From an optimization exercise on the open Yosys and OpenROAD flow, aimed at small area; shortcuts taken in it are not production practice. In this exercise RTL edits were held to simulation tests only and were not proved equivalent to the original. Not every run is shown, and edits may drop behaviour that the tests do not exercise. No activity file was given, so power comes from the tool's default toggle rates. No driver is modelled on the clock port, so clocking that relies on it looks cheaper here than on a real chip.

run_1/met2.png
Scale bar: 200 µm. Cells faint in the background.
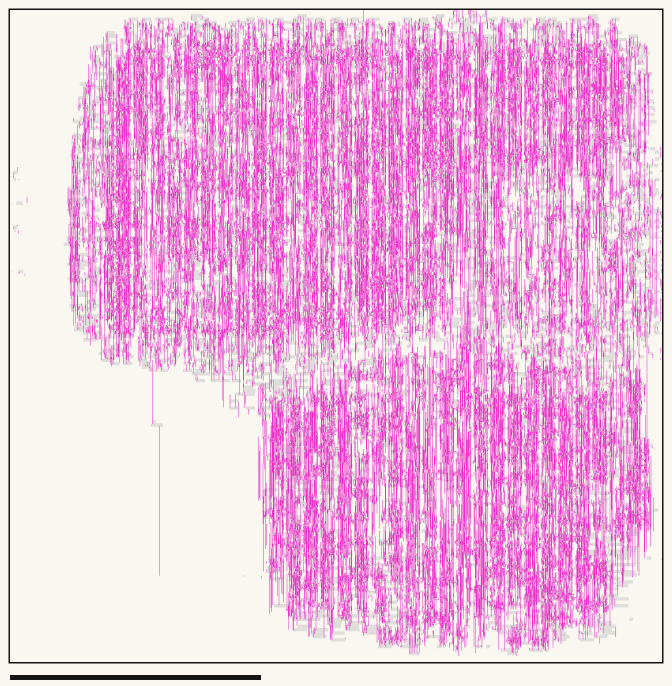
run_1/port_nets.png
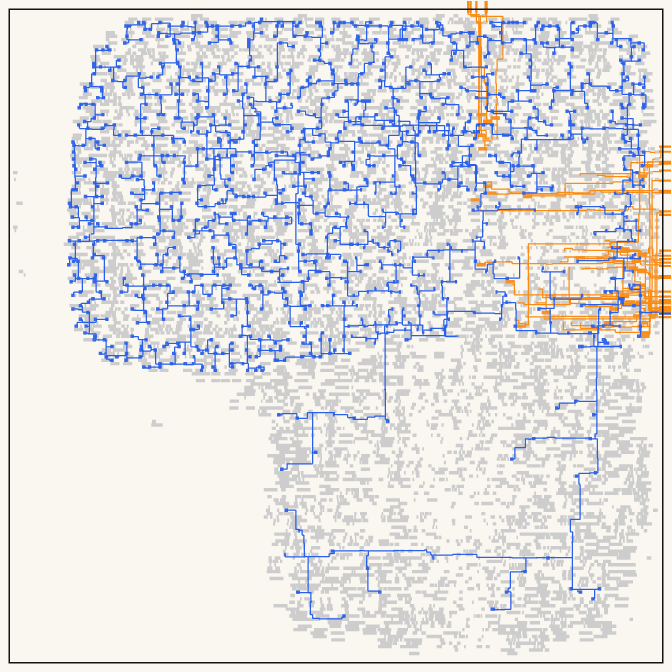
run_1/metal_stack.png
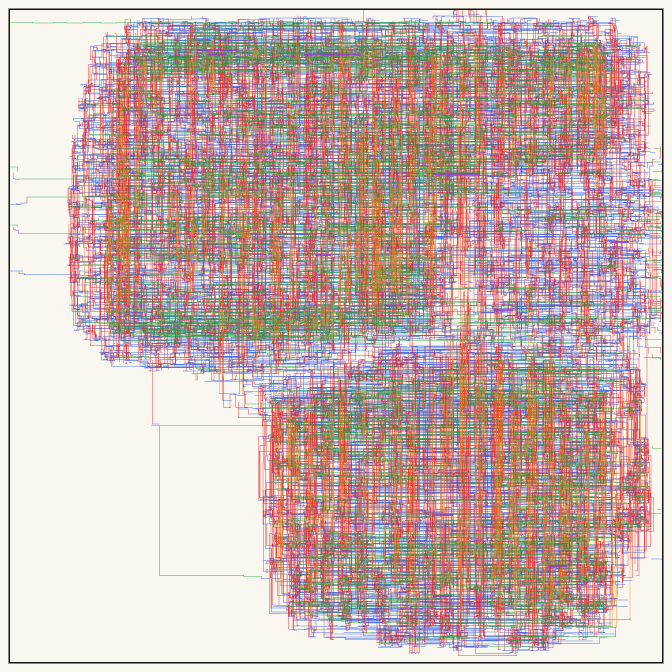
===== flow/run.sh =====
#!/bin/bash
# synth_recipe.tcl (not shown) runs the flow's synth.tcl, then flattens the netlist and writes it again
# the make line also repeats each setting of config.mk as NAME=value (left out here)
make -C /OpenROAD-flow-scripts/flow DESIGN_CONFIG=/design/flow/config.mk WORK_HOME=/design/flow/orfs CLKGATE_MAP_FILE= SYNTH_SCRIPT=/design/flow/synth_recipe.tcl finish

===== flow/config.mk =====
export PLATFORM = sky130hd
export DESIGN_NAME = CPU_top
export DESIGN_NICKNAME = CPU_top
export VERILOG_FILES = /design/flow/design.v
export SDC_FILE = /design/flow/constraint.sdc
export NUM_CORES = 8
export LEC_CHECK = 0
export CAP_MARGIN = 20
export CORE_MARGIN = 2
export CORE_UTILIZATION = 30
export PLACE_DENSITY = 0.5
export SLEW_MARGIN = 20

===== flow/constraint.sdc =====
create_clock -name core_clock -period 10.5 [get_ports {clk}]
set_input_delay 2.1000 -clock core_clock [delete_from_list [all_inputs] [get_ports {clk}]]
set_output_delay 2.1000 -clock core_clock [all_outputs]
set_load 0.01 [all_outputs]

===== flow/design.v =====
`timescale 1ns / 1ps
module ALU(
input [31:0] A, B,
input Sel,
output [31:0] Data_out
    );
    wire [31:0] suma, iand;
    assign suma = A + B;
    assign iand = A & B;
    assign Data_out = Sel ? iand : suma;
endmodule
`timescale 1ns / 1ps
module Banco_de_Registros(
input write_enable, clk, rst,
input [4:0] Addrs1, Addrs2, Addrs3,
input [31:0] Data,
output [31:0] R1_out, R2_out
    );
    reg [31:0] R0, R1, R2, R3, R4, R5, R6, R7, R8, R9, R10, R11, R12,
    R13, R14, R15, R16, R17, R18, R19, R20, R21, R22, R23, R24, R25,
    R26, R27, R28, R29, R30, R31;
    always @ (posedge clk)
    begin
        if (rst)
            R0 <= 0;  
        else if ((Addrs3 == 5'd0) & write_enable)
            R0 <= Data;   
        else
            R0 <= R0;   
    end
    always @ (posedge clk)
    begin
        if (rst)
            R1 <= 0;
        else if ((Addrs3 == 5'd1) & write_enable)
            R1 <= Data;
        else
            R1 <= R1;
    end
    always @ (posedge clk)
    begin
        if (rst)
            R2 <= 0;
        else if ((Addrs3 == 5'd2) & write_enable)
            R2 <= Data;
        else
            R2 <= R2;
    end
    always @ (posedge clk)
    begin
        if (rst)
            R3 <= 0;
        else if ((Addrs3 == 5'd3) & write_enable)
            R3 <= Data;
        else
            R3 <= R3;
    end
    always @ (posedge clk)
    begin
        if (rst)
            R4 <= 0;
        else if ((Addrs3 == 5'd4) & write_enable)
            R4 <= Data;
        else
            R4 <= R4;
    end
    always @ (posedge clk)
    begin
        if (rst)
            R5 <= 0;
        else if ((Addrs3 == 5'd5) & write_enable)
            R5 <= Data;
        else
            R5 <= R5;
    end
    always @ (posedge clk)
    begin
        if (rst)
            R6 <= 0;
        else if ((Addrs3 == 5'd6) & write_enable)
            R6 <= Data;
        else
            R6 <= R6;
    end
    always @ (posedge clk)
    begin
        if (rst)
            R7 <= 0;
        else if ((Addrs3 == 5'd7) & write_enable)
            R7 <= Data;
        else
            R7 <= R7;
    end
    always @ (posedge clk)
    begin
        if (rst)
            R8 <= 0;
        else if ((Addrs3 == 5'd8) & write_enable)
            R8 <= Data;
        else
            R8 <= R8;
    end
    always @ (posedge clk)
    begin
        if (rst)
            R9 <= 0;
        else if ((Addrs3 == 5'd9) & write_enable)
            R9 <= Data;
        else
            R9 <= R9;
    end
    always @ (posedge clk)
    begin
        if (rst)
            R10 <= 0;
        else if ((Addrs3 == 5'd10) & write_enable)
            R10 <= Data;
        else
            R10 <= R10;
    end
    always @ (posedge clk)
    begin
        if (rst)
            R11 <= 0;
        else if ((Addrs3 == 5'd11) & write_enable)
            R11 <= Data;
        else
            R11 <= R11;
    end
    always @ (posedge clk)
    begin
        if (rst)
            R12 <= 0;
        else if ((Addrs3 == 5'd12) & write_enable)
            R12 <= Data;
        else
            R12 <= R12;
    end
    always @ (posedge clk)
    begin
        if (rst)
            R13 <= 0;
        else if ((Addrs3 == 5'd13) & write_enable)
            R13 <= Data;
        else
            R13 <= R13;
    end
    always @ (posedge clk)
    begin
        if (rst)
            R14 <= 14;
        else if ((Addrs3 == 5'd14) & write_enable)
            R14 <= Data;
        else
            R14 <= R14;
    end
    always @ (posedge clk)
    begin
        if (rst)
            R15 <= 0;
        else if ((Addrs3 == 5'd15) & write_enable)
            R15 <= Data;
        else
            R15 <= R15;
    end
    always @ (posedge clk)
    begin
        if (rst)
            R16 <= 0;
        else if ((Addrs3 == 5'd16) & write_enable)
            R16 <= Data;
        else
            R16 <= R16;
    end
    always @ (posedge clk)
    begin
        if (rst)
            R17 <= 0;
        else if ((Addrs3 == 5'd17) & write_enable)
            R17 <= Data;
        else
            R17 <= R17;
    end
    always @ (posedge clk)
    begin
        if (rst)
            R18 <= 0;
        else if ((Addrs3 == 5'd18) & write_enable)
            R18 <= Data;
        else
            R18 <= R18;
    end
    always @ (posedge clk)
    begin
        if (rst)
            R19 <= 0;
        else if ((Addrs3 == 5'd19) & write_enable)
            R19 <= Data;
        else
            R19 <= R19;
    end
    always @ (posedge clk)
    begin
        if (rst)
            R20 <= 0;
        else if ((Addrs3 == 5'd20) & write_enable)
            R20 <= Data;
        else
            R20 <= R20;
    end
    always @ (posedge clk)
    begin
        if (rst)
            R21 <= 0;
        else if ((Addrs3 == 5'd21) & write_enable)
            R21 <= Data;
        else
            R21 <= R21;
    end
    always @ (posedge clk)
    begin
        if (rst)
            R22 <= 0;
        else if ((Addrs3 == 5'd22) & write_enable)
            R22 <= Data;
        else
            R22 <= R22;
    end
    always @ (posedge clk)
    begin
        if (rst)
            R23 <= 0;
        else if ((Addrs3 == 5'd23) & write_enable)
            R23 <= Data;
        else
            R23 <= R23;
    end
    always @ (posedge clk)
    begin
        if (rst)
            R24 <= 0;
        else if ((Addrs3 == 5'd24) & write_enable)
            R24 <= Data;
        else
            R24 <= R24;
    end
    always @ (posedge clk)
    begin
        if (rst)
            R25 <= 0;
        else if ((Addrs3 == 5'd25) & write_enable)
            R25 <= Data;
        else
            R25 <= R25;
    end
    always @ (posedge clk)
    begin
        if (rst)
            R26 <= 0;
        else if ((Addrs3 == 5'd26) & write_enable)
            R26 <= Data;
        else
            R26 <= R26;
    end
    always @ (posedge clk)
    begin
        if (rst)
            R27 <= 0;
        else if ((Addrs3 == 5'd27) & write_enable)
            R27 <= Data;
        else
            R27 <= R27;
    end
    always @ (posedge clk)
    begin
        if (rst)
            R28 <= 0;
        else if ((Addrs3 == 5'd28) & write_enable)
            R28 <= Data;
        else
            R28 <= R28;
    end
    always @ (posedge clk)
    begin
        if (rst)
            R29 <= 0;
        else if ((Addrs3 == 5'd29) & write_enable)
            R29 <= Data;
        else
            R29 <= R29;
    end
    always @ (posedge clk)
    begin
        if (rst)
            R30 <= 0;
        else if ((Addrs3 == 5'd30) & write_enable)
            R30 <= Data;
        else
            R30 <= R30;
    end
    always @ (posedge clk)
    begin
        if (rst)
            R31 <= 0;
        else if ((Addrs3 == 5'd31) & write_enable)
            R31 <= Data;
        else
            R31 <= R31;
    end
    reg [31:0] mux1;
    always @* begin
        case(Addrs1)
            5'd0: mux1 = R0;
            5'd1: mux1 = R1;
            5'd2: mux1 = R2;
            5'd3: mux1 = R3;
            5'd4: mux1 = R4;
            5'd5: mux1 = R5;
            5'd6: mux1 = R6;
            5'd7: mux1 = R7;
            5'd8: mux1 = R8;
            5'd9: mux1 = R9;
            5'd10: mux1 = R10;
            5'd11: mux1 = R11;
            5'd12: mux1 = R12;
            5'd13: mux1 = R13;
            5'd14: mux1 = R14;
            5'd15: mux1 = R15;
            5'd16: mux1 = R16;
            5'd17: mux1 = R17;
            5'd18: mux1 = R18;
            5'd19: mux1 = R19;
            5'd20: mux1 = R20;
            5'd21: mux1 = R21;
            5'd22: mux1 = R22;
            5'd23: mux1 = R23;
            5'd24: mux1 = R24;
            5'd25: mux1 = R25;
            5'd26: mux1 = R26;
            5'd27: mux1 = R27;
            5'd28: mux1 = R28;
            5'd29: mux1 = R29;
            5'd30: mux1 = R30;
            5'd31: mux1 = R31;    
        endcase
    end
    reg [31:0] mux2;
    always @* begin
        case(Addrs2)
            5'd0: mux2 = R0;
            5'd1: mux2 = R1;
            5'd2: mux2 = R2;
            5'd3: mux2 = R3;
            5'd4: mux2 = R4;
            5'd5: mux2 = R5;
            5'd6: mux2 = R6;
            5'd7: mux2 = R7;
            5'd8: mux2 = R8;
            5'd9: mux2 = R9;
            5'd10: mux2 = R10;
            5'd11: mux2 = R11;
            5'd12: mux2 = R12;
            5'd13: mux2 = R13;
            5'd14: mux2 = R14;
            5'd15: mux2 = R15;
            5'd16: mux2 = R16;
            5'd17: mux2 = R17;
            5'd18: mux2 = R18;
            5'd19: mux2 = R19;
            5'd20: mux2 = R20;
            5'd21: mux2 = R21;
            5'd22: mux2 = R22;
            5'd23: mux2 = R23;
            5'd24: mux2 = R24;
            5'd25: mux2 = R25;
            5'd26: mux2 = R26;
            5'd27: mux2 = R27;
            5'd28: mux2 = R28;
            5'd29: mux2 = R29;
            5'd30: mux2 = R30;
            5'd31: mux2 = R31;    
        endcase
    end
    assign R1_out = mux1;
    assign R2_out = mux2;
endmodule
`timescale 1ns / 1ps
module Extensor_de_Signo(
input ImnSrc,
input [19:0] inmediato,
output [31:0] out
    );
    wire [31:0] twelve_bits, vingt_bits;
    assign twelve_bits = inmediato[19] ? {inmediato[19], 20'b11111111111111111111, inmediato[18:8]} : {inmediato[19], 20'b0, inmediato[18:8]};
    assign vingt_bits = {inmediato[19:0], 12'b0};
    assign out = ImnSrc ? vingt_bits : twelve_bits;
endmodule
`timescale 1ns / 1ps
module Memoria_Datos(
input clk, rst, write_enable, stype,
input [4:0] Addrs,
input [31:0] Data_in,
output [31:0] Data_out
    );
    reg [7:0] Mem [31:0];
    wire [31:0] Data;
    wire [4:0] AddrsP1, AddrsP2, AddrsP3;
    assign AddrsP1 = Addrs + 5'd1;
    assign AddrsP2 = Addrs + 5'd2;
    assign AddrsP3 = Addrs + 5'd3;
    assign Data = stype ? {Data_in[7:0], Mem[AddrsP1], Mem[AddrsP2], Mem[AddrsP3]} : Data_in; 
    integer i;
    always @(posedge clk)
    begin
    if (rst)
        for (i = 0; i < 32; i = i + 1)
            Mem[i] <= 0;
    else if (write_enable)
    begin
        Mem[Addrs] <= Data[31:24];
        Mem[AddrsP1] <= Data[23:16];
        Mem[AddrsP2] <= Data[15:8];
        Mem[AddrsP3] <= Data[7:0];
    end
    end
    assign Data_out = {Mem[Addrs], Mem[AddrsP1], Mem[AddrsP2], Mem[AddrsP3]};
endmodule
`timescale 1ns / 1ps
module UC_ES(
input [3:0] Q,
input [1:0] x,
output [3:0] State
    );
    assign State[0] = ~Q[3]&~Q[2]&~Q[1]&~Q[0] | ~Q[3]&~Q[2]&~Q[1]&(x[1] | x[0]) | Q[2]&Q[1]&Q[0]&~x[0];
    assign State[1] = ~Q[3]&~Q[2]&Q[0] | ~Q[2]&Q[1]&~Q[0];
    assign State[2] = ~Q[2]&Q[1] | ~Q[3]&Q[0]&(Q[1] | ~Q[2]&x[1]);
    assign State[3] = ~Q[3]&Q[2]&~Q[1]&Q[0];
endmodule
`timescale 1ns / 1ps
module Unidad_Control(
input clk, rst,
input [31:0] inst, 
output AluControl, InstW, MemW, RegW, PCW, AluSrcB, stype, ltype, ImnSrc, ImmType,
output [1:0] AluSrcA, ResultSrc
    );
    parameter Fetch = 4'd0;
    parameter Decode = 4'd1;
    parameter Immediate = 4'd2;
    parameter Utype = 4'd3;
    parameter Store = 4'd4;
    parameter Load = 4'd5;
    parameter AluWB = 4'd6;
    parameter MemAddrs = 4'd7;
    parameter MemWB = 4'd8;
    reg [3:0] State;
    wire [3:0] Next;
    reg [1:0] x;   
    wire [6:0] Opcode;
    assign Opcode = inst[6:0];
    always @*
        case(State)
        Decode: x <= {~Opcode[4], Opcode[2]};
        MemAddrs: x <= {1'b0, Opcode[5]}; 
        default: x <= 2'b0;
        endcase
    always @(posedge clk)
    begin
        if (rst)
            State <= 0;
        else
            State <= Next;
    end
    UC_ES LCES(State, x, Next);
    assign AluControl = (State == Immediate) & (&inst[14:12]);  
    assign PCW = State == Fetch;   
    assign InstW = State == Fetch;   
    assign RegW = (State == AluWB) | State[3];   
    assign MemW = State == Store;   
    assign AluSrcB = ~State[3]&~State[2]&~State[1];   
    assign AluSrcA[1] = State == Utype;   
    assign AluSrcA[0] = ~State[3]&~State[2]&~State[1];
    assign ResultSrc[0] = State == MemWB;   
    assign ResultSrc[1] = ~State[3]&~State[2]&~State[1];
    assign ltype = inst[14] & (State == Load);  
    assign stype = ~inst[13] & (State == Store);  
    assign  ImnSrc = State == Utype;
    assign ImmType = Opcode[5]&~Opcode[4];  
endmodule
`timescale 1ns / 1ps
module CPU_top(
input clk, rst,
input [31:0] imem_data,
output [31:0] imem_addr,
output [31:0] out
    );
    wire [31:0] WriteData, ReadData;
    reg [31:0] Result, inst_reg;
    wire AluControl, InstW, MemW, RegW, PCW, AluSrcB, stype, ltype, ImmSrc, ImmType;
    wire [1:0] AluSrcA, ResultSrc;
    Unidad_Control UC (clk, rst, inst_reg, AluControl, InstW, MemW, RegW, PCW, 
    AluSrcB, stype, ltype, ImmSrc, ImmType, AluSrcA, ResultSrc);
    reg [31:0] PC;
    always @(posedge clk)
    begin
    if (rst)
        PC <= 0;
    else if (PCW)
        PC <= Result;
    end
    wire [31:0] inst;
    assign imem_addr = PC;
    assign inst = imem_data;
    always @(posedge clk)
    begin
    if (rst)
        inst_reg <= 0;
    else if (InstW)
        inst_reg <= inst;
    end
    reg [31:0] Data_reg;
    wire [31:0] Data;
    assign Data = ltype ? {24'd0, ReadData[31:24]} : ReadData;
    always @(posedge clk)
    begin
    if (rst)
        Data_reg <= 0;
    else
        Data_reg <= Data;
    end
    Memoria_Datos Datos(clk, rst, MemW, stype, Result[4:0], WriteData, ReadData);
    wire [31:0] R1_out, R2_out;
    reg [31:0] R1_reg, R2_reg;
    assign WriteData = R2_reg;
    Banco_de_Registros Registers(RegW, clk, rst, inst_reg[19:15], inst_reg[24:20], inst_reg[11:7],
    Result, R1_out, R2_out);
    always @(posedge clk)
    begin
    if (rst)
        R1_reg <= 0;
    else
        R1_reg <= R1_out;
    end
    always @(posedge clk)
    begin
    if (rst)
        R2_reg <= 0;
    else
        R2_reg <= R2_out;
    end
    wire [19:0] Imm;
    wire [31:0] ExtImm;
    assign Imm = ImmType ? {inst_reg[31:25], inst_reg[11:7], 8'd0} : inst_reg[31:12];
    Extensor_de_Signo ExtSign(ImmSrc, Imm, ExtImm);
    reg [31:0] SrcA, AluOut;
    wire [31:0] SrcB, AluResult;
    assign SrcB = AluSrcB ? 31'd4 : ExtImm;
    always @*
    case(AluSrcA)
        2'b00: SrcA = R1_reg;
        2'b01: SrcA = PC;
        2'b10: SrcA = 2'b0;
        2'b11: SrcA = 2'b0;
    endcase
    ALU CPU_ALU(SrcA, SrcB, AluControl, AluResult);
    always @(posedge clk)
    begin
    if (rst)
        AluOut <= 0;
    else
        AluOut <= AluResult;
    end
    always @*
    case(ResultSrc)
        2'd0: Result = AluOut;
        2'd1: Result = Data_reg;
        2'd2: Result = AluResult;
        2'd3: Result = 0;
    endcase
    assign out = Result;
endmodule

==> qor.yml, run 1 <==
clockRootBuffer: "clkbuf_16"
grt_pass1_wl_mm: 674
cts_tree: "yes"
largest_reg_flops: 256
worst_pin_slew_ns: 1.27
dp_slack_ns: 2.35
fin_nets: 8888
hold_end: "Registers.R1[1]"
crit_path_end_kind: "output port"
fmax_ghz: 0.115
fin_cells: 12500
initialDrtViolationCount: 17000
r2r_cells: 19
seq_area_frac_synth_pct: 40.1
ys_types: 107
synth_most_common_cell: "nor2_1"
min_path_cells: 2
firstDrtPassIters: 28
cts.path.max_buffers: 3
rsz0062_at_grt: "false"
cts.sinks: 1472
core_um2: 265000
cts_resized: 0
multi_input_area_um2: 44900
numCtsBuffers: 171
yosys.area.top_type: "dfxtp_1"
ys_ff_latch: 1472
synth.yosys.warnings: 4
final-max-slew-violation-count: 0
via_per_inst: 7.01
path_clk_slew_ns: 0.06
synth_cells: 9195
clock_latency_ns: 0.91
r2r-end: "Datos.Mem[5][0]"
cp_max_fo: 6
htree_levels: 4
grt_use_total_pct: 35.5
place_congestion: 1.05
crit_path_start_kind: "flop"
die-area_um2: 270000
detail_route.wirelength_mm: 504
drive_gt1_share_pct: 11.2
status: "no timing/DRC/antenna violations"
die-height_um: 520
antenna_found_initial: 35
setup_tns_ns: 0
synth.avg_cell_area_um2: 8.69
die_w_um: 520
rows: 189
regArea_um2: 32000
drc: 0
port_buffers: 93
areaGrowthSynthToFinish_pct: 14.2
async_reset_ff_share_pct: 0
Back to the opening pictures, met2.png:
- longest straight run: 160 µm
- main direction: vertical
- nets with wire on the layer: 7,092
- wire length on this layer: 191 mm
- share of all routed wire: 38%

Back to the opening pictures, port_nets.png:
- blue: `rst` (bits 1; direction input; end cells 1,222; buffers 13; wire 13,000 µm)
- orange: `imem_addr` (bits 32; direction output; end cells 32; buffers 32; wire 3,980 µm)

Back to the opening pictures, metal_stack.png:
- green: met3 (wire length 80.6 mm)
- blue: met1 (wire length 196 mm)
- red: met2 (wire length 191 mm)
- orange: met4 (wire length 36.3 mm)
- purple: met5 (wire length 205 µm)

run 1: cell families (layout without fill, tap and decap cells):
logic type | count (synthesis) | after routing | share of synthesized area [%]
adders and majority gates | 42 | 42 | 0.667
and+or+nand+nor | 2996 | 2996 | 16.3
other | 0 | 38 | 0
DFF | 1472 | 1472 | 40.1
muxes | 435 | 435 | 7.02
buffers and inverters | 1049 | 805 | 5.27
xor gates and xnor gates | 33 | 33 | 0.362
AOI/OAI and AO/OA | 3168 | 3168 | 30.2
run 1: power breakdown:
group          internal, W  switching, W  leakage, nW
clock network      0.00355       0.00279         2.83
registers          0.00609      0.000487         12.5
logic              0.00378        0.0114         14.1
total               0.0134        0.0147         29.4
run 1: worst max-delay path, cell delays in order, from the launching register on:
cell	delay [ns]
dfxtp_1	0.40
nand2b_1	0.43
mux2i_1	0.43
nor2_1	0.10
ha_1	0.28
fa_1	0.48
nand3_1	0.16
a21boi_0	0.12
buf_4	0.18
o32ai_1	0.41
o21ai_0	0.38
a41oi_1	0.67
o21ai_0	0.24
a31o_2	0.29
a21oi_1	0.17
xor2_1	0.12
o21ai_0	0.28
clkdlybuf4s50_1	0.61
run 1: how the worst max path moves through the flow:
| stage | startpoint | endpoint | slack, ns | cells past startpoint |
|---|---|---|---|---|
| finish | inst_reg[4] | out[28] | 1.81 | 17 |
| global route | inst_reg[4] | out[28] | 1.62 | 17 |
| CTS | inst_reg[4] | out[28] | 1.90 | 17 |
| detailed placement | inst_reg[4] | Datos.Mem[12][5] | 2.35 | 19 |
| global placement | inst_reg[4] | Datos.Mem[1][5] | 2.41 | 19 |
| floorplan | UC.State[3] | Datos.Mem[11][2] | 2.35 | 32 |
run 1: per-layer routing:
| layer | GRT usage [%] | up-vias | share of wire (%) |
|---|---|---|---|
| li1 | - | 34800 | - |
| met1 | 47.4 | 42600 | 39 |
| met2 | 46.8 | 8328 | 38 |
| met3 | 15.3 | 2110 | 16 |
| met4 | 20.6 | 20 | 7.2 |
| met5 | 0 | - | 0.041 |
run 1: final cells by class:
class                   instances  share of cell area [%]
clock inverters                83                    1.17
repair buffers                442                    4.08
inverters                      51                   0.223
clock buffers                 229                    5.23
flip-flops and latches       1472                    35.1
multi-input cells            6674                    49.3
diodes                         38                   0.104
well taps                    3533                    4.84
run 1: layout by cell type (no fill, tap or decap), types with 280 or more instances in the layout:
cell type / instances
dfxtp_1: 1215
a22o_1: 343
buf_4: 337
mux2i_1: 289
nor2_1: 1344
nand2_1: 627
a22oi_1: 381
a21oi_1: 292
nand3_1: 280
a221oi_1: 575
a211oi_1: 1002
run 1: stage by stage:
step	total power (W)	hold slack, ns
2_1_floorplan	0.0135	0.437
3_3_place_gp	0.0208	0.463
3_5_place_dp	0.0208	0.463
4_1_cts	0.0271	0.477
5_1_grt	0.0281	0.497
6_report	0.0281	0.475
==> run 2: a larger rewrite; changed files in full <==
removed: flow/run.sh
==> flow/design.v <==
module ALU(
input [31:0] a, imm,
input [31:12] u,
input lui, andi,
output [31:0] y
    );
    assign y = lui ? {u, 12'd0} : andi ? (a & imm) : (a + imm);
endmodule
module Banco_de_Registros(
input clk, rst, clr, ph, we,
input [3:0] waddr, raddr,
input [31:0] wdata,
output [31:0] rdata
    );
    wire [31:0] a_w [0:15];
    genvar g;
    generate for (g = 0; g < 16; g = g + 1) begin : ring
        reg [31:0] ra, rb;
        wire sel = clr | (we & (waddr == g));
        wire [31:0] d;
        if (g == 7)   
            assign d = clr ? {28'd0, {3{~rst}}, 1'b0} : wdata;
        else
            assign d = clr ? 32'd0 : wdata;
        always @(posedge clk) begin
            ra <= rb;
            rb <= sel ? d : ra;
        end
        assign a_w[g] = ra;
    end endgenerate
    assign rdata = a_w[raddr];
endmodule
module Extensor_de_Signo(
input [31:7] ir,
input store,
output [31:0] imm
    );
    assign imm = {{20{ir[31]}}, ir[31:25], store ? ir[11:7] : ir[24:20]};
endmodule
module Memoria_Datos(
input clk, rst, we, sb, lbu,
input [4:0] addr,
input [31:0] wdata,
output [31:0] rdata
    );
    wire [2:0] w = addr[4:2];
    wire [1:0] off = addr[1:0];
    wire [7:0] db [0:3];
    assign db[0] = sb ? wdata[7:0] : wdata[31:24];
    assign db[1] = wdata[23:16];
    assign db[2] = wdata[15:8];
    assign db[3] = wdata[7:0];
    wire [7:0] bv [0:3];
    genvar k, j;
    generate for (k = 0; k < 4; k = k + 1) begin : bank
        wire [2:0] idx = w + (k < off);
        wire [1:0] q = k - off;
        wire [7:0] wb = rst ? 8'd0 : db[q];
        wire bwe = we & (~sb | (q == 2'd0));
        wire [7:0] cells [0:7];
        for (j = 0; j < 8; j = j + 1) begin : cb
            reg [7:0] m;
            always @(posedge clk)
                if (rst | (bwe & (idx == j))) m <= wb;
            assign cells[j] = m;
        end
        assign bv[k] = cells[idx];
    end endgenerate
    wire [7:0] b0 = bv[off];
    wire [7:0] b1 = bv[off + 2'd1];
    wire [7:0] b2 = bv[off + 2'd2];
    wire [7:0] b3 = bv[off + 2'd3];
    assign rdata = lbu ? {24'd0, b0} : {b0, b1, b2, b3};
endmodule
module UC_ES(
input [2:0] st,
input load,
output reg [2:0] nxt
    );
    always @*
        case (st)
            3'd0: nxt = 3'd1;
            3'd1: nxt = 3'd2;
            3'd2: nxt = 3'd3;
            3'd3: nxt = load ? 3'd4 : 3'd0;
            default: nxt = 3'd0;
        endcase
endmodule
module Unidad_Control(
input clk, rst,
input [1:0] cls,
output st_f, st_d, st_x, st_w, st_m,
output reg pf,       
output reg ph,       
output clr,          
output is_lui, is_opi, is_load, is_store
    );
    reg [2:0] st;
    reg rst_d;
    wire [2:0] nxt;
    UC_ES LCES (.st(st), .load(is_load), .nxt(nxt));
    always @(posedge clk) begin
        st    <= rst ? 3'd0 : nxt;
        pf    <= ~rst & (st_m | (st_w & ~is_load));
        ph    <= ~rst & ~ph;
        rst_d <= rst;
    end
    assign clr = rst | rst_d;
    assign st_f = st == 3'd0;
    assign st_d = st == 3'd1;
    assign st_x = st == 3'd2;
    assign st_w = st == 3'd3;
    assign st_m = st == 3'd4;
    assign is_lui   = cls == 2'b11;
    assign is_opi   = cls == 2'b01;
    assign is_load  = cls == 2'b00;
    assign is_store = cls == 2'b10;
endmodule
module CPU_top(
input clk, rst,
input [31:0] imem_data,
output [31:0] imem_addr,
output [31:0] out
    );
    wire st_f, st_d, st_x, st_w, st_m, pf, ph, clr;
    wire is_lui, is_opi, is_load, is_store;
    reg  [31:7] ir;
    reg  [1:0]  cls;    
    Unidad_Control UC (.clk(clk), .rst(rst), .cls(cls),
        .st_f(st_f), .st_d(st_d), .st_x(st_x), .st_w(st_w), .st_m(st_m),
        .pf(pf), .ph(ph), .clr(clr),
        .is_lui(is_lui), .is_opi(is_opi), .is_load(is_load), .is_store(is_store));
    reg  [31:2] pc;
    wire [31:2] pc_inc = pc + 30'd1;
    always @(posedge clk)
        if (rst) pc <= 30'd0;
        else if (st_f) pc <= pc_inc;
    assign imem_addr = {pc, 2'b00};
    always @(posedge clk)
        if (st_f) begin
            ir  <= imem_data[31:7];
            cls <= {imem_data[5], imem_data[4]};
        end
    wire andi = ir[14];           
    wire lbu  = ir[14];           
    wire sb   = ~ir[13];          
    wire [4:0]  raddr = (st_d | st_x) ? ir[19:15] : ir[24:20];
    wire [31:0] rv;
    reg  [31:0] T;
    wire wr_now = ((st_w & ~is_load & ~is_store) | st_m | (st_f & pf & ~is_store)) & (ir[7] == ph);
    Banco_de_Registros Registers (.clk(clk), .rst(rst), .clr(clr), .ph(ph),
        .we(wr_now), .waddr(ir[11:8]), .wdata(T), .raddr(raddr[4:1]), .rdata(rv));
    wire [31:0] imm;
    Extensor_de_Signo ExtSign (.ir(ir), .store(is_store), .imm(imm));
    wire [31:0] alu;
    ALU CPU_ALU (.a(rv), .imm(imm), .u(ir[31:12]), .lui(is_lui), .andi(is_opi & andi), .y(alu));
    wire [31:0] mval;
    wire mwe = ((st_w & is_store) | (st_f & pf & is_store)) & (ir[20] == ph);
    Memoria_Datos Datos (.clk(clk), .rst(rst), .we(mwe), .sb(sb), .addr(T[4:0]),
        .wdata(rv), .lbu(lbu), .rdata(mval));
    wire t_alu = (st_d | st_x) & (is_lui | (ir[15] == ph));
    wire t_ld  = st_w & is_load;
    always @(posedge clk)
        if (t_alu | t_ld) T <= t_ld ? mval : alu;
    assign out = (st_w | st_m) ? T : {pc_inc, 2'b00};
endmodule
==> flow/flow/run.sh <==
#!/bin/bash
set -euo pipefail
export CTS_ARGS="-sink_clustering_enable -repair_clock_nets -dont_use_dummy_load -sink_clustering_size 25 -sink_clustering_max_diameter 100"
export BUFFER_PORTS_ARGS="-buffer_cell sky130_fd_sc_hd__buf_1"
bash standard.sh > flow_make.log 2>&1
==> flow/standard.sh <==
#!/bin/bash
# synth_recipe.tcl (not shown) runs the flow's synth.tcl, then flattens the netlist and writes it again
# the make line also repeats each setting of config.mk as NAME=value (left out here)
make -C /OpenROAD-flow-scripts/flow DESIGN_CONFIG=/design/flow/config.mk WORK_HOME=/design/flow/orfs CLKGATE_MAP_FILE= SYNTH_SCRIPT=/design/flow/synth_recipe.tcl "${@:-finish}"
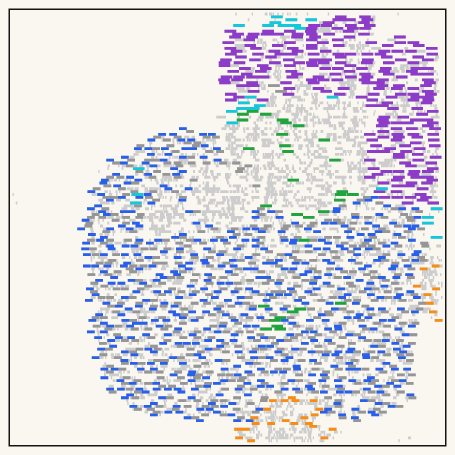
run_2/registers.png
- purple: `Datos.bank.cb.m` (sequential cells 256; where upper right)
- green: `T` (sequential cells 32)
- orange: `pc` (sequential cells 30)
- cyan: `ir` (sequential cells 25)
- blue: `Registers.ring.rb` (sequential cells 512)
- not coloured: 520

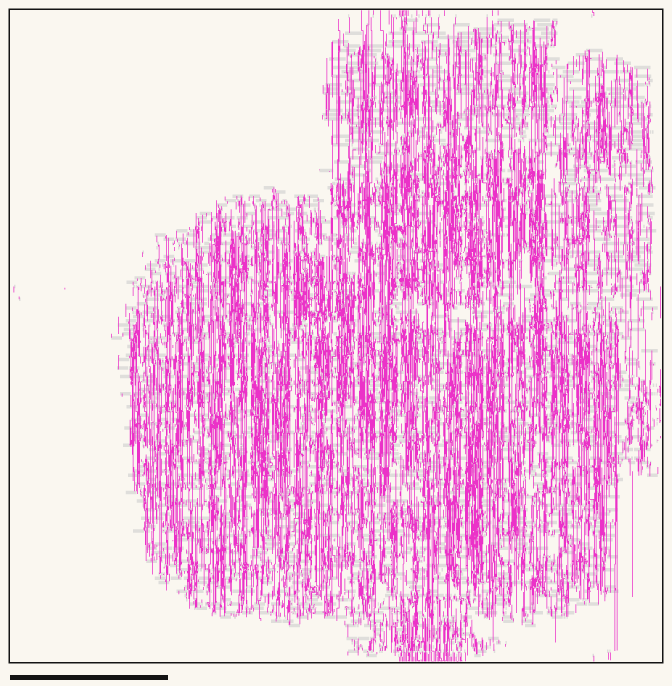
run_2/met2.png
Scale bar: 100 µm. Cells faint in the background.
- longest straight run: 161 µm
- share of all routed wire: 46%
- main direction: vertical
- wire length on this layer: 86.6 mm

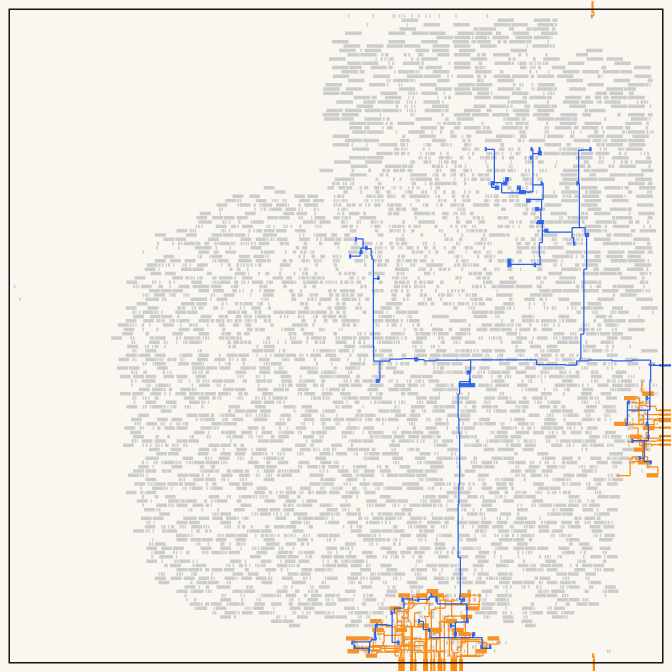
run_2/port_nets.png
- orange: `imem_addr` (bits 32; direction output; end cells 32; buffers 30; wire 1,550 µm)
- blue: `rst` (bits 1; direction input; end cells 64; buffers 2; wire 1,240 µm)
Port Buffers: 90
# IOs: 98

==> qor.yml, run 2 <==
status: "no timing/DRC/antenna violations"
critical_path.max_stage_delay_ns: 0.56
die-area_um2: 171000
gr-usage-met2_pct: 34.4
r2r_cells: 21
rsz0062_at_grt: "false"
worst_pin_slew_ns: 1.21
clockRootBuffer: "clkbuf_16"
crit_path_end_kind: "flop"
clock_latency_ns: 0.74
grt_use_met3_pct: 3.05
firstDrtPassIters: 6
drive_gt1_share_pct: 6.44
path_common_cell: "buf_4"
final_common_cell: "nand2_1"
r2r-end: "T[26]"
whs_ns: 0.270
cts.path.max_buffers: 3
crit_path_start_kind: "flop"
grt_use_total_pct: 21.5
layout_common_cells: "nand2_1 (1,220), dfxtp_1 (1,060), a21oi_1 (671)"
synthMuxAreaShare_pct: 3.98
grt_pass1_wl_mm: 265
cts.sinks: 1375
numCtsBuffers: 66
==> run 2: cell types whose count changed in the layout (fill, tap and decap cells not counted), sizes merged, moves of 100 or more <==
cell,before,now
buf,350,203
nand3,280,76
a211oi,1006,13
clkbuf,229,66
a22oi,390,153
dfxtp,1216,1060
a21oi,303,671
mux2i,293,112
a22o,343,37
nand4,134,34
nand2,633,1221
a221oi,605,40
nor2,1451,210
nor3,276,30
==> run 2: worst min path at each step <==
stage	start	end	slack, ns	depth (start not counted)
2_1_floorplan	Registers.ring[0].rb[0]	Registers.ring[0].ra[0]	0.31	0
3_3_place_gp	Registers.ring[8].rb[11]	Registers.ring[8].ra[11]	0.31	0
3_5_place_dp	Registers.ring[0].rb[19]	Registers.ring[0].ra[19]	0.31	0
4_1_cts	Registers.ring[8].rb[7]	Registers.ring[8].ra[7]	0.27	0
5_1_grt	Registers.ring[8].rb[7]	Registers.ring[8].ra[7]	0.27	0
6_report	Registers.ring[8].rb[7]	Registers.ring[8].ra[7]	0.27	0
==> run 2: cell families (layout without fill, tap and decap cells) <==
group,Yosys count,in the layout
compound gates,1248,1248
flops,1375,1375
mux,169,169
fa+ha+maj,44,44
xor+xnor,87,87
buf+inv,446,316
simple gates,1694,1694
other cells,1,3
==> run 2: final cells by class <==
cell class	instances	area, µm²	share of cell area (%)
Tap cell	2204	2760	5.04
Antenna cell	1	2.50	0.00457
Clock buffer	66	1650	3.02
Multi-Input combinational cell	3244	18300	33.4
Sequential cell	1375	30700	56.0
Inverter	47	176	0.322
Timing Repair Buffer	203	1200	2.19
==> run 2: critical path: cells and delay by family, from the launching register on <==
kind                     cells  cell delay, ns
adder cells (fa/ha/maj)      2            0.96
buffers and inverters        3            1.11
AND/OR/NAND/NOR              3            0.67
AO/OA/AOI/OAI               12            3.48
flip-flops                   1            0.44
XOR/XNOR                     1            0.14
==> run 2: metal layers <==
metal | routed length, µm | part of all wire [%]
met1 | 82500 | 44
met2 | 86600 | 46
met3 | 13200 | 7.0
met5 | 41 | 0.022
met4 | 5750 | 3.1
==> run 2: metrics by stage <==
step / util [%] / instances / setup slack (ns) / total power, W
global route: 32.8 / 7140 / 3.22 / 0.0105
detailed placement: 31.8 / 7072 / 3.55 / 0.00743
floorplan: - / 5065 / 5.51 / 0.00672
finish: 32.8 / 7140 / 3.44 / 0.0101
CTS: 32.8 / 7138 / 3.60 / 0.0102
global placement: 31.8 / 7072 / 3.56 / 0.00743
==> run 2: where the power goes <==
part / internal [W] / switching, W / leakage [nW]
Clock: 0.00113 / 0.00167 / 0.813
Sequential: 0.00557 / 0.000149 / 11.7
Combinational: 0.000458 / 0.00116 / 5.75
--- run 3 (diff from run 2) ---
==> flow/run.sh (new file) <==
#!/bin/bash
# synth_recipe.tcl (not shown) runs the flow's synth.tcl, then flattens the netlist and writes it again
# the make line also repeats each setting of config.mk as NAME=value (left out here)
make -C /OpenROAD-flow-scripts/flow DESIGN_CONFIG=/design/flow/config.mk WORK_HOME=/design/flow/orfs CLKGATE_MAP_FILE= SYNTH_SCRIPT=/design/flow/synth_recipe.tcl finish
removed: flow/flow/run.sh
removed: flow/standard.sh
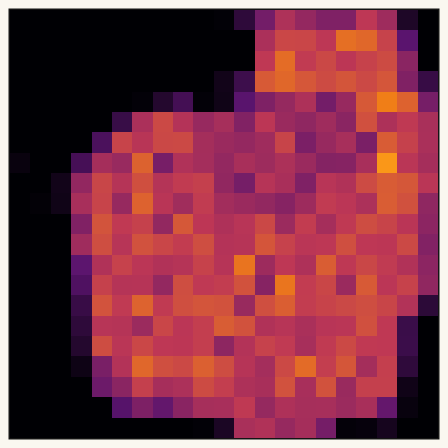
run_3/density.png
21 x 21 tiles, from black (low) to pale yellow (high), 0 to 100% covered.
- emptiest ninth of the die: upper left
- tiles over 75% full: 0.20%
- fullest tile: 77%
- mean over tiles: 33%
Starting Density: 30.1%
area of the core: 167,000 µm²
final core occ: 35.1%

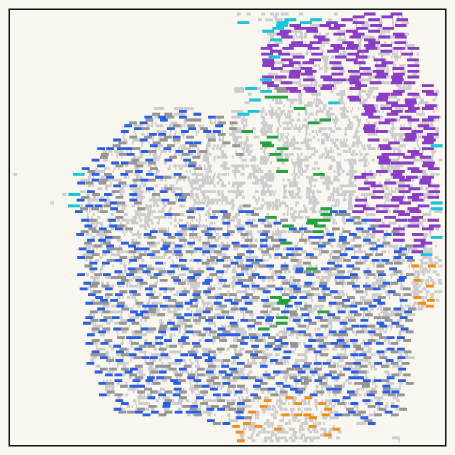
run_3/registers.png
- green: `T` (sequential cells 32)
- blue: `Registers.ring.rb` (sequential cells 512)
- orange: `pc` (sequential cells 30)
- cyan: `ir` (sequential cells 25)
- purple: `Datos.bank.cb.m` (sequential cells 256; where upper right)
- not coloured: 520

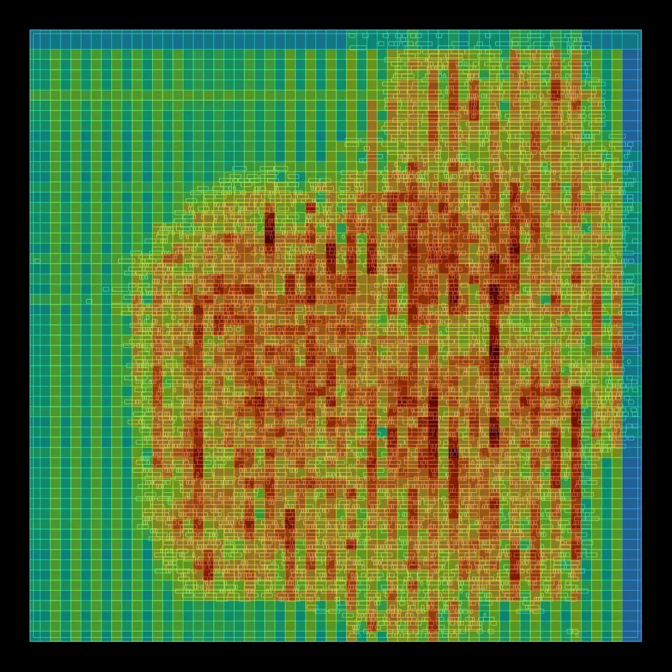
run_3/final_congestion.png
met3 usage: 3.66%
total track usage: 21.6%
wire per inst: 25.7 µm

==> qor.yml, run 3 <==
die-area_um2: 171000
seqPwrFrac_pct: 45.8
port_buffers: 90
cts_tree: "yes"
cts.path.max_buffers: 3
synth.yosys.warnings: 5
async_reset_ff_share_pct: 0
fin_nets: 5100
hold_end: "Registers.ring[15].ra[25]"
die_w_um: 413
synth_most_common_cell: "nand2_1"
place_congestion: 0.946
clock_latency_ns: 0.81
status: "no timing/DRC/antenna violations"
synth.avg_cell_area_um2: 9.92
p_int_w: 0.00897
layout_common_cells: "nand2_1 (1,220), dfxtp_1 (1,060), a21oi_1 (671)"
cp_max_fo: 30
crit_path_end_kind: "flop"
areaGrowthSynthToFinish_pct: 16.3
crit_path_start_kind: "flop"
firstDrtPassIters: 6
clockRootBuffer: "clkbuf_16"
worst_pin_slew_ns: 1.30
dp.cells: 7079
drc: 0
cts_resized: 0
cts.sinks: 1375
==> run 3: cell counts after synthesis <==
Identical to the previous run, type by type.
==> run 3: critical path, stage by stage, from the launching register on <==
cell,delay (ns)
dfxtp_1,0.43
xnor2_2,0.14
buf_4,0.32
or2_1,0.55
buf_4,0.43
mux2_2,0.37
buf_4,0.21
buf_4,0.34
a22oi_1,0.25
o311a_1,0.19
o2111ai_1,0.49
ha_1,0.48
fa_1,0.49
a211oi_1,0.32
o311ai_0,0.27
a221o_1,0.40
o21ai_0,0.26
and2_1,0.20
o211ai_1,0.16
o221ai_1,0.40
a21oi_1,0.16
mux2i_1,0.15
a221oi_1,0.31
==> run 3: worst max path at each step <==
stage / end / slack (ns) / startpoint / cells past startpoint
after global placement: T[30] / 3.01 / UC.st[0] / 22
final: T[28] / 2.94 / UC.st[0] / 22
after detailed placement: T[30] / 3.02 / UC.st[0] / 22
after floorplan: T[26] / 5.51 / UC.st[0] / 18
after global routing: T[30] / 2.68 / UC.st[0] / 22
after CTS: T[30] / 3.04 / UC.st[0] / 22
==> run 3: final cells by class <==
cell class	instances	area [µm²]	area share, %
clock inverter	49	495	0.848
timing repair buffer	209	1800	3.08
multi-input combinational	3244	18300	31.2
tap	2204	2760	4.72
antenna	1	2.50	0.00428
inverter	47	176	0.302
clock buffer	214	4270	7.30
sequential	1375	30700	52.5
==> run 3: cell families (layout without fill, tap and decap cells) <==
logic type	Yosys count	after routing	synth area share (%)
other	1	3	0.00746
adder cells (fa/ha/maj)	44	44	1.11
buffers and inverters	446	519	3.36
XOR/XNOR	87	87	1.52
flip-flops	1375	1375	61.1
AND/OR/NAND/NOR	1694	1694	13.8
multiplexers	169	169	3.98
AO/OA/AOI/OAI	1248	1248	15.2
==> run 3: metrics by stage <==
stage	utilization [%]	setup WS (ns)	cell area [µm²]	total power, W	hold slack [ns]
detailed placement	32.2	3.02	53700	0.00745	0.312
global route	35.1	2.68	58400	0.0129	0.322
CTS	35.1	3.04	58400	0.0126	0.304
global placement	32.2	3.01	53700	0.00745	0.310
finish	35.1	2.94	58400	0.0125	0.305
floorplan	-	5.51	50200	0.00672	0.310
==> run 3: power by group through the flow <==
stage	clock, W	combinational (W)	sequential, W
2_1_floorplan	0	0.000997	0.00572
3_3_place_gp	0	0.00161	0.00584
3_5_place_dp	0	0.00161	0.00584
4_1_cts	0.00521	0.00162	0.00573
5_1_grt	0.00542	0.00171	0.00574
6_report	0.00514	0.00163	0.00573
==> run 3: metal layers <==
metal	GRT usage, %	part of all wire (%)
met1	29.4	44
met2	34.7	46
met3	3.66	7.0
met4	7.62	3.4
met5	0	0.029
--- run 4 (diff from run 3) ---
==> flow/flow/run.sh (new file) <==
#!/bin/bash
# Standard ORFS flow (standard.sh) with three changes:
#  - synthesis: the same script, but ABC maps with an area-oriented script
#    (flow/abc_area.script: &nf -a) instead of ORFS's delay-oriented one.
#    Registers are untouched (ABC only maps the combinational logic).
#  - clock tree: larger sink clusters (25 flip-flops per leaf buffer) and no
#    dummy loads;
#  - port buffers: the smallest buffer (buf_1).
set -euo pipefail
W=$(pwd)
F=$W/flow
# synthesis script: synth_recipe.tcl, sourcing a copy of ORFS synth.tcl whose
# ABC call uses flow/abc_area.script
sed "s#source \$::env(SCRIPTS_DIR)/synth_preamble.tcl#source \$::env(SCRIPTS_DIR)/synth_preamble.tcl\nset abc_args [lreplace \$abc_args 1 1 $F/abc_area.script]#" \
    "$FLOW_HOME/scripts/synth.tcl" > $W/own_synth_core.tcl
sed "s#source \$::env(SCRIPTS_DIR)/synth.tcl#source $W/own_synth_core.tcl#" $W/synth_recipe.tcl > $W/own_synth.tcl
grep -q "own_synth_core.tcl" $W/own_synth.tcl
grep -q "abc_area.script" $W/own_synth_core.tcl
sed "s#SYNTH_SCRIPT=[^ ]*#SYNTH_SCRIPT=$W/own_synth.tcl#" $W/standard.sh > $W/own_standard.sh
grep -q "SYNTH_SCRIPT=$W/own_synth.tcl" $W/own_standard.sh
export CTS_ARGS="-sink_clustering_enable -repair_clock_nets -dont_use_dummy_load -sink_clustering_size 25 -sink_clustering_max_diameter 100"
export BUFFER_PORTS_ARGS="-buffer_cell sky130_fd_sc_hd__buf_1"
bash $W/own_standard.sh > $W/flow_make.log 2>&1
==> flow/flow/abc_area.script (new file) <==
strash
&get -n
&st
&syn2
&dch
&nf -a
&put
topo
stime -c
buffer -c
upsize -c
dnsize -c
==> flow/standard.sh (new file) <==
#!/bin/bash
# synth_recipe.tcl (not shown) runs the flow's synth.tcl, then flattens the netlist and writes it again
# the make line also repeats each setting of config.mk as NAME=value (left out here)
make -C /OpenROAD-flow-scripts/flow DESIGN_CONFIG=/design/flow/config.mk WORK_HOME=/design/flow/orfs CLKGATE_MAP_FILE= SYNTH_SCRIPT=/design/flow/synth_recipe.tcl "${@:-finish}"
removed: flow/run.sh
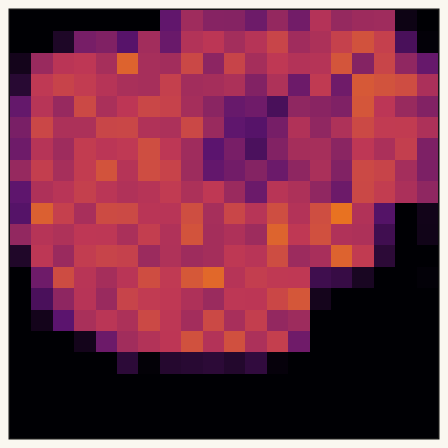
run_4/density.png
20 x 20 tiles, from black (low) to pale yellow (high), 0 to 100% covered.
- emptiest ninth of the die: lower right
- nearly empty tiles: 29%
- fullest tile: 67%
- mean over tiles: 30%
final core occ: 32.9%
Starting Density: 30.2%

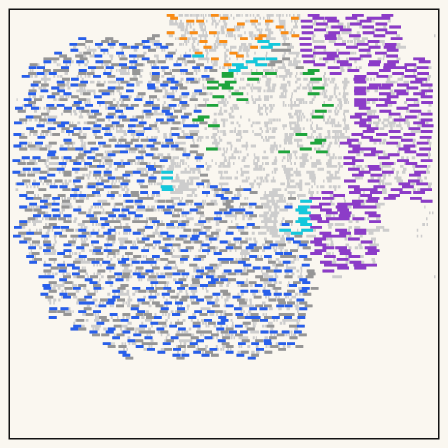
run_4/registers.png
- green: `T` (sequential cells 32; where top centre)
- blue: `Registers.ring.rb` (sequential cells 512)
- cyan: `ir` (sequential cells 25)
- purple: `Datos.bank.cb.m` (sequential cells 256)
- orange: `pc` (sequential cells 30; where top centre)
- not coloured: 520
Seq/total area: 59.7%
Seq power: 0.00628 W
sequential cell area: 30,700 µm²

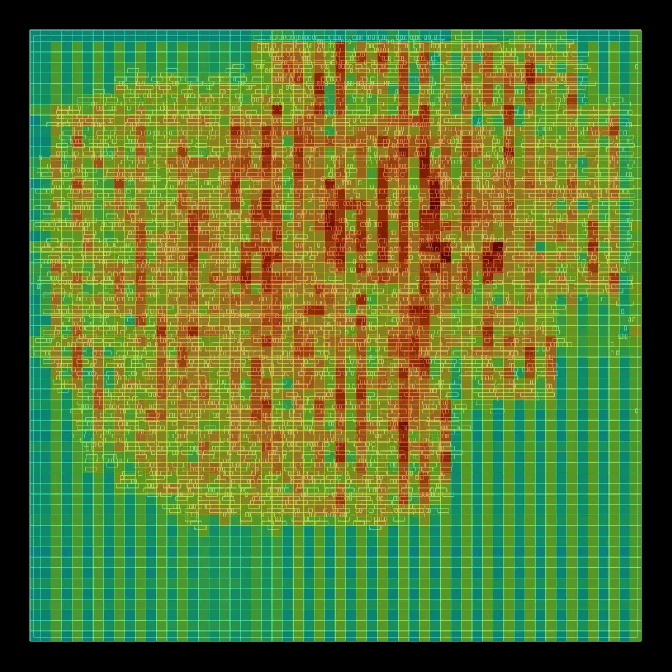
run_4/final_congestion.png
wire per inst: 23.6 µm
met2 usage: 29.1%
peak-usage layer in the global routing report: met2
met1 Use GR: 26.5%

==> qor.yml, run 4 <==
seq_area_frac_synth_pct: 65.0
cp-startpoint: "UC.st[0]"
status: "no timing/DRC/antenna violations"
die_w_um: 401
synth_cells: 4359
hp-start: "Registers.ring[10].rb[13]"
final-max-slew-violation-count: 0
final_common_cell: "dfxtp_1"
dp_slack_ns: 3.97
fin_nets: 4379
rsz0062_at_grt: "false"
via_per_inst: 5.10
ys_ff_latch: 1375
htree_levels: 2
synth.avg_cell_area_um2: 10.8
crit_path_start_kind: "flop"
die-area_um2: 161000
rows: 145
synth_most_common_cell: "dfxtp_1"
cts.sinks: 1375
grt_use_met3_pct: 1.99
grt_use_total_pct: 18.2
initialDrtViolationCount: 3009
fin_cells: 6358
areaGrowthSynthToFinish_pct: 8.79
path_clk_slew_ns: 0.11
port_buffers: 90
async_reset_ff_share_pct: 0
cp_max_fo: 21
worstPathCellList: "nor2_2, nor3b_4, buf_4, mux2i_4, nor4_4, buf_4, buf_4, a22oi_1, nand4_1, o31ai_2, inv_1, ha_1, nand2_1, or3_1, o21ai_0, a21oi_1, o31ai_1, xnor2_1, o21ai_0, a22o_1"
whs_ns: 0.305
fmax_ghz: 0.149
cts_tree: "yes"
[run 4: changes by cell type in the layout (fill, tap and decap cells not counted), sizes merged, moves of 86 or more]
| cell | delta |
|---|---|
| a22oi | +94 |
| nand2 | -542 |
| o21ai | +519 |
| a21oi | -449 |
| clkbuf | -152 |
| mux2i | -86 |
| clkdlybuf4s50 | -89 |
[run 4: cell type report]
cell class	count	area (µm²)	area share (%)
Antenna cell	1	2.50	0.00487
Clock buffer	61	1530	2.97
Inverter	38	143	0.278
Multi-Input combinational cell	2652	15500	30.1
Sequential cell	1375	30700	59.7
Tap cell	2058	2570	5.01
Timing Repair Buffer	173	992	1.93
[run 4: stage by stage]
step / cell area (µm²) / util [%]
2_1_floorplan: 47200 / -
3_3_place_gp: 49800 / 31.9
3_5_place_dp: 49800 / 31.9
4_1_cts: 51400 / 32.9
5_1_grt: 51400 / 32.9
6_report: 51400 / 32.9
[run 4: worst max-delay path, delay by kind of cell, from the launching register on]
family          cells  cell delay, ns
simple gates        6            1.09
mux                 1            0.69
fa+ha+maj           1            0.45
flops               1            0.39
compound gates      7            2.55
xor+xnor            1            0.19
buf+inv             4            1.00
[run 4: kinds of logic (layout without fill, tap and decap cells)]
| logic type | Yosys count | count (layout) | share of synthesized area (%) |
|---|---|---|---|
| buffers and inverters | 333 | 272 | 2.89 |
| AO/OA/AOI/OAI | 1398 | 1398 | 18.3 |
| multiplexers | 37 | 37 | 0.943 |
| XOR/XNOR | 70 | 70 | 1.30 |
| adder cells (fa/ha/maj) | 44 | 44 | 1.18 |
| AND/OR/NAND/NOR | 1101 | 1101 | 10.4 |
| flip-flops | 1375 | 1375 | 65.0 |
| other | 1 | 3 | 0.00794 |
[run 4: where the power goes]
group          internal [W]  switching, W
Sequential          0.00602      0.000261
Clock               0.00104       0.00161
Combinational      0.000621       0.00152
[run 4: path summary, 6_finish.rpt]
kind / to / slack, ns / cells past startpoint
max: T[28] / 3.80 / 20
min: Registers.ring[10].ra[13] / 0.30 / 0
min reg2reg: Registers.ring[10].ra[13] / 0.30 / 0
max reg2reg: T[28] / 3.80 / 20
[run 4: layer usage]
layer,vias to the layer above,routed length (µm)
met3,150,7030
met2,756,67700
met1,16100,72400
met4,2,3000
li1,15400,-
met5,-,13
==> run 5: a larger rewrite; changed files in full <==
==> flow/design.v <==
module ALU(
input [31:0] a, imm,
input [31:12] u,
input lui, andi,
output [31:0] y
    );
    function [6:0] rca6(input [5:0] x, input [5:0] z, input cin);
        integer k;
        reg c;
        begin
            c = cin;
            for (k = 0; k < 6; k = k + 1) begin
                rca6[k] = x[k] ^ z[k] ^ c;
                c = (x[k] & z[k]) | (x[k] & c) | (z[k] & c);
            end
            rca6[6] = c;
        end
    endfunction
    wire [6:0] l0 = rca6(a[5:0], imm[5:0], 1'b0);
    wire [6:0] h0 = rca6(a[11:6], imm[11:6], 1'b0);
    wire [6:0] h1 = rca6(a[11:6], imm[11:6], 1'b1);
    wire [6:0] h = l0[6] ? h1 : h0;
    wire s = imm[11];
    wire [20:0] d;
    assign d[0] = h[6] ^ s;
    genvar k;
    generate for (k = 0; k < 20; k = k + 1) begin : hc
        assign d[k+1] = (a[12+k] ^ s) & d[k];
    end endgenerate
    wire [31:0] sum = {a[31:12] ^ d[19:0], h[5:0], l0[5:0]};
    assign y = lui ? {u, 12'd0} : andi ? (a & imm) : sum;
endmodule
module Banco_de_Registros(
input clk, rst, clr, ph, we,
input [3:0] waddr, raddr,
input [31:0] wdata,
output [31:0] rdata
    );
    wire [31:0] a_w [0:15];
    genvar g;
    generate for (g = 0; g < 16; g = g + 1) begin : ring
        reg [31:0] ra, rb;
        wire sel = clr | (we & (waddr == g));
        wire [31:0] d;
        if (g == 7)   
            assign d = clr ? {28'd0, {3{~rst}}, 1'b0} : wdata;
        else
            assign d = clr ? 32'd0 : wdata;
        always @(posedge clk) begin
            ra <= rb;
            rb <= sel ? d : ra;
        end
        assign a_w[g] = ra;
    end endgenerate
    assign rdata = a_w[raddr];
endmodule
module Extensor_de_Signo(
input [31:7] ir,
input store,
output [31:0] imm
    );
    assign imm = {{20{ir[31]}}, ir[31:25], store ? ir[11:7] : ir[24:20]};
endmodule
module Memoria_Datos(
input clk, rst, clr, ph,
input we1,               
input sb, lbu,
input [31:0] t,          
input [31:0] wdata,
output [31:0] rdata
    );
    reg [4:0] a5;
    reg we2, sb2;
    always @(posedge clk) begin
        a5  <= t[4:0];
        we2 <= ~rst & we1;
        sb2 <= sb;
    end
    wire wr = we1 | we2;
    wire [4:0] addr = we2 ? a5 : t[4:0];
    wire [31:0] dw = we2 ? t : wdata;
    wire sbx = we2 ? sb2 : sb;
    wire [2:0] w = addr[4:2];
    wire [1:0] off = addr[1:0];
    wire [7:0] db [0:3];
    assign db[0] = dw[31:24];
    assign db[1] = dw[23:16];
    assign db[2] = dw[15:8];
    assign db[3] = dw[7:0];
    wire [7:0] bv [0:3];      
    wire [7:0] ri [0:3];      
    wire [7:0] ro [0:3];      
    wire [1:0] amt = wr ? ((sbx ? 2'd3 : 2'd0) - off) : (off + {1'b0, lbu});
    genvar k, p;
    generate for (k = 0; k < 4; k = k + 1) begin : bank
        wire [2:0] idx = w + (k < off);
        wire bwe = wr & (~sbx | (off == k));
        wire [7:0] wd = clr ? 8'd0 : ro[k];
        wire [7:0] ca [0:3];
        wire [7:0] cb [0:3];
        for (p = 0; p < 4; p = p + 1) begin : pr
            reg [7:0] ma, mb;
            wire sel = clr | (bwe & (idx[2:1] == p) & (idx[0] == ph));
            always @(posedge clk) begin
                ma <= mb;
                mb <= sel ? wd : ma;
            end
            assign ca[p] = ma;
            assign cb[p] = mb;
        end
        assign bv[k] = (idx[0] == ph) ? ca[idx[2:1]] : cb[idx[2:1]];
        assign ri[k] = wr ? db[k] : bv[k];
        assign ro[k] = ri[(k + amt) & 2'd3];
    end endgenerate
    assign rdata = {ro[0] & {8{~lbu}}, ro[1] & {8{~lbu}}, ro[2] & {8{~lbu}}, ro[3]};
endmodule
module UC_ES(
input [2:0] st,
input load,
output reg [2:0] nxt
    );
    always @*
        case (st)
            3'd0: nxt = 3'd1;
            3'd1: nxt = 3'd2;
            3'd2: nxt = 3'd3;
            3'd3: nxt = load ? 3'd4 : 3'd0;
            default: nxt = 3'd0;
        endcase
endmodule
module Unidad_Control(
input clk, rst,
input [1:0] cls,
output st_f, st_d, st_x, st_w, st_m,
output reg pf,       
output reg ph,       
output clr,          
output reg rsel,     
output is_lui, is_opi, is_load, is_store
    );
    reg [2:0] st;
    reg rst_d;
    wire [2:0] nxt;
    UC_ES LCES (.st(st), .load(is_load), .nxt(nxt));
    always @(posedge clk) begin
        st    <= rst ? 3'd0 : nxt;
        pf    <= ~rst & (st_m | (st_w & ~is_load));
        ph    <= ~rst & ~ph;
        rst_d <= rst;
        rsel  <= ~rst & (st_f | st_d);
    end
    assign clr = rst | rst_d;
    assign st_f = st == 3'd0;
    assign st_d = st == 3'd1;
    assign st_x = st == 3'd2;
    assign st_w = st == 3'd3;
    assign st_m = st == 3'd4;
    assign is_lui   = cls == 2'b11;
    assign is_opi   = cls == 2'b01;
    assign is_load  = cls == 2'b00;
    assign is_store = cls == 2'b10;
endmodule
module CPU_top(
input clk, rst,
input [31:0] imem_data,
output [31:0] imem_addr,
output [31:0] out
    );
    wire st_f, st_d, st_x, st_w, st_m, pf, ph, clr, rsel;
    wire is_lui, is_opi, is_load, is_store;
    reg  [31:7] ir;
    reg  [1:0]  cls;    
    Unidad_Control UC (.clk(clk), .rst(rst), .cls(cls),
        .st_f(st_f), .st_d(st_d), .st_x(st_x), .st_w(st_w), .st_m(st_m),
        .pf(pf), .ph(ph), .clr(clr), .rsel(rsel),
        .is_lui(is_lui), .is_opi(is_opi), .is_load(is_load), .is_store(is_store));
    reg  [31:2] pc;
    wire [31:2] pc_inc = pc + 30'd1;
    always @(posedge clk)
        if (rst) pc <= 30'd0;
        else if (st_f) pc <= pc_inc;
    assign imem_addr = {pc, 2'b00};
    always @(posedge clk)
        if (st_f) begin
            ir  <= imem_data[31:7];
            cls <= {imem_data[5], imem_data[4]};
        end
    wire andi = ir[14];           
    wire lbu  = ir[14];           
    wire sb   = ~ir[13];          
    wire [4:0]  raddr = rsel ? ir[19:15] : ir[24:20];
    wire [31:0] rv;
    reg  [31:0] T;
    wire wr_now = ((st_w & ~is_load & ~is_store) | st_m | (st_f & pf & ~is_store)) & (ir[7] == ph);
    Banco_de_Registros Registers (.clk(clk), .rst(rst), .clr(clr), .ph(ph),
        .we(wr_now), .waddr(ir[11:8]), .wdata(T), .raddr(raddr[4:1]), .rdata(rv));
    wire [31:0] imm;
    Extensor_de_Signo ExtSign (.ir(ir), .store(is_store), .imm(imm));
    wire [31:0] alu;
    wire mwe;
    ALU CPU_ALU (.a(rv), .imm(imm & {32{~mwe}}), .u(ir[31:12]), .lui(is_lui), .andi(is_opi & andi), .y(alu));
    wire [31:0] mval;
    assign mwe = ((st_w & is_store) | (st_f & pf & is_store)) & (ir[20] == ph);
    Memoria_Datos Datos (.clk(clk), .rst(rst), .clr(clr), .ph(ph), .we1(mwe), .sb(sb), .lbu(lbu),
        .t(T), .wdata(rv), .rdata(mval));
    wire t_alu = (st_d | st_x) & (is_lui | (ir[15] == ph));
    wire t_ld  = st_w & is_load;
    always @(posedge clk)
        if (t_alu | t_ld | mwe) T <= t_ld ? mval : alu;
    assign out = (st_w | st_m) ? T : {pc_inc, 2'b00};
endmodule
==> flow/flow/run.sh <==
#!/bin/bash
# Standard ORFS flow (standard.sh) with three changes:
#  - synthesis: the same script, but ABC maps with an area-oriented script
#    (flow/abc_area.script: &nf -a) instead of ORFS's delay-oriented one.
#    Registers are untouched (ABC only maps the combinational logic).
#  - clock tree: larger sink clusters (28 flip-flops per leaf buffer) and no
#    dummy loads;
#  - port buffers: the smallest buffer (buf_1).
set -euo pipefail
W=$(pwd)
F=$W/flow
# synthesis script: synth_recipe.tcl, sourcing a copy of ORFS synth.tcl whose
# ABC call uses flow/abc_area.script
sed "s#source \$::env(SCRIPTS_DIR)/synth_preamble.tcl#source \$::env(SCRIPTS_DIR)/synth_preamble.tcl\nset abc_args [lreplace \$abc_args 1 1 $F/abc_area.script]#" \
    "$FLOW_HOME/scripts/synth.tcl" > $W/own_synth_core.tcl
sed "s#source \$::env(SCRIPTS_DIR)/synth.tcl#source $W/own_synth_core.tcl#" $W/synth_recipe.tcl > $W/own_synth.tcl
grep -q "own_synth_core.tcl" $W/own_synth.tcl
grep -q "abc_area.script" $W/own_synth_core.tcl
sed "s#SYNTH_SCRIPT=[^ ]*#SYNTH_SCRIPT=$W/own_synth.tcl#" $W/standard.sh > $W/own_standard.sh
grep -q "SYNTH_SCRIPT=$W/own_synth.tcl" $W/own_standard.sh
export CTS_ARGS="-sink_clustering_enable -repair_clock_nets -dont_use_dummy_load -sink_clustering_size 28 -sink_clustering_max_diameter 100"
export BUFFER_PORTS_ARGS="-buffer_cell sky130_fd_sc_hd__buf_1"
bash $W/own_standard.sh > $W/flow_make.log 2>&1
==> flow/config.mk <==
export PLATFORM = sky130hd
export DESIGN_NAME = CPU_top
export DESIGN_NICKNAME = CPU_top
export VERILOG_FILES = /design/flow/design.v
export SDC_FILE = /design/flow/constraint.sdc
export NUM_CORES = 8
export LEC_CHECK = 0
export CAP_MARGIN = 20
export CORE_MARGIN = 2
export CORE_UTILIZATION = 50
export PLACE_DENSITY = 0.65
export SLEW_MARGIN = 20
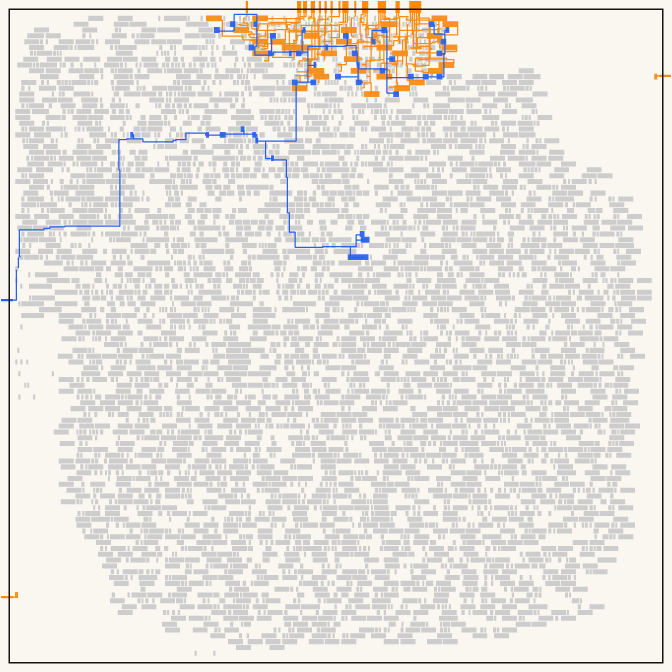
run_5/port_nets.png
- blue: `rst` (bits 1; direction input; end cells 41; buffers 2; wire 683 µm)
- orange: `imem_addr` (bits 32; direction output; end cells 32; buffers 30; wire 1,450 µm)

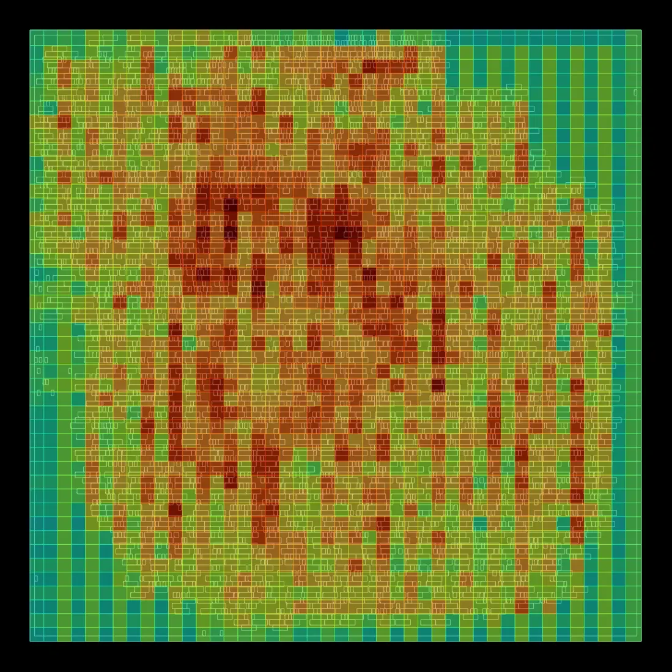
run_5/final_congestion.png
met3 usage: 3.47%
met1 Use GR: 37.6%
met2 usage: 41.5%

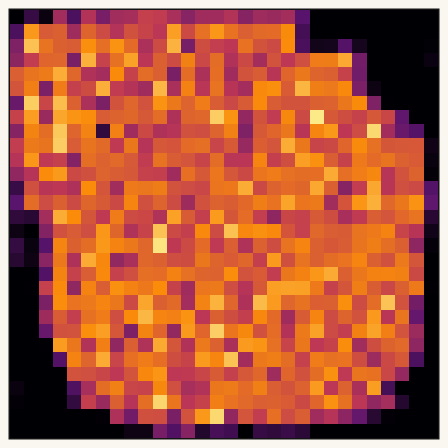
run_5/density.png
30 x 30 tiles, from black (low) to pale yellow (high), 0 to 100% covered.
- nearly empty tiles: 13%
- tiles over 75% full: 10%
- mean over tiles: 50%
- emptiest ninth of the die: upper right
- fullest tile: 95%

==> qor.yml, run 5 <==
status: "no timing/DRC/antenna violations"
ys_ff_latch: 1383
r2r_cells: 26
finalCriticalPeriod_ns: 8.61
synth-main-ff-cell: "dfxtp_1"
r2r-end: "T[31]"
numCtsBuffers: 55
clock_latency_ns: 0.68
rows: 110
hold_end: "Registers.ring[3].ra[0]"
synth.avg_cell_area_um2: 10.2
layout_common_cells: "dfxtp_1 (1,324), nand2_1 (885), o21ai_0 (729)"
total_power_w: 0.00997
cts_tree: "yes"
hp-start: "Registers.ring[3].rb[0]"
netlist_area_um2: 45100
pin_count: 98
die-height_um: 304
crit_path_start_kind: "flop"
final-max-slew-violation-count: 0
ys_types: 77
initialDrtViolationCount: 3182
die-area_um2: 92700
htree_levels: 2
detail_route.wirelength_mm: 124
antenna_found_initial: 2
multi_input_area_um2: 16000
rsz0062_at_grt: "false"
fmax_ghz: 0.116
cts_resized: 0
yosys.area.top_type: "dfxtp_1"
seq_area_frac_synth_pct: 62.6
wl_per_cell_um: 22.3
p_leak_nw: 17.8
drive_gt1_share_pct: 6.22
synth.yosys.warnings: 6
drc: 0
grt_use_total_pct: 26.3
final_area_um2: 48100
port_buffers: 90
path_clk_slew_ns: 0.12
firstDrtPassIters: 5
final_common_cell: "dfxtp_1"
areaGrowthSynthToFinish_pct: 6.50
initial_utilization_pct: 50.3
setup_tns_ns: 0
fin_nets: 4454
whs_ns: 0.298
r2r_slack_ns: 1.89
cts.path.max_buffers: 3
via_per_inst: 5.67
cp_max_fo: 29
worst_pin_slew_ns: 1.08
final_antenna_net_count: 0
min_path_cells: 0
clockRootBuffer: "clkbuf_16"
cts.sinks: 1383
crit_path_end_kind: "flop"
-- run 5: cell count changes in the layout (fill, tap and decap cells not counted), moves of 31 or more --
cell / previous run / this run
a21o_1: 31 / 0
a21oi_1: 221 / 145
a22oi_1: 247 / 62
dfxtp_1: 1060 / 1324
edfxtp_1: 315 / 59
mux2i_1: 22 / 81
mux4_2: 0 / 48
nand2_1: 679 / 885
nand4_1: 68 / 23
o21ai_0: 612 / 729
or2_2: 1 / 36
-- run 5: per-stage QoR --
| stage | setup slack [ns] | instances | util [%] |
|---|---|---|---|
| final | 1.89 | 5549 | 53.6 |
| after global routing | 1.56 | 5548 | 53.6 |
| after CTS | 2.06 | 5548 | 53.6 |
| after detailed placement | 2.10 | 5493 | 52.0 |
| after global placement | 2.14 | 5493 | 52.0 |
| after floorplan | 3.52 | 4446 | - |
-- run 5: power by group --
group / internal (W) / switching [W] / total (W)
registers: 0.00575 / 0.000247 / 0.00599
logic: 0.000487 / 0.00101 / 0.00150
clock network: 0.000941 / 0.00154 / 0.00248
total: 0.00718 / 0.00279 / 0.00997
-- run 5: critical path: stages (launching register included) --
cell and delay [ns]:
dfxtp_1 0.74, mux2i_4 0.55, buf_4 0.49, a211oi_4 0.04
buf_4 0.30, a22o_1 0.26, a221o_1 0.26, nor2_1 0.11
a21oi_1 0.15, ha_1 0.24, inv_1 0.08, fa_1 0.17
inv_1 0.05, fa_1 0.46, fa_1 0.48, fa_1 0.47
fa_1 0.58, a211o_1 0.35, a31o_1 0.26, o21a_1 0.22
nor4b_4 0.61, nand4_4 0.23, nor4_4 0.30, nand4_2 0.20
or4_1 0.52, and3_1 0.20, o22ai_2 0.11
-- run 5: logic make-up (layout without fill, tap and decap cells) --
logic type	after synthesis	after routing	synth area share, %
flip-flops	1383	1383	62.6
AND/OR/NAND/NOR	1298	1298	12.0
AO/OA/AOI/OAI	1197	1197	15.6
buffers and inverters	313	239	2.66
multiplexers	138	138	4.43
XOR/XNOR	69	69	1.34
adder cells (fa/ha/maj)	46	46	1.36
other	1	3	0.00831
-- run 5: worst max-delay path by stage --
stage	start	to	slack [ns]	cells after the start
6_report	UC.rsel	T[31]	1.89	26
5_1_grt	UC.rsel	T[31]	1.56	26
3_5_place_dp	UC.rsel	T[31]	2.10	27
2_1_floorplan	UC.rsel	T[31]	3.52	30
4_1_cts	UC.rsel	T[31]	2.06	26
3_3_place_gp	UC.rsel	T[31]	2.14	27
-- run 5: final cells by class --
| type | instances | share of cell area [%] |
|---|---|---|
| Antenna cell | 1 | 0.00521 |
| Tap cell | 1176 | 3.06 |
| Clock buffer | 55 | 2.86 |
| Sequential cell | 1383 | 58.8 |
| Inverter | 27 | 0.211 |
| Multi-Input combinational cell | 2750 | 33.3 |
| Timing Repair Buffer | 157 | 1.75 |
-- run 5: routing by layer --
layer  track usage (%)  part of all wire, %  vias to the layer above
li1                  -                    -                    15200
met1              37.6                   45                    15000
met2              41.5                   45                     1017
met3              3.47                  6.9                      216
met4              8.15                  3.2                        0
met5                 0                    0                        -
--- run 6 (diff from run 5) ---
--- a/flow/design.v
+++ b/flow/design.v
@@ -52,7 +52,15 @@
         end
         assign a_w[g] = ra;
     end endgenerate
-    assign rdata = a_w[raddr];
+    wire [15:0] rsel = 16'd1 << raddr;
+    reg [31:0] r;
+    integer i;
+    always @* begin
+        r = 32'd0;
+        for (i = 0; i < 16; i = i + 1)
+            r = r | (a_w[i] & {32{rsel[i]}});
+    end
+    assign rdata = r;
 endmodule
 module Extensor_de_Signo(
 input [31:7] ir,
@@ -91,6 +99,7 @@
     wire [7:0] ri [0:3];      
     wire [7:0] ro [0:3];      
     wire [1:0] amt = wr ? ((sbx ? 2'd3 : 2'd0) - off) : (off + {1'b0, lbu});
+    wire [3:0] aoh = 4'd1 << amt;
     genvar k, p;
     generate for (k = 0; k < 4; k = k + 1) begin : bank
         wire [2:0] idx = w + (k < off);
@@ -108,9 +117,24 @@
             assign ca[p] = ma;
             assign cb[p] = mb;
         end
-        assign bv[k] = (idx[0] == ph) ? ca[idx[2:1]] : cb[idx[2:1]];
+        wire [3:0] poh = 4'd1 << idx[2:1];
+        wire ina = (idx[0] == ph);
+        reg [7:0] r;
+        integer i;
+        always @* begin
+            r = 8'd0;
+            for (i = 0; i < 4; i = i + 1)
+                r = r | (ca[i] & {8{poh[i] & ina}}) | (cb[i] & {8{poh[i] & ~ina}});
+        end
+        assign bv[k] = r;
         assign ri[k] = wr ? db[k] : bv[k];
-        assign ro[k] = ri[(k + amt) & 2'd3];
+        reg [7:0] o;
+        always @* begin
+            o = 8'd0;
+            for (i = 0; i < 4; i = i + 1)
+                o = o | (ri[i] & {8{aoh[(i - k) & 3]}});
+        end
+        assign ro[k] = o;
     end endgenerate
     assign rdata = {ro[0] & {8{~lbu}}, ro[1] & {8{~lbu}}, ro[2] & {8{~lbu}}, ro[3]};
 endmodule
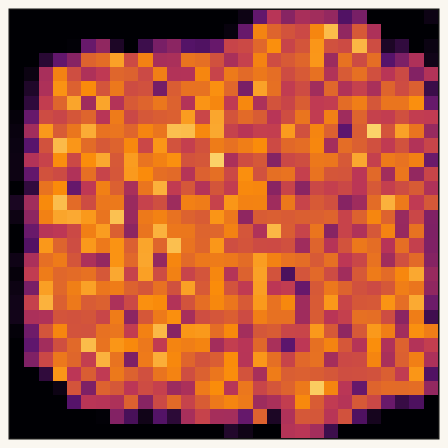
run_6/density.png
30 x 30 tiles, from black (low) to pale yellow (high), 0 to 100% covered.
- fullest tile: 90%
- nearly empty tiles: 12%
- mean over tiles: 50%
final core occ: 53.7%
area of the core: 88,400 µm²
Starting Density: 50.5%

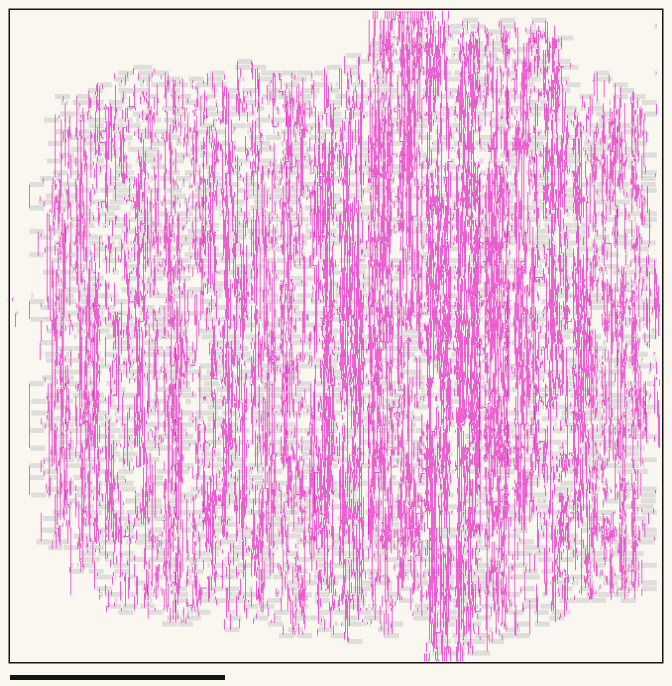
run_6/met2.png
Scale bar: 100 µm. Cells faint in the background.
- longest straight run: 90.6 µm
- share of all routed wire: 44%
- nets with wire on the layer: 3,493
- main direction: vertical
routed wire length: 126 mm
met2 usage: 41.9%
Vias: 31,700

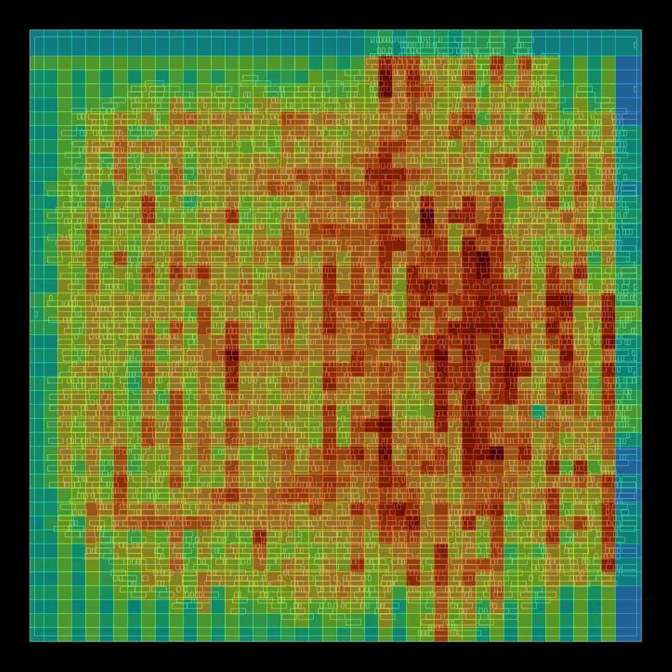
run_6/final_congestion.png
met1 Use GR: 37.6%
total track usage: 27.1%
wire per inst: 22.7 µm
met3 usage: 4.34%

==> qor.yml, run 6 <==
status: "no timing/DRC/antenna violations"
areaGrowthSynthToFinish_pct: 6.45
netlist_area_um2: 44600
critical_path.max_stage_delay_ns: 0.72
cts_resized: 0
firstDrtPassIters: 7
numCtsBuffers: 55
grt_pass1_wl_mm: 188
yosys.area.top_type: "dfxtp_1"
rows: 109
via_per_inst: 5.71
async_reset_ff_share_pct: 0
combinationalPowerShare_pct: 12.9
synth_most_common_cell: "dfxtp_1"
p_sw_share_pct: 27.5
drc: 0
seq_area_frac_synth_pct: 63.4
fin_nets: 4478
synth-main-ff-cell: "dfxtp_1"
fin_cells: 5562
final-max-slew-violation-count: 0
dp.cells: 5505
clockPowerShare_pct: 25.7
clock_latency_ns: 0.69
crit_path_top_delay_cell: "dfxtp_1"
layout_common_cells: "dfxtp_1 (1,323), nand2_1 (928), o21ai_0 (671)"
pin_count: 98
cts_tree: "yes"
rsz0062_at_grt: "false"
ys_types: 65
crit_path_end_kind: "flop"
antenna_found_initial: 0
clockRootBuffer: "clkbuf_16"
die-area_um2: 91600
ys_ff_latch: 1383
initialDrtViolationCount: 3189
synth.yosys.warnings: 6
p_leak_nw: 17.2
cts.path.max_buffers: 3
cp_max_fo: 28
==> run 6: cell count changes in the layout (fill, tap and decap cells not counted), sizes merged, moves of 10 or more <==
| cell | previous run | this run |
|---|---|---|
| mux4 | 48 | 0 |
| nor2 | 208 | 174 |
| or2 | 37 | 12 |
| o22a | 10 | 0 |
| o221ai | 32 | 0 |
| o21ai | 731 | 676 |
| nand2b | 6 | 45 |
| a21oi | 148 | 182 |
| a22oi | 69 | 135 |
| a222oi | 54 | 82 |
| and4 | 5 | 22 |
| a221oi | 16 | 42 |
| nand2 | 885 | 928 |
==> run 6: layer usage <==
metal	vias up	share of wire (%)	routed length (µm)	track usage [%]
met5	-	0	0	0
met4	0	4.8	6030	11.8
met3	254	7.5	9430	4.34
met2	1076	44	54900	41.9
met1	15100	44	55800	37.6
li1	15300	-	-	-
==> run 6: worst paths after layout <==
| check | endpoint | slack, ns | cells after the start |
|---|---|---|---|
| worst max register to register | T[31] | 2.79 | 26 |
| worst min register to register | Registers.ring[13].ra[3] | 0.32 | 0 |
| worst min-delay path | Registers.ring[13].ra[3] | 0.32 | 0 |
| worst max-delay path | T[31] | 2.79 | 26 |
==> run 6: logic make-up (layout without fill, tap and decap cells) <==
logic type,after synthesis,in the layout,share of synthesized area [%]
AOI/OAI and AO/OA,1242,1242,16.7
xor gates and xnor gates,63,63,1.24
adders and majority gates,46,46,1.37
buffers and inverters,310,233,2.65
DFF,1383,1383,63.4
muxes,81,81,1.83
other,1,3,0.00841
and+or+nand+nor,1346,1346,12.7
==> run 6: through the flow <==
step	power [W]	hold slack, ns	worst slack (ns)	util [%]
4_1_cts	0.00970	0.321	2.88	53.7
3_3_place_gp	0.00726	0.310	2.94	52.1
3_5_place_dp	0.00729	0.312	2.92	52.1
2_1_floorplan	0.00675	0.310	4.10	-
6_report	0.00968	0.316	2.79	53.7
5_1_grt	0.0100	0.328	2.44	53.7
==> run 6: power groups by stage <==
stage	clock [W]	sequential [W]	combinational [W]
floorplan	0	0.00597	0.000784
global placement	0	0.00605	0.00121
detailed placement	0	0.00606	0.00122
CTS	0.00253	0.00595	0.00123
global route	0.00270	0.00599	0.00134
finish	0.00249	0.00595	0.00125
==> run 6: cell type report <==
cell class / count / area (µm²)
inverters: 20 / 75.1
well taps: 1165 / 1460
diodes: 1 / 2.50
multi-input cells: 2780 / 15400
clock buffers: 55 / 1380
fillers: 7992 / 40900
repair buffers: 158 / 850
flip-flops and latches: 1383 / 28300
==> run 6: worst max-delay path: cells and delay by family (launching register included) <==
family / cells / cell delay [ns]
and+or+nand+nor: 9 / 2.41
DFF: 1 / 0.72
adders and majority gates: 6 / 2.42
AOI/OAI and AO/OA: 8 / 1.41
buffers and inverters: 3 / 0.49
--- run 7 (diff from run 6) ---
--- a/flow/flow/run.sh
+++ b/flow/flow/run.sh
@@ -1,7 +1,8 @@
 #!/bin/bash
 # Standard ORFS flow (standard.sh) with three changes:
 #  - synthesis: the same script, but ABC maps with an area-oriented script
-#    (flow/abc_area.script: &nf -a) instead of ORFS's delay-oriented one.
+#    (flow/abc_area.script: &nf with a relaxed delay target) instead of
+#    ORFS's delay-oriented one.
 #    Registers are untouched (ABC only maps the combinational logic).
 #  - clock tree: larger sink clusters (28 flip-flops per leaf buffer) and no
 #    dummy loads;
==> flow/flow/abc_area.script (replaced) <==
strash
&get -n
&st
&dch -f
&nf -p -R 1000 -C 32 -F 8 -A 4 -a
&put
topo
stime -c
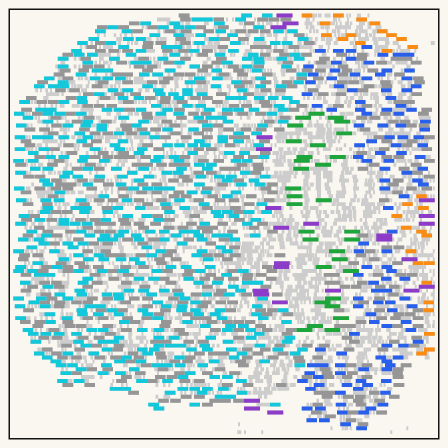
run_7/registers.png
- orange: `pc` (sequential cells 30; where a column on the right)
- blue: `Datos.bank.pr.mb` (sequential cells 128; where a column on the right)
- green: `T` (sequential cells 32)
- purple: `ir` (sequential cells 25)
- cyan: `Registers.ring.rb` (sequential cells 512)
- not coloured: 656

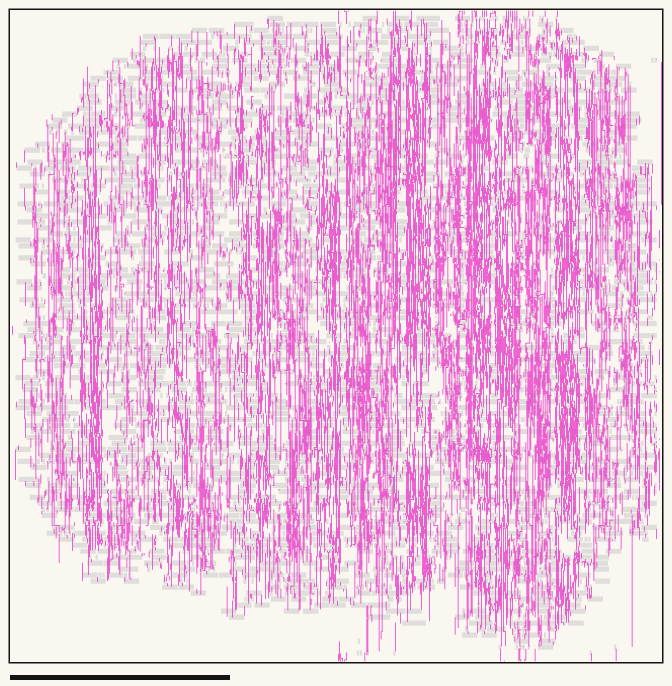
run_7/met2.png
Scale bar: 100 µm. Cells faint in the background.
- main direction: vertical
- share of all routed wire: 45%
- nets with wire on the layer: 3,352
- longest straight run: 94.9 µm
- wire length on this layer: 54.2 mm
routed wire length: 121 mm
met2 usage: 43.1%

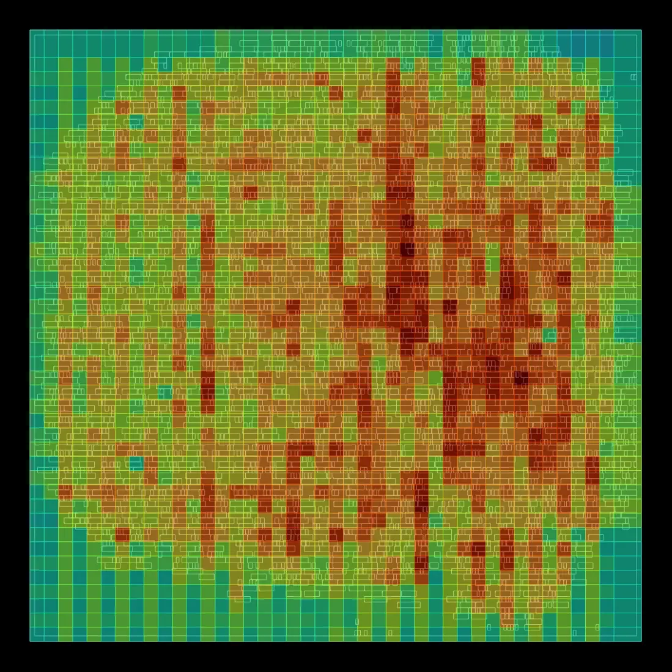
run_7/final_congestion.png
total track usage: 27.2%
final core occ: 54.9%

==> qor.yml, run 7 <==
crit_path_end_kind: "flop"
port_buffers: 90
fin_cells: 5377
final_common_cell: "dfxtp_1"
path_clk_slew_ns: 0.10
areaGrowthSynthToFinish_pct: 9.25
place_congestion: 0.930
synth.yosys.warnings: 6
fin_nets: 4314
num_vias: 30900
crit_path_start_kind: "flop"
cts_tree: "yes"
die-area_um2: 87700
fmax_ghz: 0.108
crit_path_top_delay_cell: "mux2_1"
worst_pin_slew_ns: 1.13
clock_latency_ns: 0.69
numCtsBuffers: 56
min_path_cells: 0
synth_cells: 4023
final-max-slew-violation-count: 0
grt_pass1_wl_mm: 182
die-height_um: 296
cp_max_fo: 16
cts.path.max_buffers: 3
final_antenna_net_count: 0
initial_utilization_pct: 50.3
ys_types: 52
setup_tns_ns: 0
cts.sinks: 1383
rsz0062_at_grt: "false"
r2r_cells: 32
layout_common_cells: "dfxtp_1 (1,324), nand2_1 (778), o21ai_0 (699)"
total_power_w: 0.00948
r2r_slack_ns: 1.22
synth.avg_cell_area_um2: 10.6
status: "no timing/DRC/antenna violations"
critical_path.max_stage_delay_ns: 0.67
synth_most_common_cell: "dfxtp_1"
cts_resized: 0
clockRootBuffer: "clkbuf_16"
initialDrtViolationCount: 3234
antenna_found_initial: 3
finalCriticalPeriod_ns: 9.28
firstDrtPassIters: 8
p_leak_nw: 16.8
die_w_um: 296
seq_area_frac_synth_pct: 66.2
pin_count: 98
via_per_inst: 5.75
htree_levels: 2
synth-main-ff-cell: "dfxtp_1"
core_um2: 84900
netlist_area_um2: 42700
yosys.area.top_type: "dfxtp_1"
drive_gt1_share_pct: 4.04
wl_per_cell_um: 22.5
async_reset_ff_share_pct: 0
dp.cells: 5320
hold_end: "Registers.ring[6].ra[8]"
[run 7: cell types whose count changed after synthesis, moves of 41 or more]
cell      before  now
a21oi_1      182  116
a222oi_1      82  169
clkbuf_1     265    0
clkinv_1       0   41
mux2i_1       78   19
nand2_1      928  778
nor2_1       173  221
[run 7: worst max-delay path by stage]
stage	from	to	slack, ns	cells past startpoint
4_1_cts	UC.rsel	T[31]	1.25	32
6_report	UC.rsel	T[31]	1.22	32
5_1_grt	UC.rsel	T[31]	0.57	32
2_1_floorplan	UC.st[1]	T[31]	0.70	29
3_3_place_gp	UC.rsel	T[31]	1.30	32
3_5_place_dp	UC.rsel	T[31]	1.27	32
[run 7: worst max-delay path: cells and delay by family (launching register included)]
family,cells,cell delay [ns]
flops,1,0.57
simple gates,17,3.70
xor+xnor,1,0.19
mux,2,0.89
compound gates,3,0.97
fa+ha+maj,6,2.39
buf+inv,3,0.27
[run 7: cell families (layout without fill, tap and decap cells)]
logic type | Yosys count | count (layout) | share of synthesized area (%)
and+or+nand+nor | 1209 | 1209 | 11.7
DFF | 1383 | 1383 | 66.2
muxes | 24 | 24 | 0.577
other | 1 | 3 | 0.00878
buffers and inverters | 43 | 251 | 0.396
adders and majority gates | 46 | 46 | 1.44
AOI/OAI and AO/OA | 1246 | 1246 | 18.2
xor gates and xnor gates | 71 | 71 | 1.46
[run 7: final cells by class]
cell class | count | area, µm²
diodes | 1 | 2.50
repair buffers | 154 | 820
well taps | 1144 | 1430
clock buffers | 56 | 1400
inverters | 41 | 154
fillers | 7598 | 38200
flip-flops and latches | 1383 | 28300
multi-input cells | 2598 | 14600
[run 7: per-stage QoR]
| step | hold slack (ns) | setup slack (ns) | instance area [µm²] | util, % |
|---|---|---|---|---|
| 6_report | 0.291 | 1.22 | 46600 | 54.9 |
| 5_1_grt | 0.287 | 0.566 | 46600 | 54.9 |
| 2_1_floorplan | 0.310 | 0.703 | 42700 | - |
| 3_3_place_gp | 0.310 | 1.30 | 45200 | 53.2 |
| 3_5_place_dp | 0.312 | 1.27 | 45200 | 53.3 |
| 4_1_cts | 0.272 | 1.25 | 46600 | 54.9 |
[run 7: power breakdown]
group | leakage [nW] | total (W) | switching, W | internal [W]
logic | 4.69 | 0.00108 | 0.000787 | 0.000297
clock network | 0.690 | 0.00250 | 0.00155 | 0.000957
registers | 11.4 | 0.00589 | 0.000217 | 0.00567
total | 16.8 | 0.00948 | 0.00255 | 0.00693
[run 7: layer usage]
metal	wire length [µm]	vias to the layer above	GRT usage, %
met5	31	-	0
met4	4510	4	9.85
met3	9050	235	4.11
met2	54200	1088	43.1
met1	53500	14700	37.8
li1	-	14900	-
--- run 8 (diff from run 7) ---
--- a/flow/design.v
+++ b/flow/design.v
@@ -199,7 +199,14 @@
         .pf(pf), .ph(ph), .clr(clr), .rsel(rsel),
         .is_lui(is_lui), .is_opi(is_opi), .is_load(is_load), .is_store(is_store));
     reg  [31:2] pc;
-    wire [31:2] pc_inc = pc + 30'd1;
+    wire [31:2] pc_inc;
+    wire [30:0] pc_c;
+    assign pc_c[0] = 1'b1;
+    genvar i;
+    generate for (i = 0; i < 30; i = i + 1) begin : inc
+        assign pc_inc[i+2] = pc[i+2] ^ pc_c[i];
+        assign pc_c[i+1] = pc[i+2] & pc_c[i];
+    end endgenerate
     always @(posedge clk)
         if (rst) pc <= 30'd0;
         else if (st_f) pc <= pc_inc;
==> flow/flow/run.sh (replaced) <==
#!/bin/bash
# Standard ORFS flow (standard.sh) with these changes:
#  - synthesis: the same script, but
#      * ABC maps with an area-oriented script (flow/abc_area.script: &nf
#        with a relaxed delay target) instead of ORFS's delay-oriented one;
#      * no full-adder extraction before ABC (ADDER_MAP_FILE empty), so ABC
#        maps the adders too.
#    Registers are untouched (ABC only maps the combinational logic).
#  - clock tree: clkbuf_8 leaf buffers driving up to 16 flip-flops each, no
#    dummy loads;
#  - port buffers: the smallest buffer (buf_1).
set -euo pipefail
W=$(pwd)
F=$W/flow
# synthesis script: synth_recipe.tcl, sourcing a copy of ORFS synth.tcl whose
# ABC call uses flow/abc_area.script
sed "s#source \$::env(SCRIPTS_DIR)/synth_preamble.tcl#source \$::env(SCRIPTS_DIR)/synth_preamble.tcl\nset abc_args [lreplace \$abc_args 1 1 $F/abc_area.script]#" \
    "$FLOW_HOME/scripts/synth.tcl" > $W/own_synth_core.tcl
sed "s#source \$::env(SCRIPTS_DIR)/synth.tcl#source $W/own_synth_core.tcl#" $W/synth_recipe.tcl > $W/own_synth.tcl
grep -q "own_synth_core.tcl" $W/own_synth.tcl
grep -q "abc_area.script" $W/own_synth_core.tcl
sed "s#SYNTH_SCRIPT=[^ ]*#SYNTH_SCRIPT=$W/own_synth.tcl ADDER_MAP_FILE=#" $W/standard.sh > $W/own_standard.sh
grep -q "SYNTH_SCRIPT=$W/own_synth.tcl ADDER_MAP_FILE=" $W/own_standard.sh
export CTS_ARGS="-sink_clustering_enable -repair_clock_nets -dont_use_dummy_load -buf_list sky130_fd_sc_hd__clkbuf_8 -sink_clustering_size 16 -sink_clustering_max_diameter 100"
export BUFFER_PORTS_ARGS="-buffer_cell sky130_fd_sc_hd__buf_1"
bash $W/own_standard.sh > $W/flow_make.log 2>&1
==> flow/flow/abc_area.script (replaced) <==
strash
&get -n
&st
&dch -f -C 2000
&nf -p -R 1000 -C 32 -F 10 -A 8 -a -E 50
&put
topo
stime -c
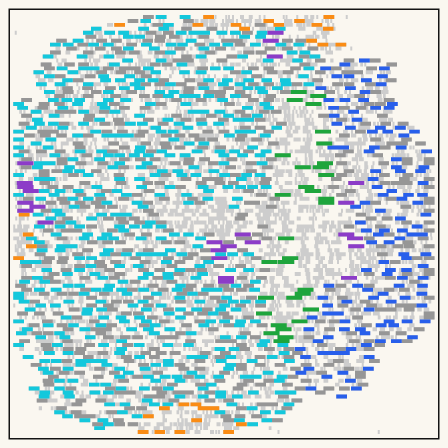
run_8/registers.png
- orange: `pc` (sequential cells 30; where all over the die)
- cyan: `Registers.ring.rb` (sequential cells 512)
- blue: `Datos.bank.pr.mb` (sequential cells 128)
- purple: `ir` (sequential cells 25)
- green: `T` (sequential cells 32)
- not coloured: 656

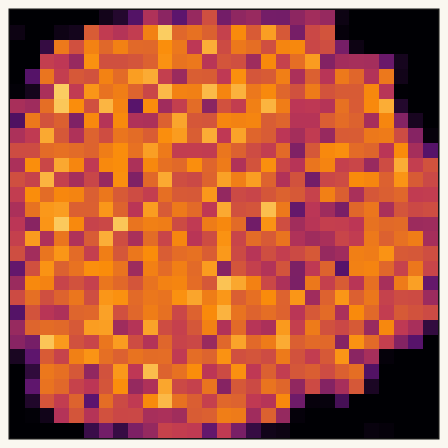
run_8/density.png
29 x 29 tiles, from black (low) to pale yellow (high), 0 to 100% covered.
- fullest tile: 89%
- mean over tiles: 51%
- emptiest ninth of the die: lower right
- nearly empty tiles: 11%
- tiles over 75% full: 12%

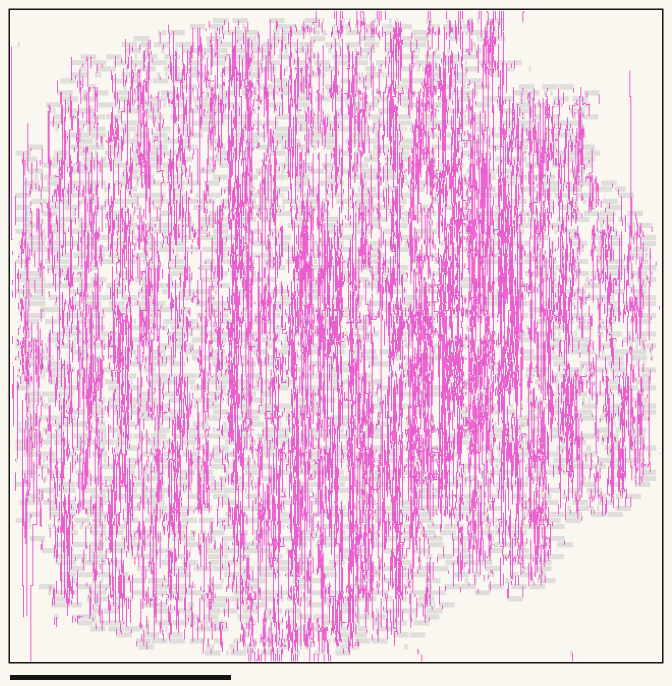
run_8/met2.png
Scale bar: 100 µm. Cells faint in the background.
- nets with wire on the layer: 3,370
- longest straight run: 97.1 µm
- wire length on this layer: 53.2 mm

==> qor.yml, run 8 <==
port_buffers: 90
via_per_inst: 5.87
grt_pass1_wl_mm: 182
async_reset_ff_share_pct: 0
seq_area_frac_synth_pct: 67.0
clock_latency_ns: 0.78
rows: 106
firstDrtPassIters: 9
r2r-end: "T[31]"
cts.path.max_buffers: 3
wl_per_cell_um: 23.1
die-area_um2: 86700
grt_use_total_pct: 27.8
p_leak_nw: 16.5
cts_tree: "yes"
status: "no timing/DRC/antenna violations"
layout_common_cells: "dfxtp_1 (1,324), nand2_1 (874), o21ai_0 (678)"
crit_path_start_kind: "flop"
final_area_um2: 45900
r2r_slack_ns: 1.71
crit_path_top_delay_cell: "a221oi_1"
synth.yosys.warnings: 6
clockRootBuffer: "clkbuf_8"
drive_gt1_share_pct: 4.87
fillers: 7471
detail_route.wirelength_mm: 122
hp-start: "Registers.ring[15].rb[20]"
-- run 8: kinds of logic after synthesis --
logic type,synth area share (%)
compound gates,18.8
xor+xnor,1.37
buf+inv,0.0623
flops,67.0
mux,0.620
other cells,0.00889
simple gates,12.1
-- run 8: critical path, delay by kind of cell (launching register included) --
family	cells	cell delay, ns
AND/OR/NAND/NOR	21	3.76
multiplexers	2	1.08
flip-flops	1	0.59
AO/OA/AOI/OAI	10	3.07
-- run 8: how the worst max path moves through the flow --
stage	start	endpoint	slack, ns	cells past startpoint
after floorplan	UC.st[2]	T[31]	2.08	30
after global placement	UC.rsel	T[31]	1.97	33
after detailed placement	UC.rsel	T[31]	1.87	33
after CTS	pc[2]	out[30]	1.67	20
after global routing	UC.rsel	T[31]	0.92	33
final	UC.rsel	T[31]	1.71	33
-- run 8: power by group --
part | total (W) | internal [W] | switching (W) | leakage (nW)
sequential | 0.00590 | 0.00568 | 0.000221 | 11.4
clock | 0.00239 | 0.000820 | 0.00157 | 0.690
combinational | 0.00104 | 0.000272 | 0.000767 | 4.45
-- run 8: per-layer routing --
metal / GRT usage, % / vias up / share of wire, %
li1: - / 14900 / -
met1: 39.9 / 14800 / 45
met2: 42.6 / 1177 / 44
met3: 4.52 / 238 / 7.9
met4: 9.23 / 2 / 3.2
met5: 0 / - / 0.011
-- run 8: layout make-up --
class,count,area [µm²],share of cell area [%]
sequential,1383,28300,61.6
multi-input combinational,2579,14200,30.9
tap,1080,1350,2.94
clock buffer,96,1320,2.88
timing repair buffer,145,756,1.65
inverter,3,11.3,0.0245
antenna,2,5.00,0.0109
-- run 8: per-stage QoR --
step | std cells | hold slack [ns] | utilization (%) | worst slack, ns | power, W
after floorplan | 3967 | 0.310 | - | 2.08 | 0.00654
after global placement | 5189 | 0.310 | 53.3 | 1.97 | 0.00700
after detailed placement | 5190 | 0.312 | 53.3 | 1.87 | 0.00703
after CTS | 5286 | 0.282 | 54.9 | 1.67 | 0.00934
after global routing | 5287 | 0.283 | 55.0 | 0.916 | 0.00966
final | 5288 | 0.282 | 55.0 | 1.71 | 0.00933

[what the ideal ports hide]
No port has a modelled driver above. Below, the same layouts with a new extraction and two added sets of constraints.
Step 1, drivers: a clkbuf_16 drives clk and a buf_2 each remaining input, both assumed.
Step 2 times the ports against the registers' clock, not the clock port: input delays grow and output delays shrink by t, the midpoint of the rising clock arrivals with the driver on.
Slacks: ideal / step 1 / step 2; pairs: ideal / step 1.
run | t, ns | slack for setup (ns) | latest minus earliest clock arrival (ns) | pins driven straight from the clock port
run 1 | 0.974 | 1.809 / 1.695 / 1.924 | 0.093 / 0.093 | 1
run 2 | 0.759 | 3.441 / 3.441 / 3.441 | 0.132 / 0.131 | 1
run 3 | 0.846 | 2.942 / 2.942 / 2.942 | 0.066 / 0.066 | 1
run 4 | 0.764 | 3.796 / 3.796 / 3.796 | 0.099 / 0.098 | 1
run 5 | 0.723 | 1.891 / 1.891 / 1.891 | 0.066 / 0.066 | 1
run 6 | 0.726 | 2.793 / 2.793 / 2.793 | 0.070 / 0.071 | 1
run 7 | 0.724 | 1.223 / 1.223 / 1.223 | 0.066 / 0.065 | 1
run 8 | 0.800 | 1.709 / 1.709 / 1.709 | 0.080 / 0.080 | 1
After both steps setup and hold are still met in every run listed.
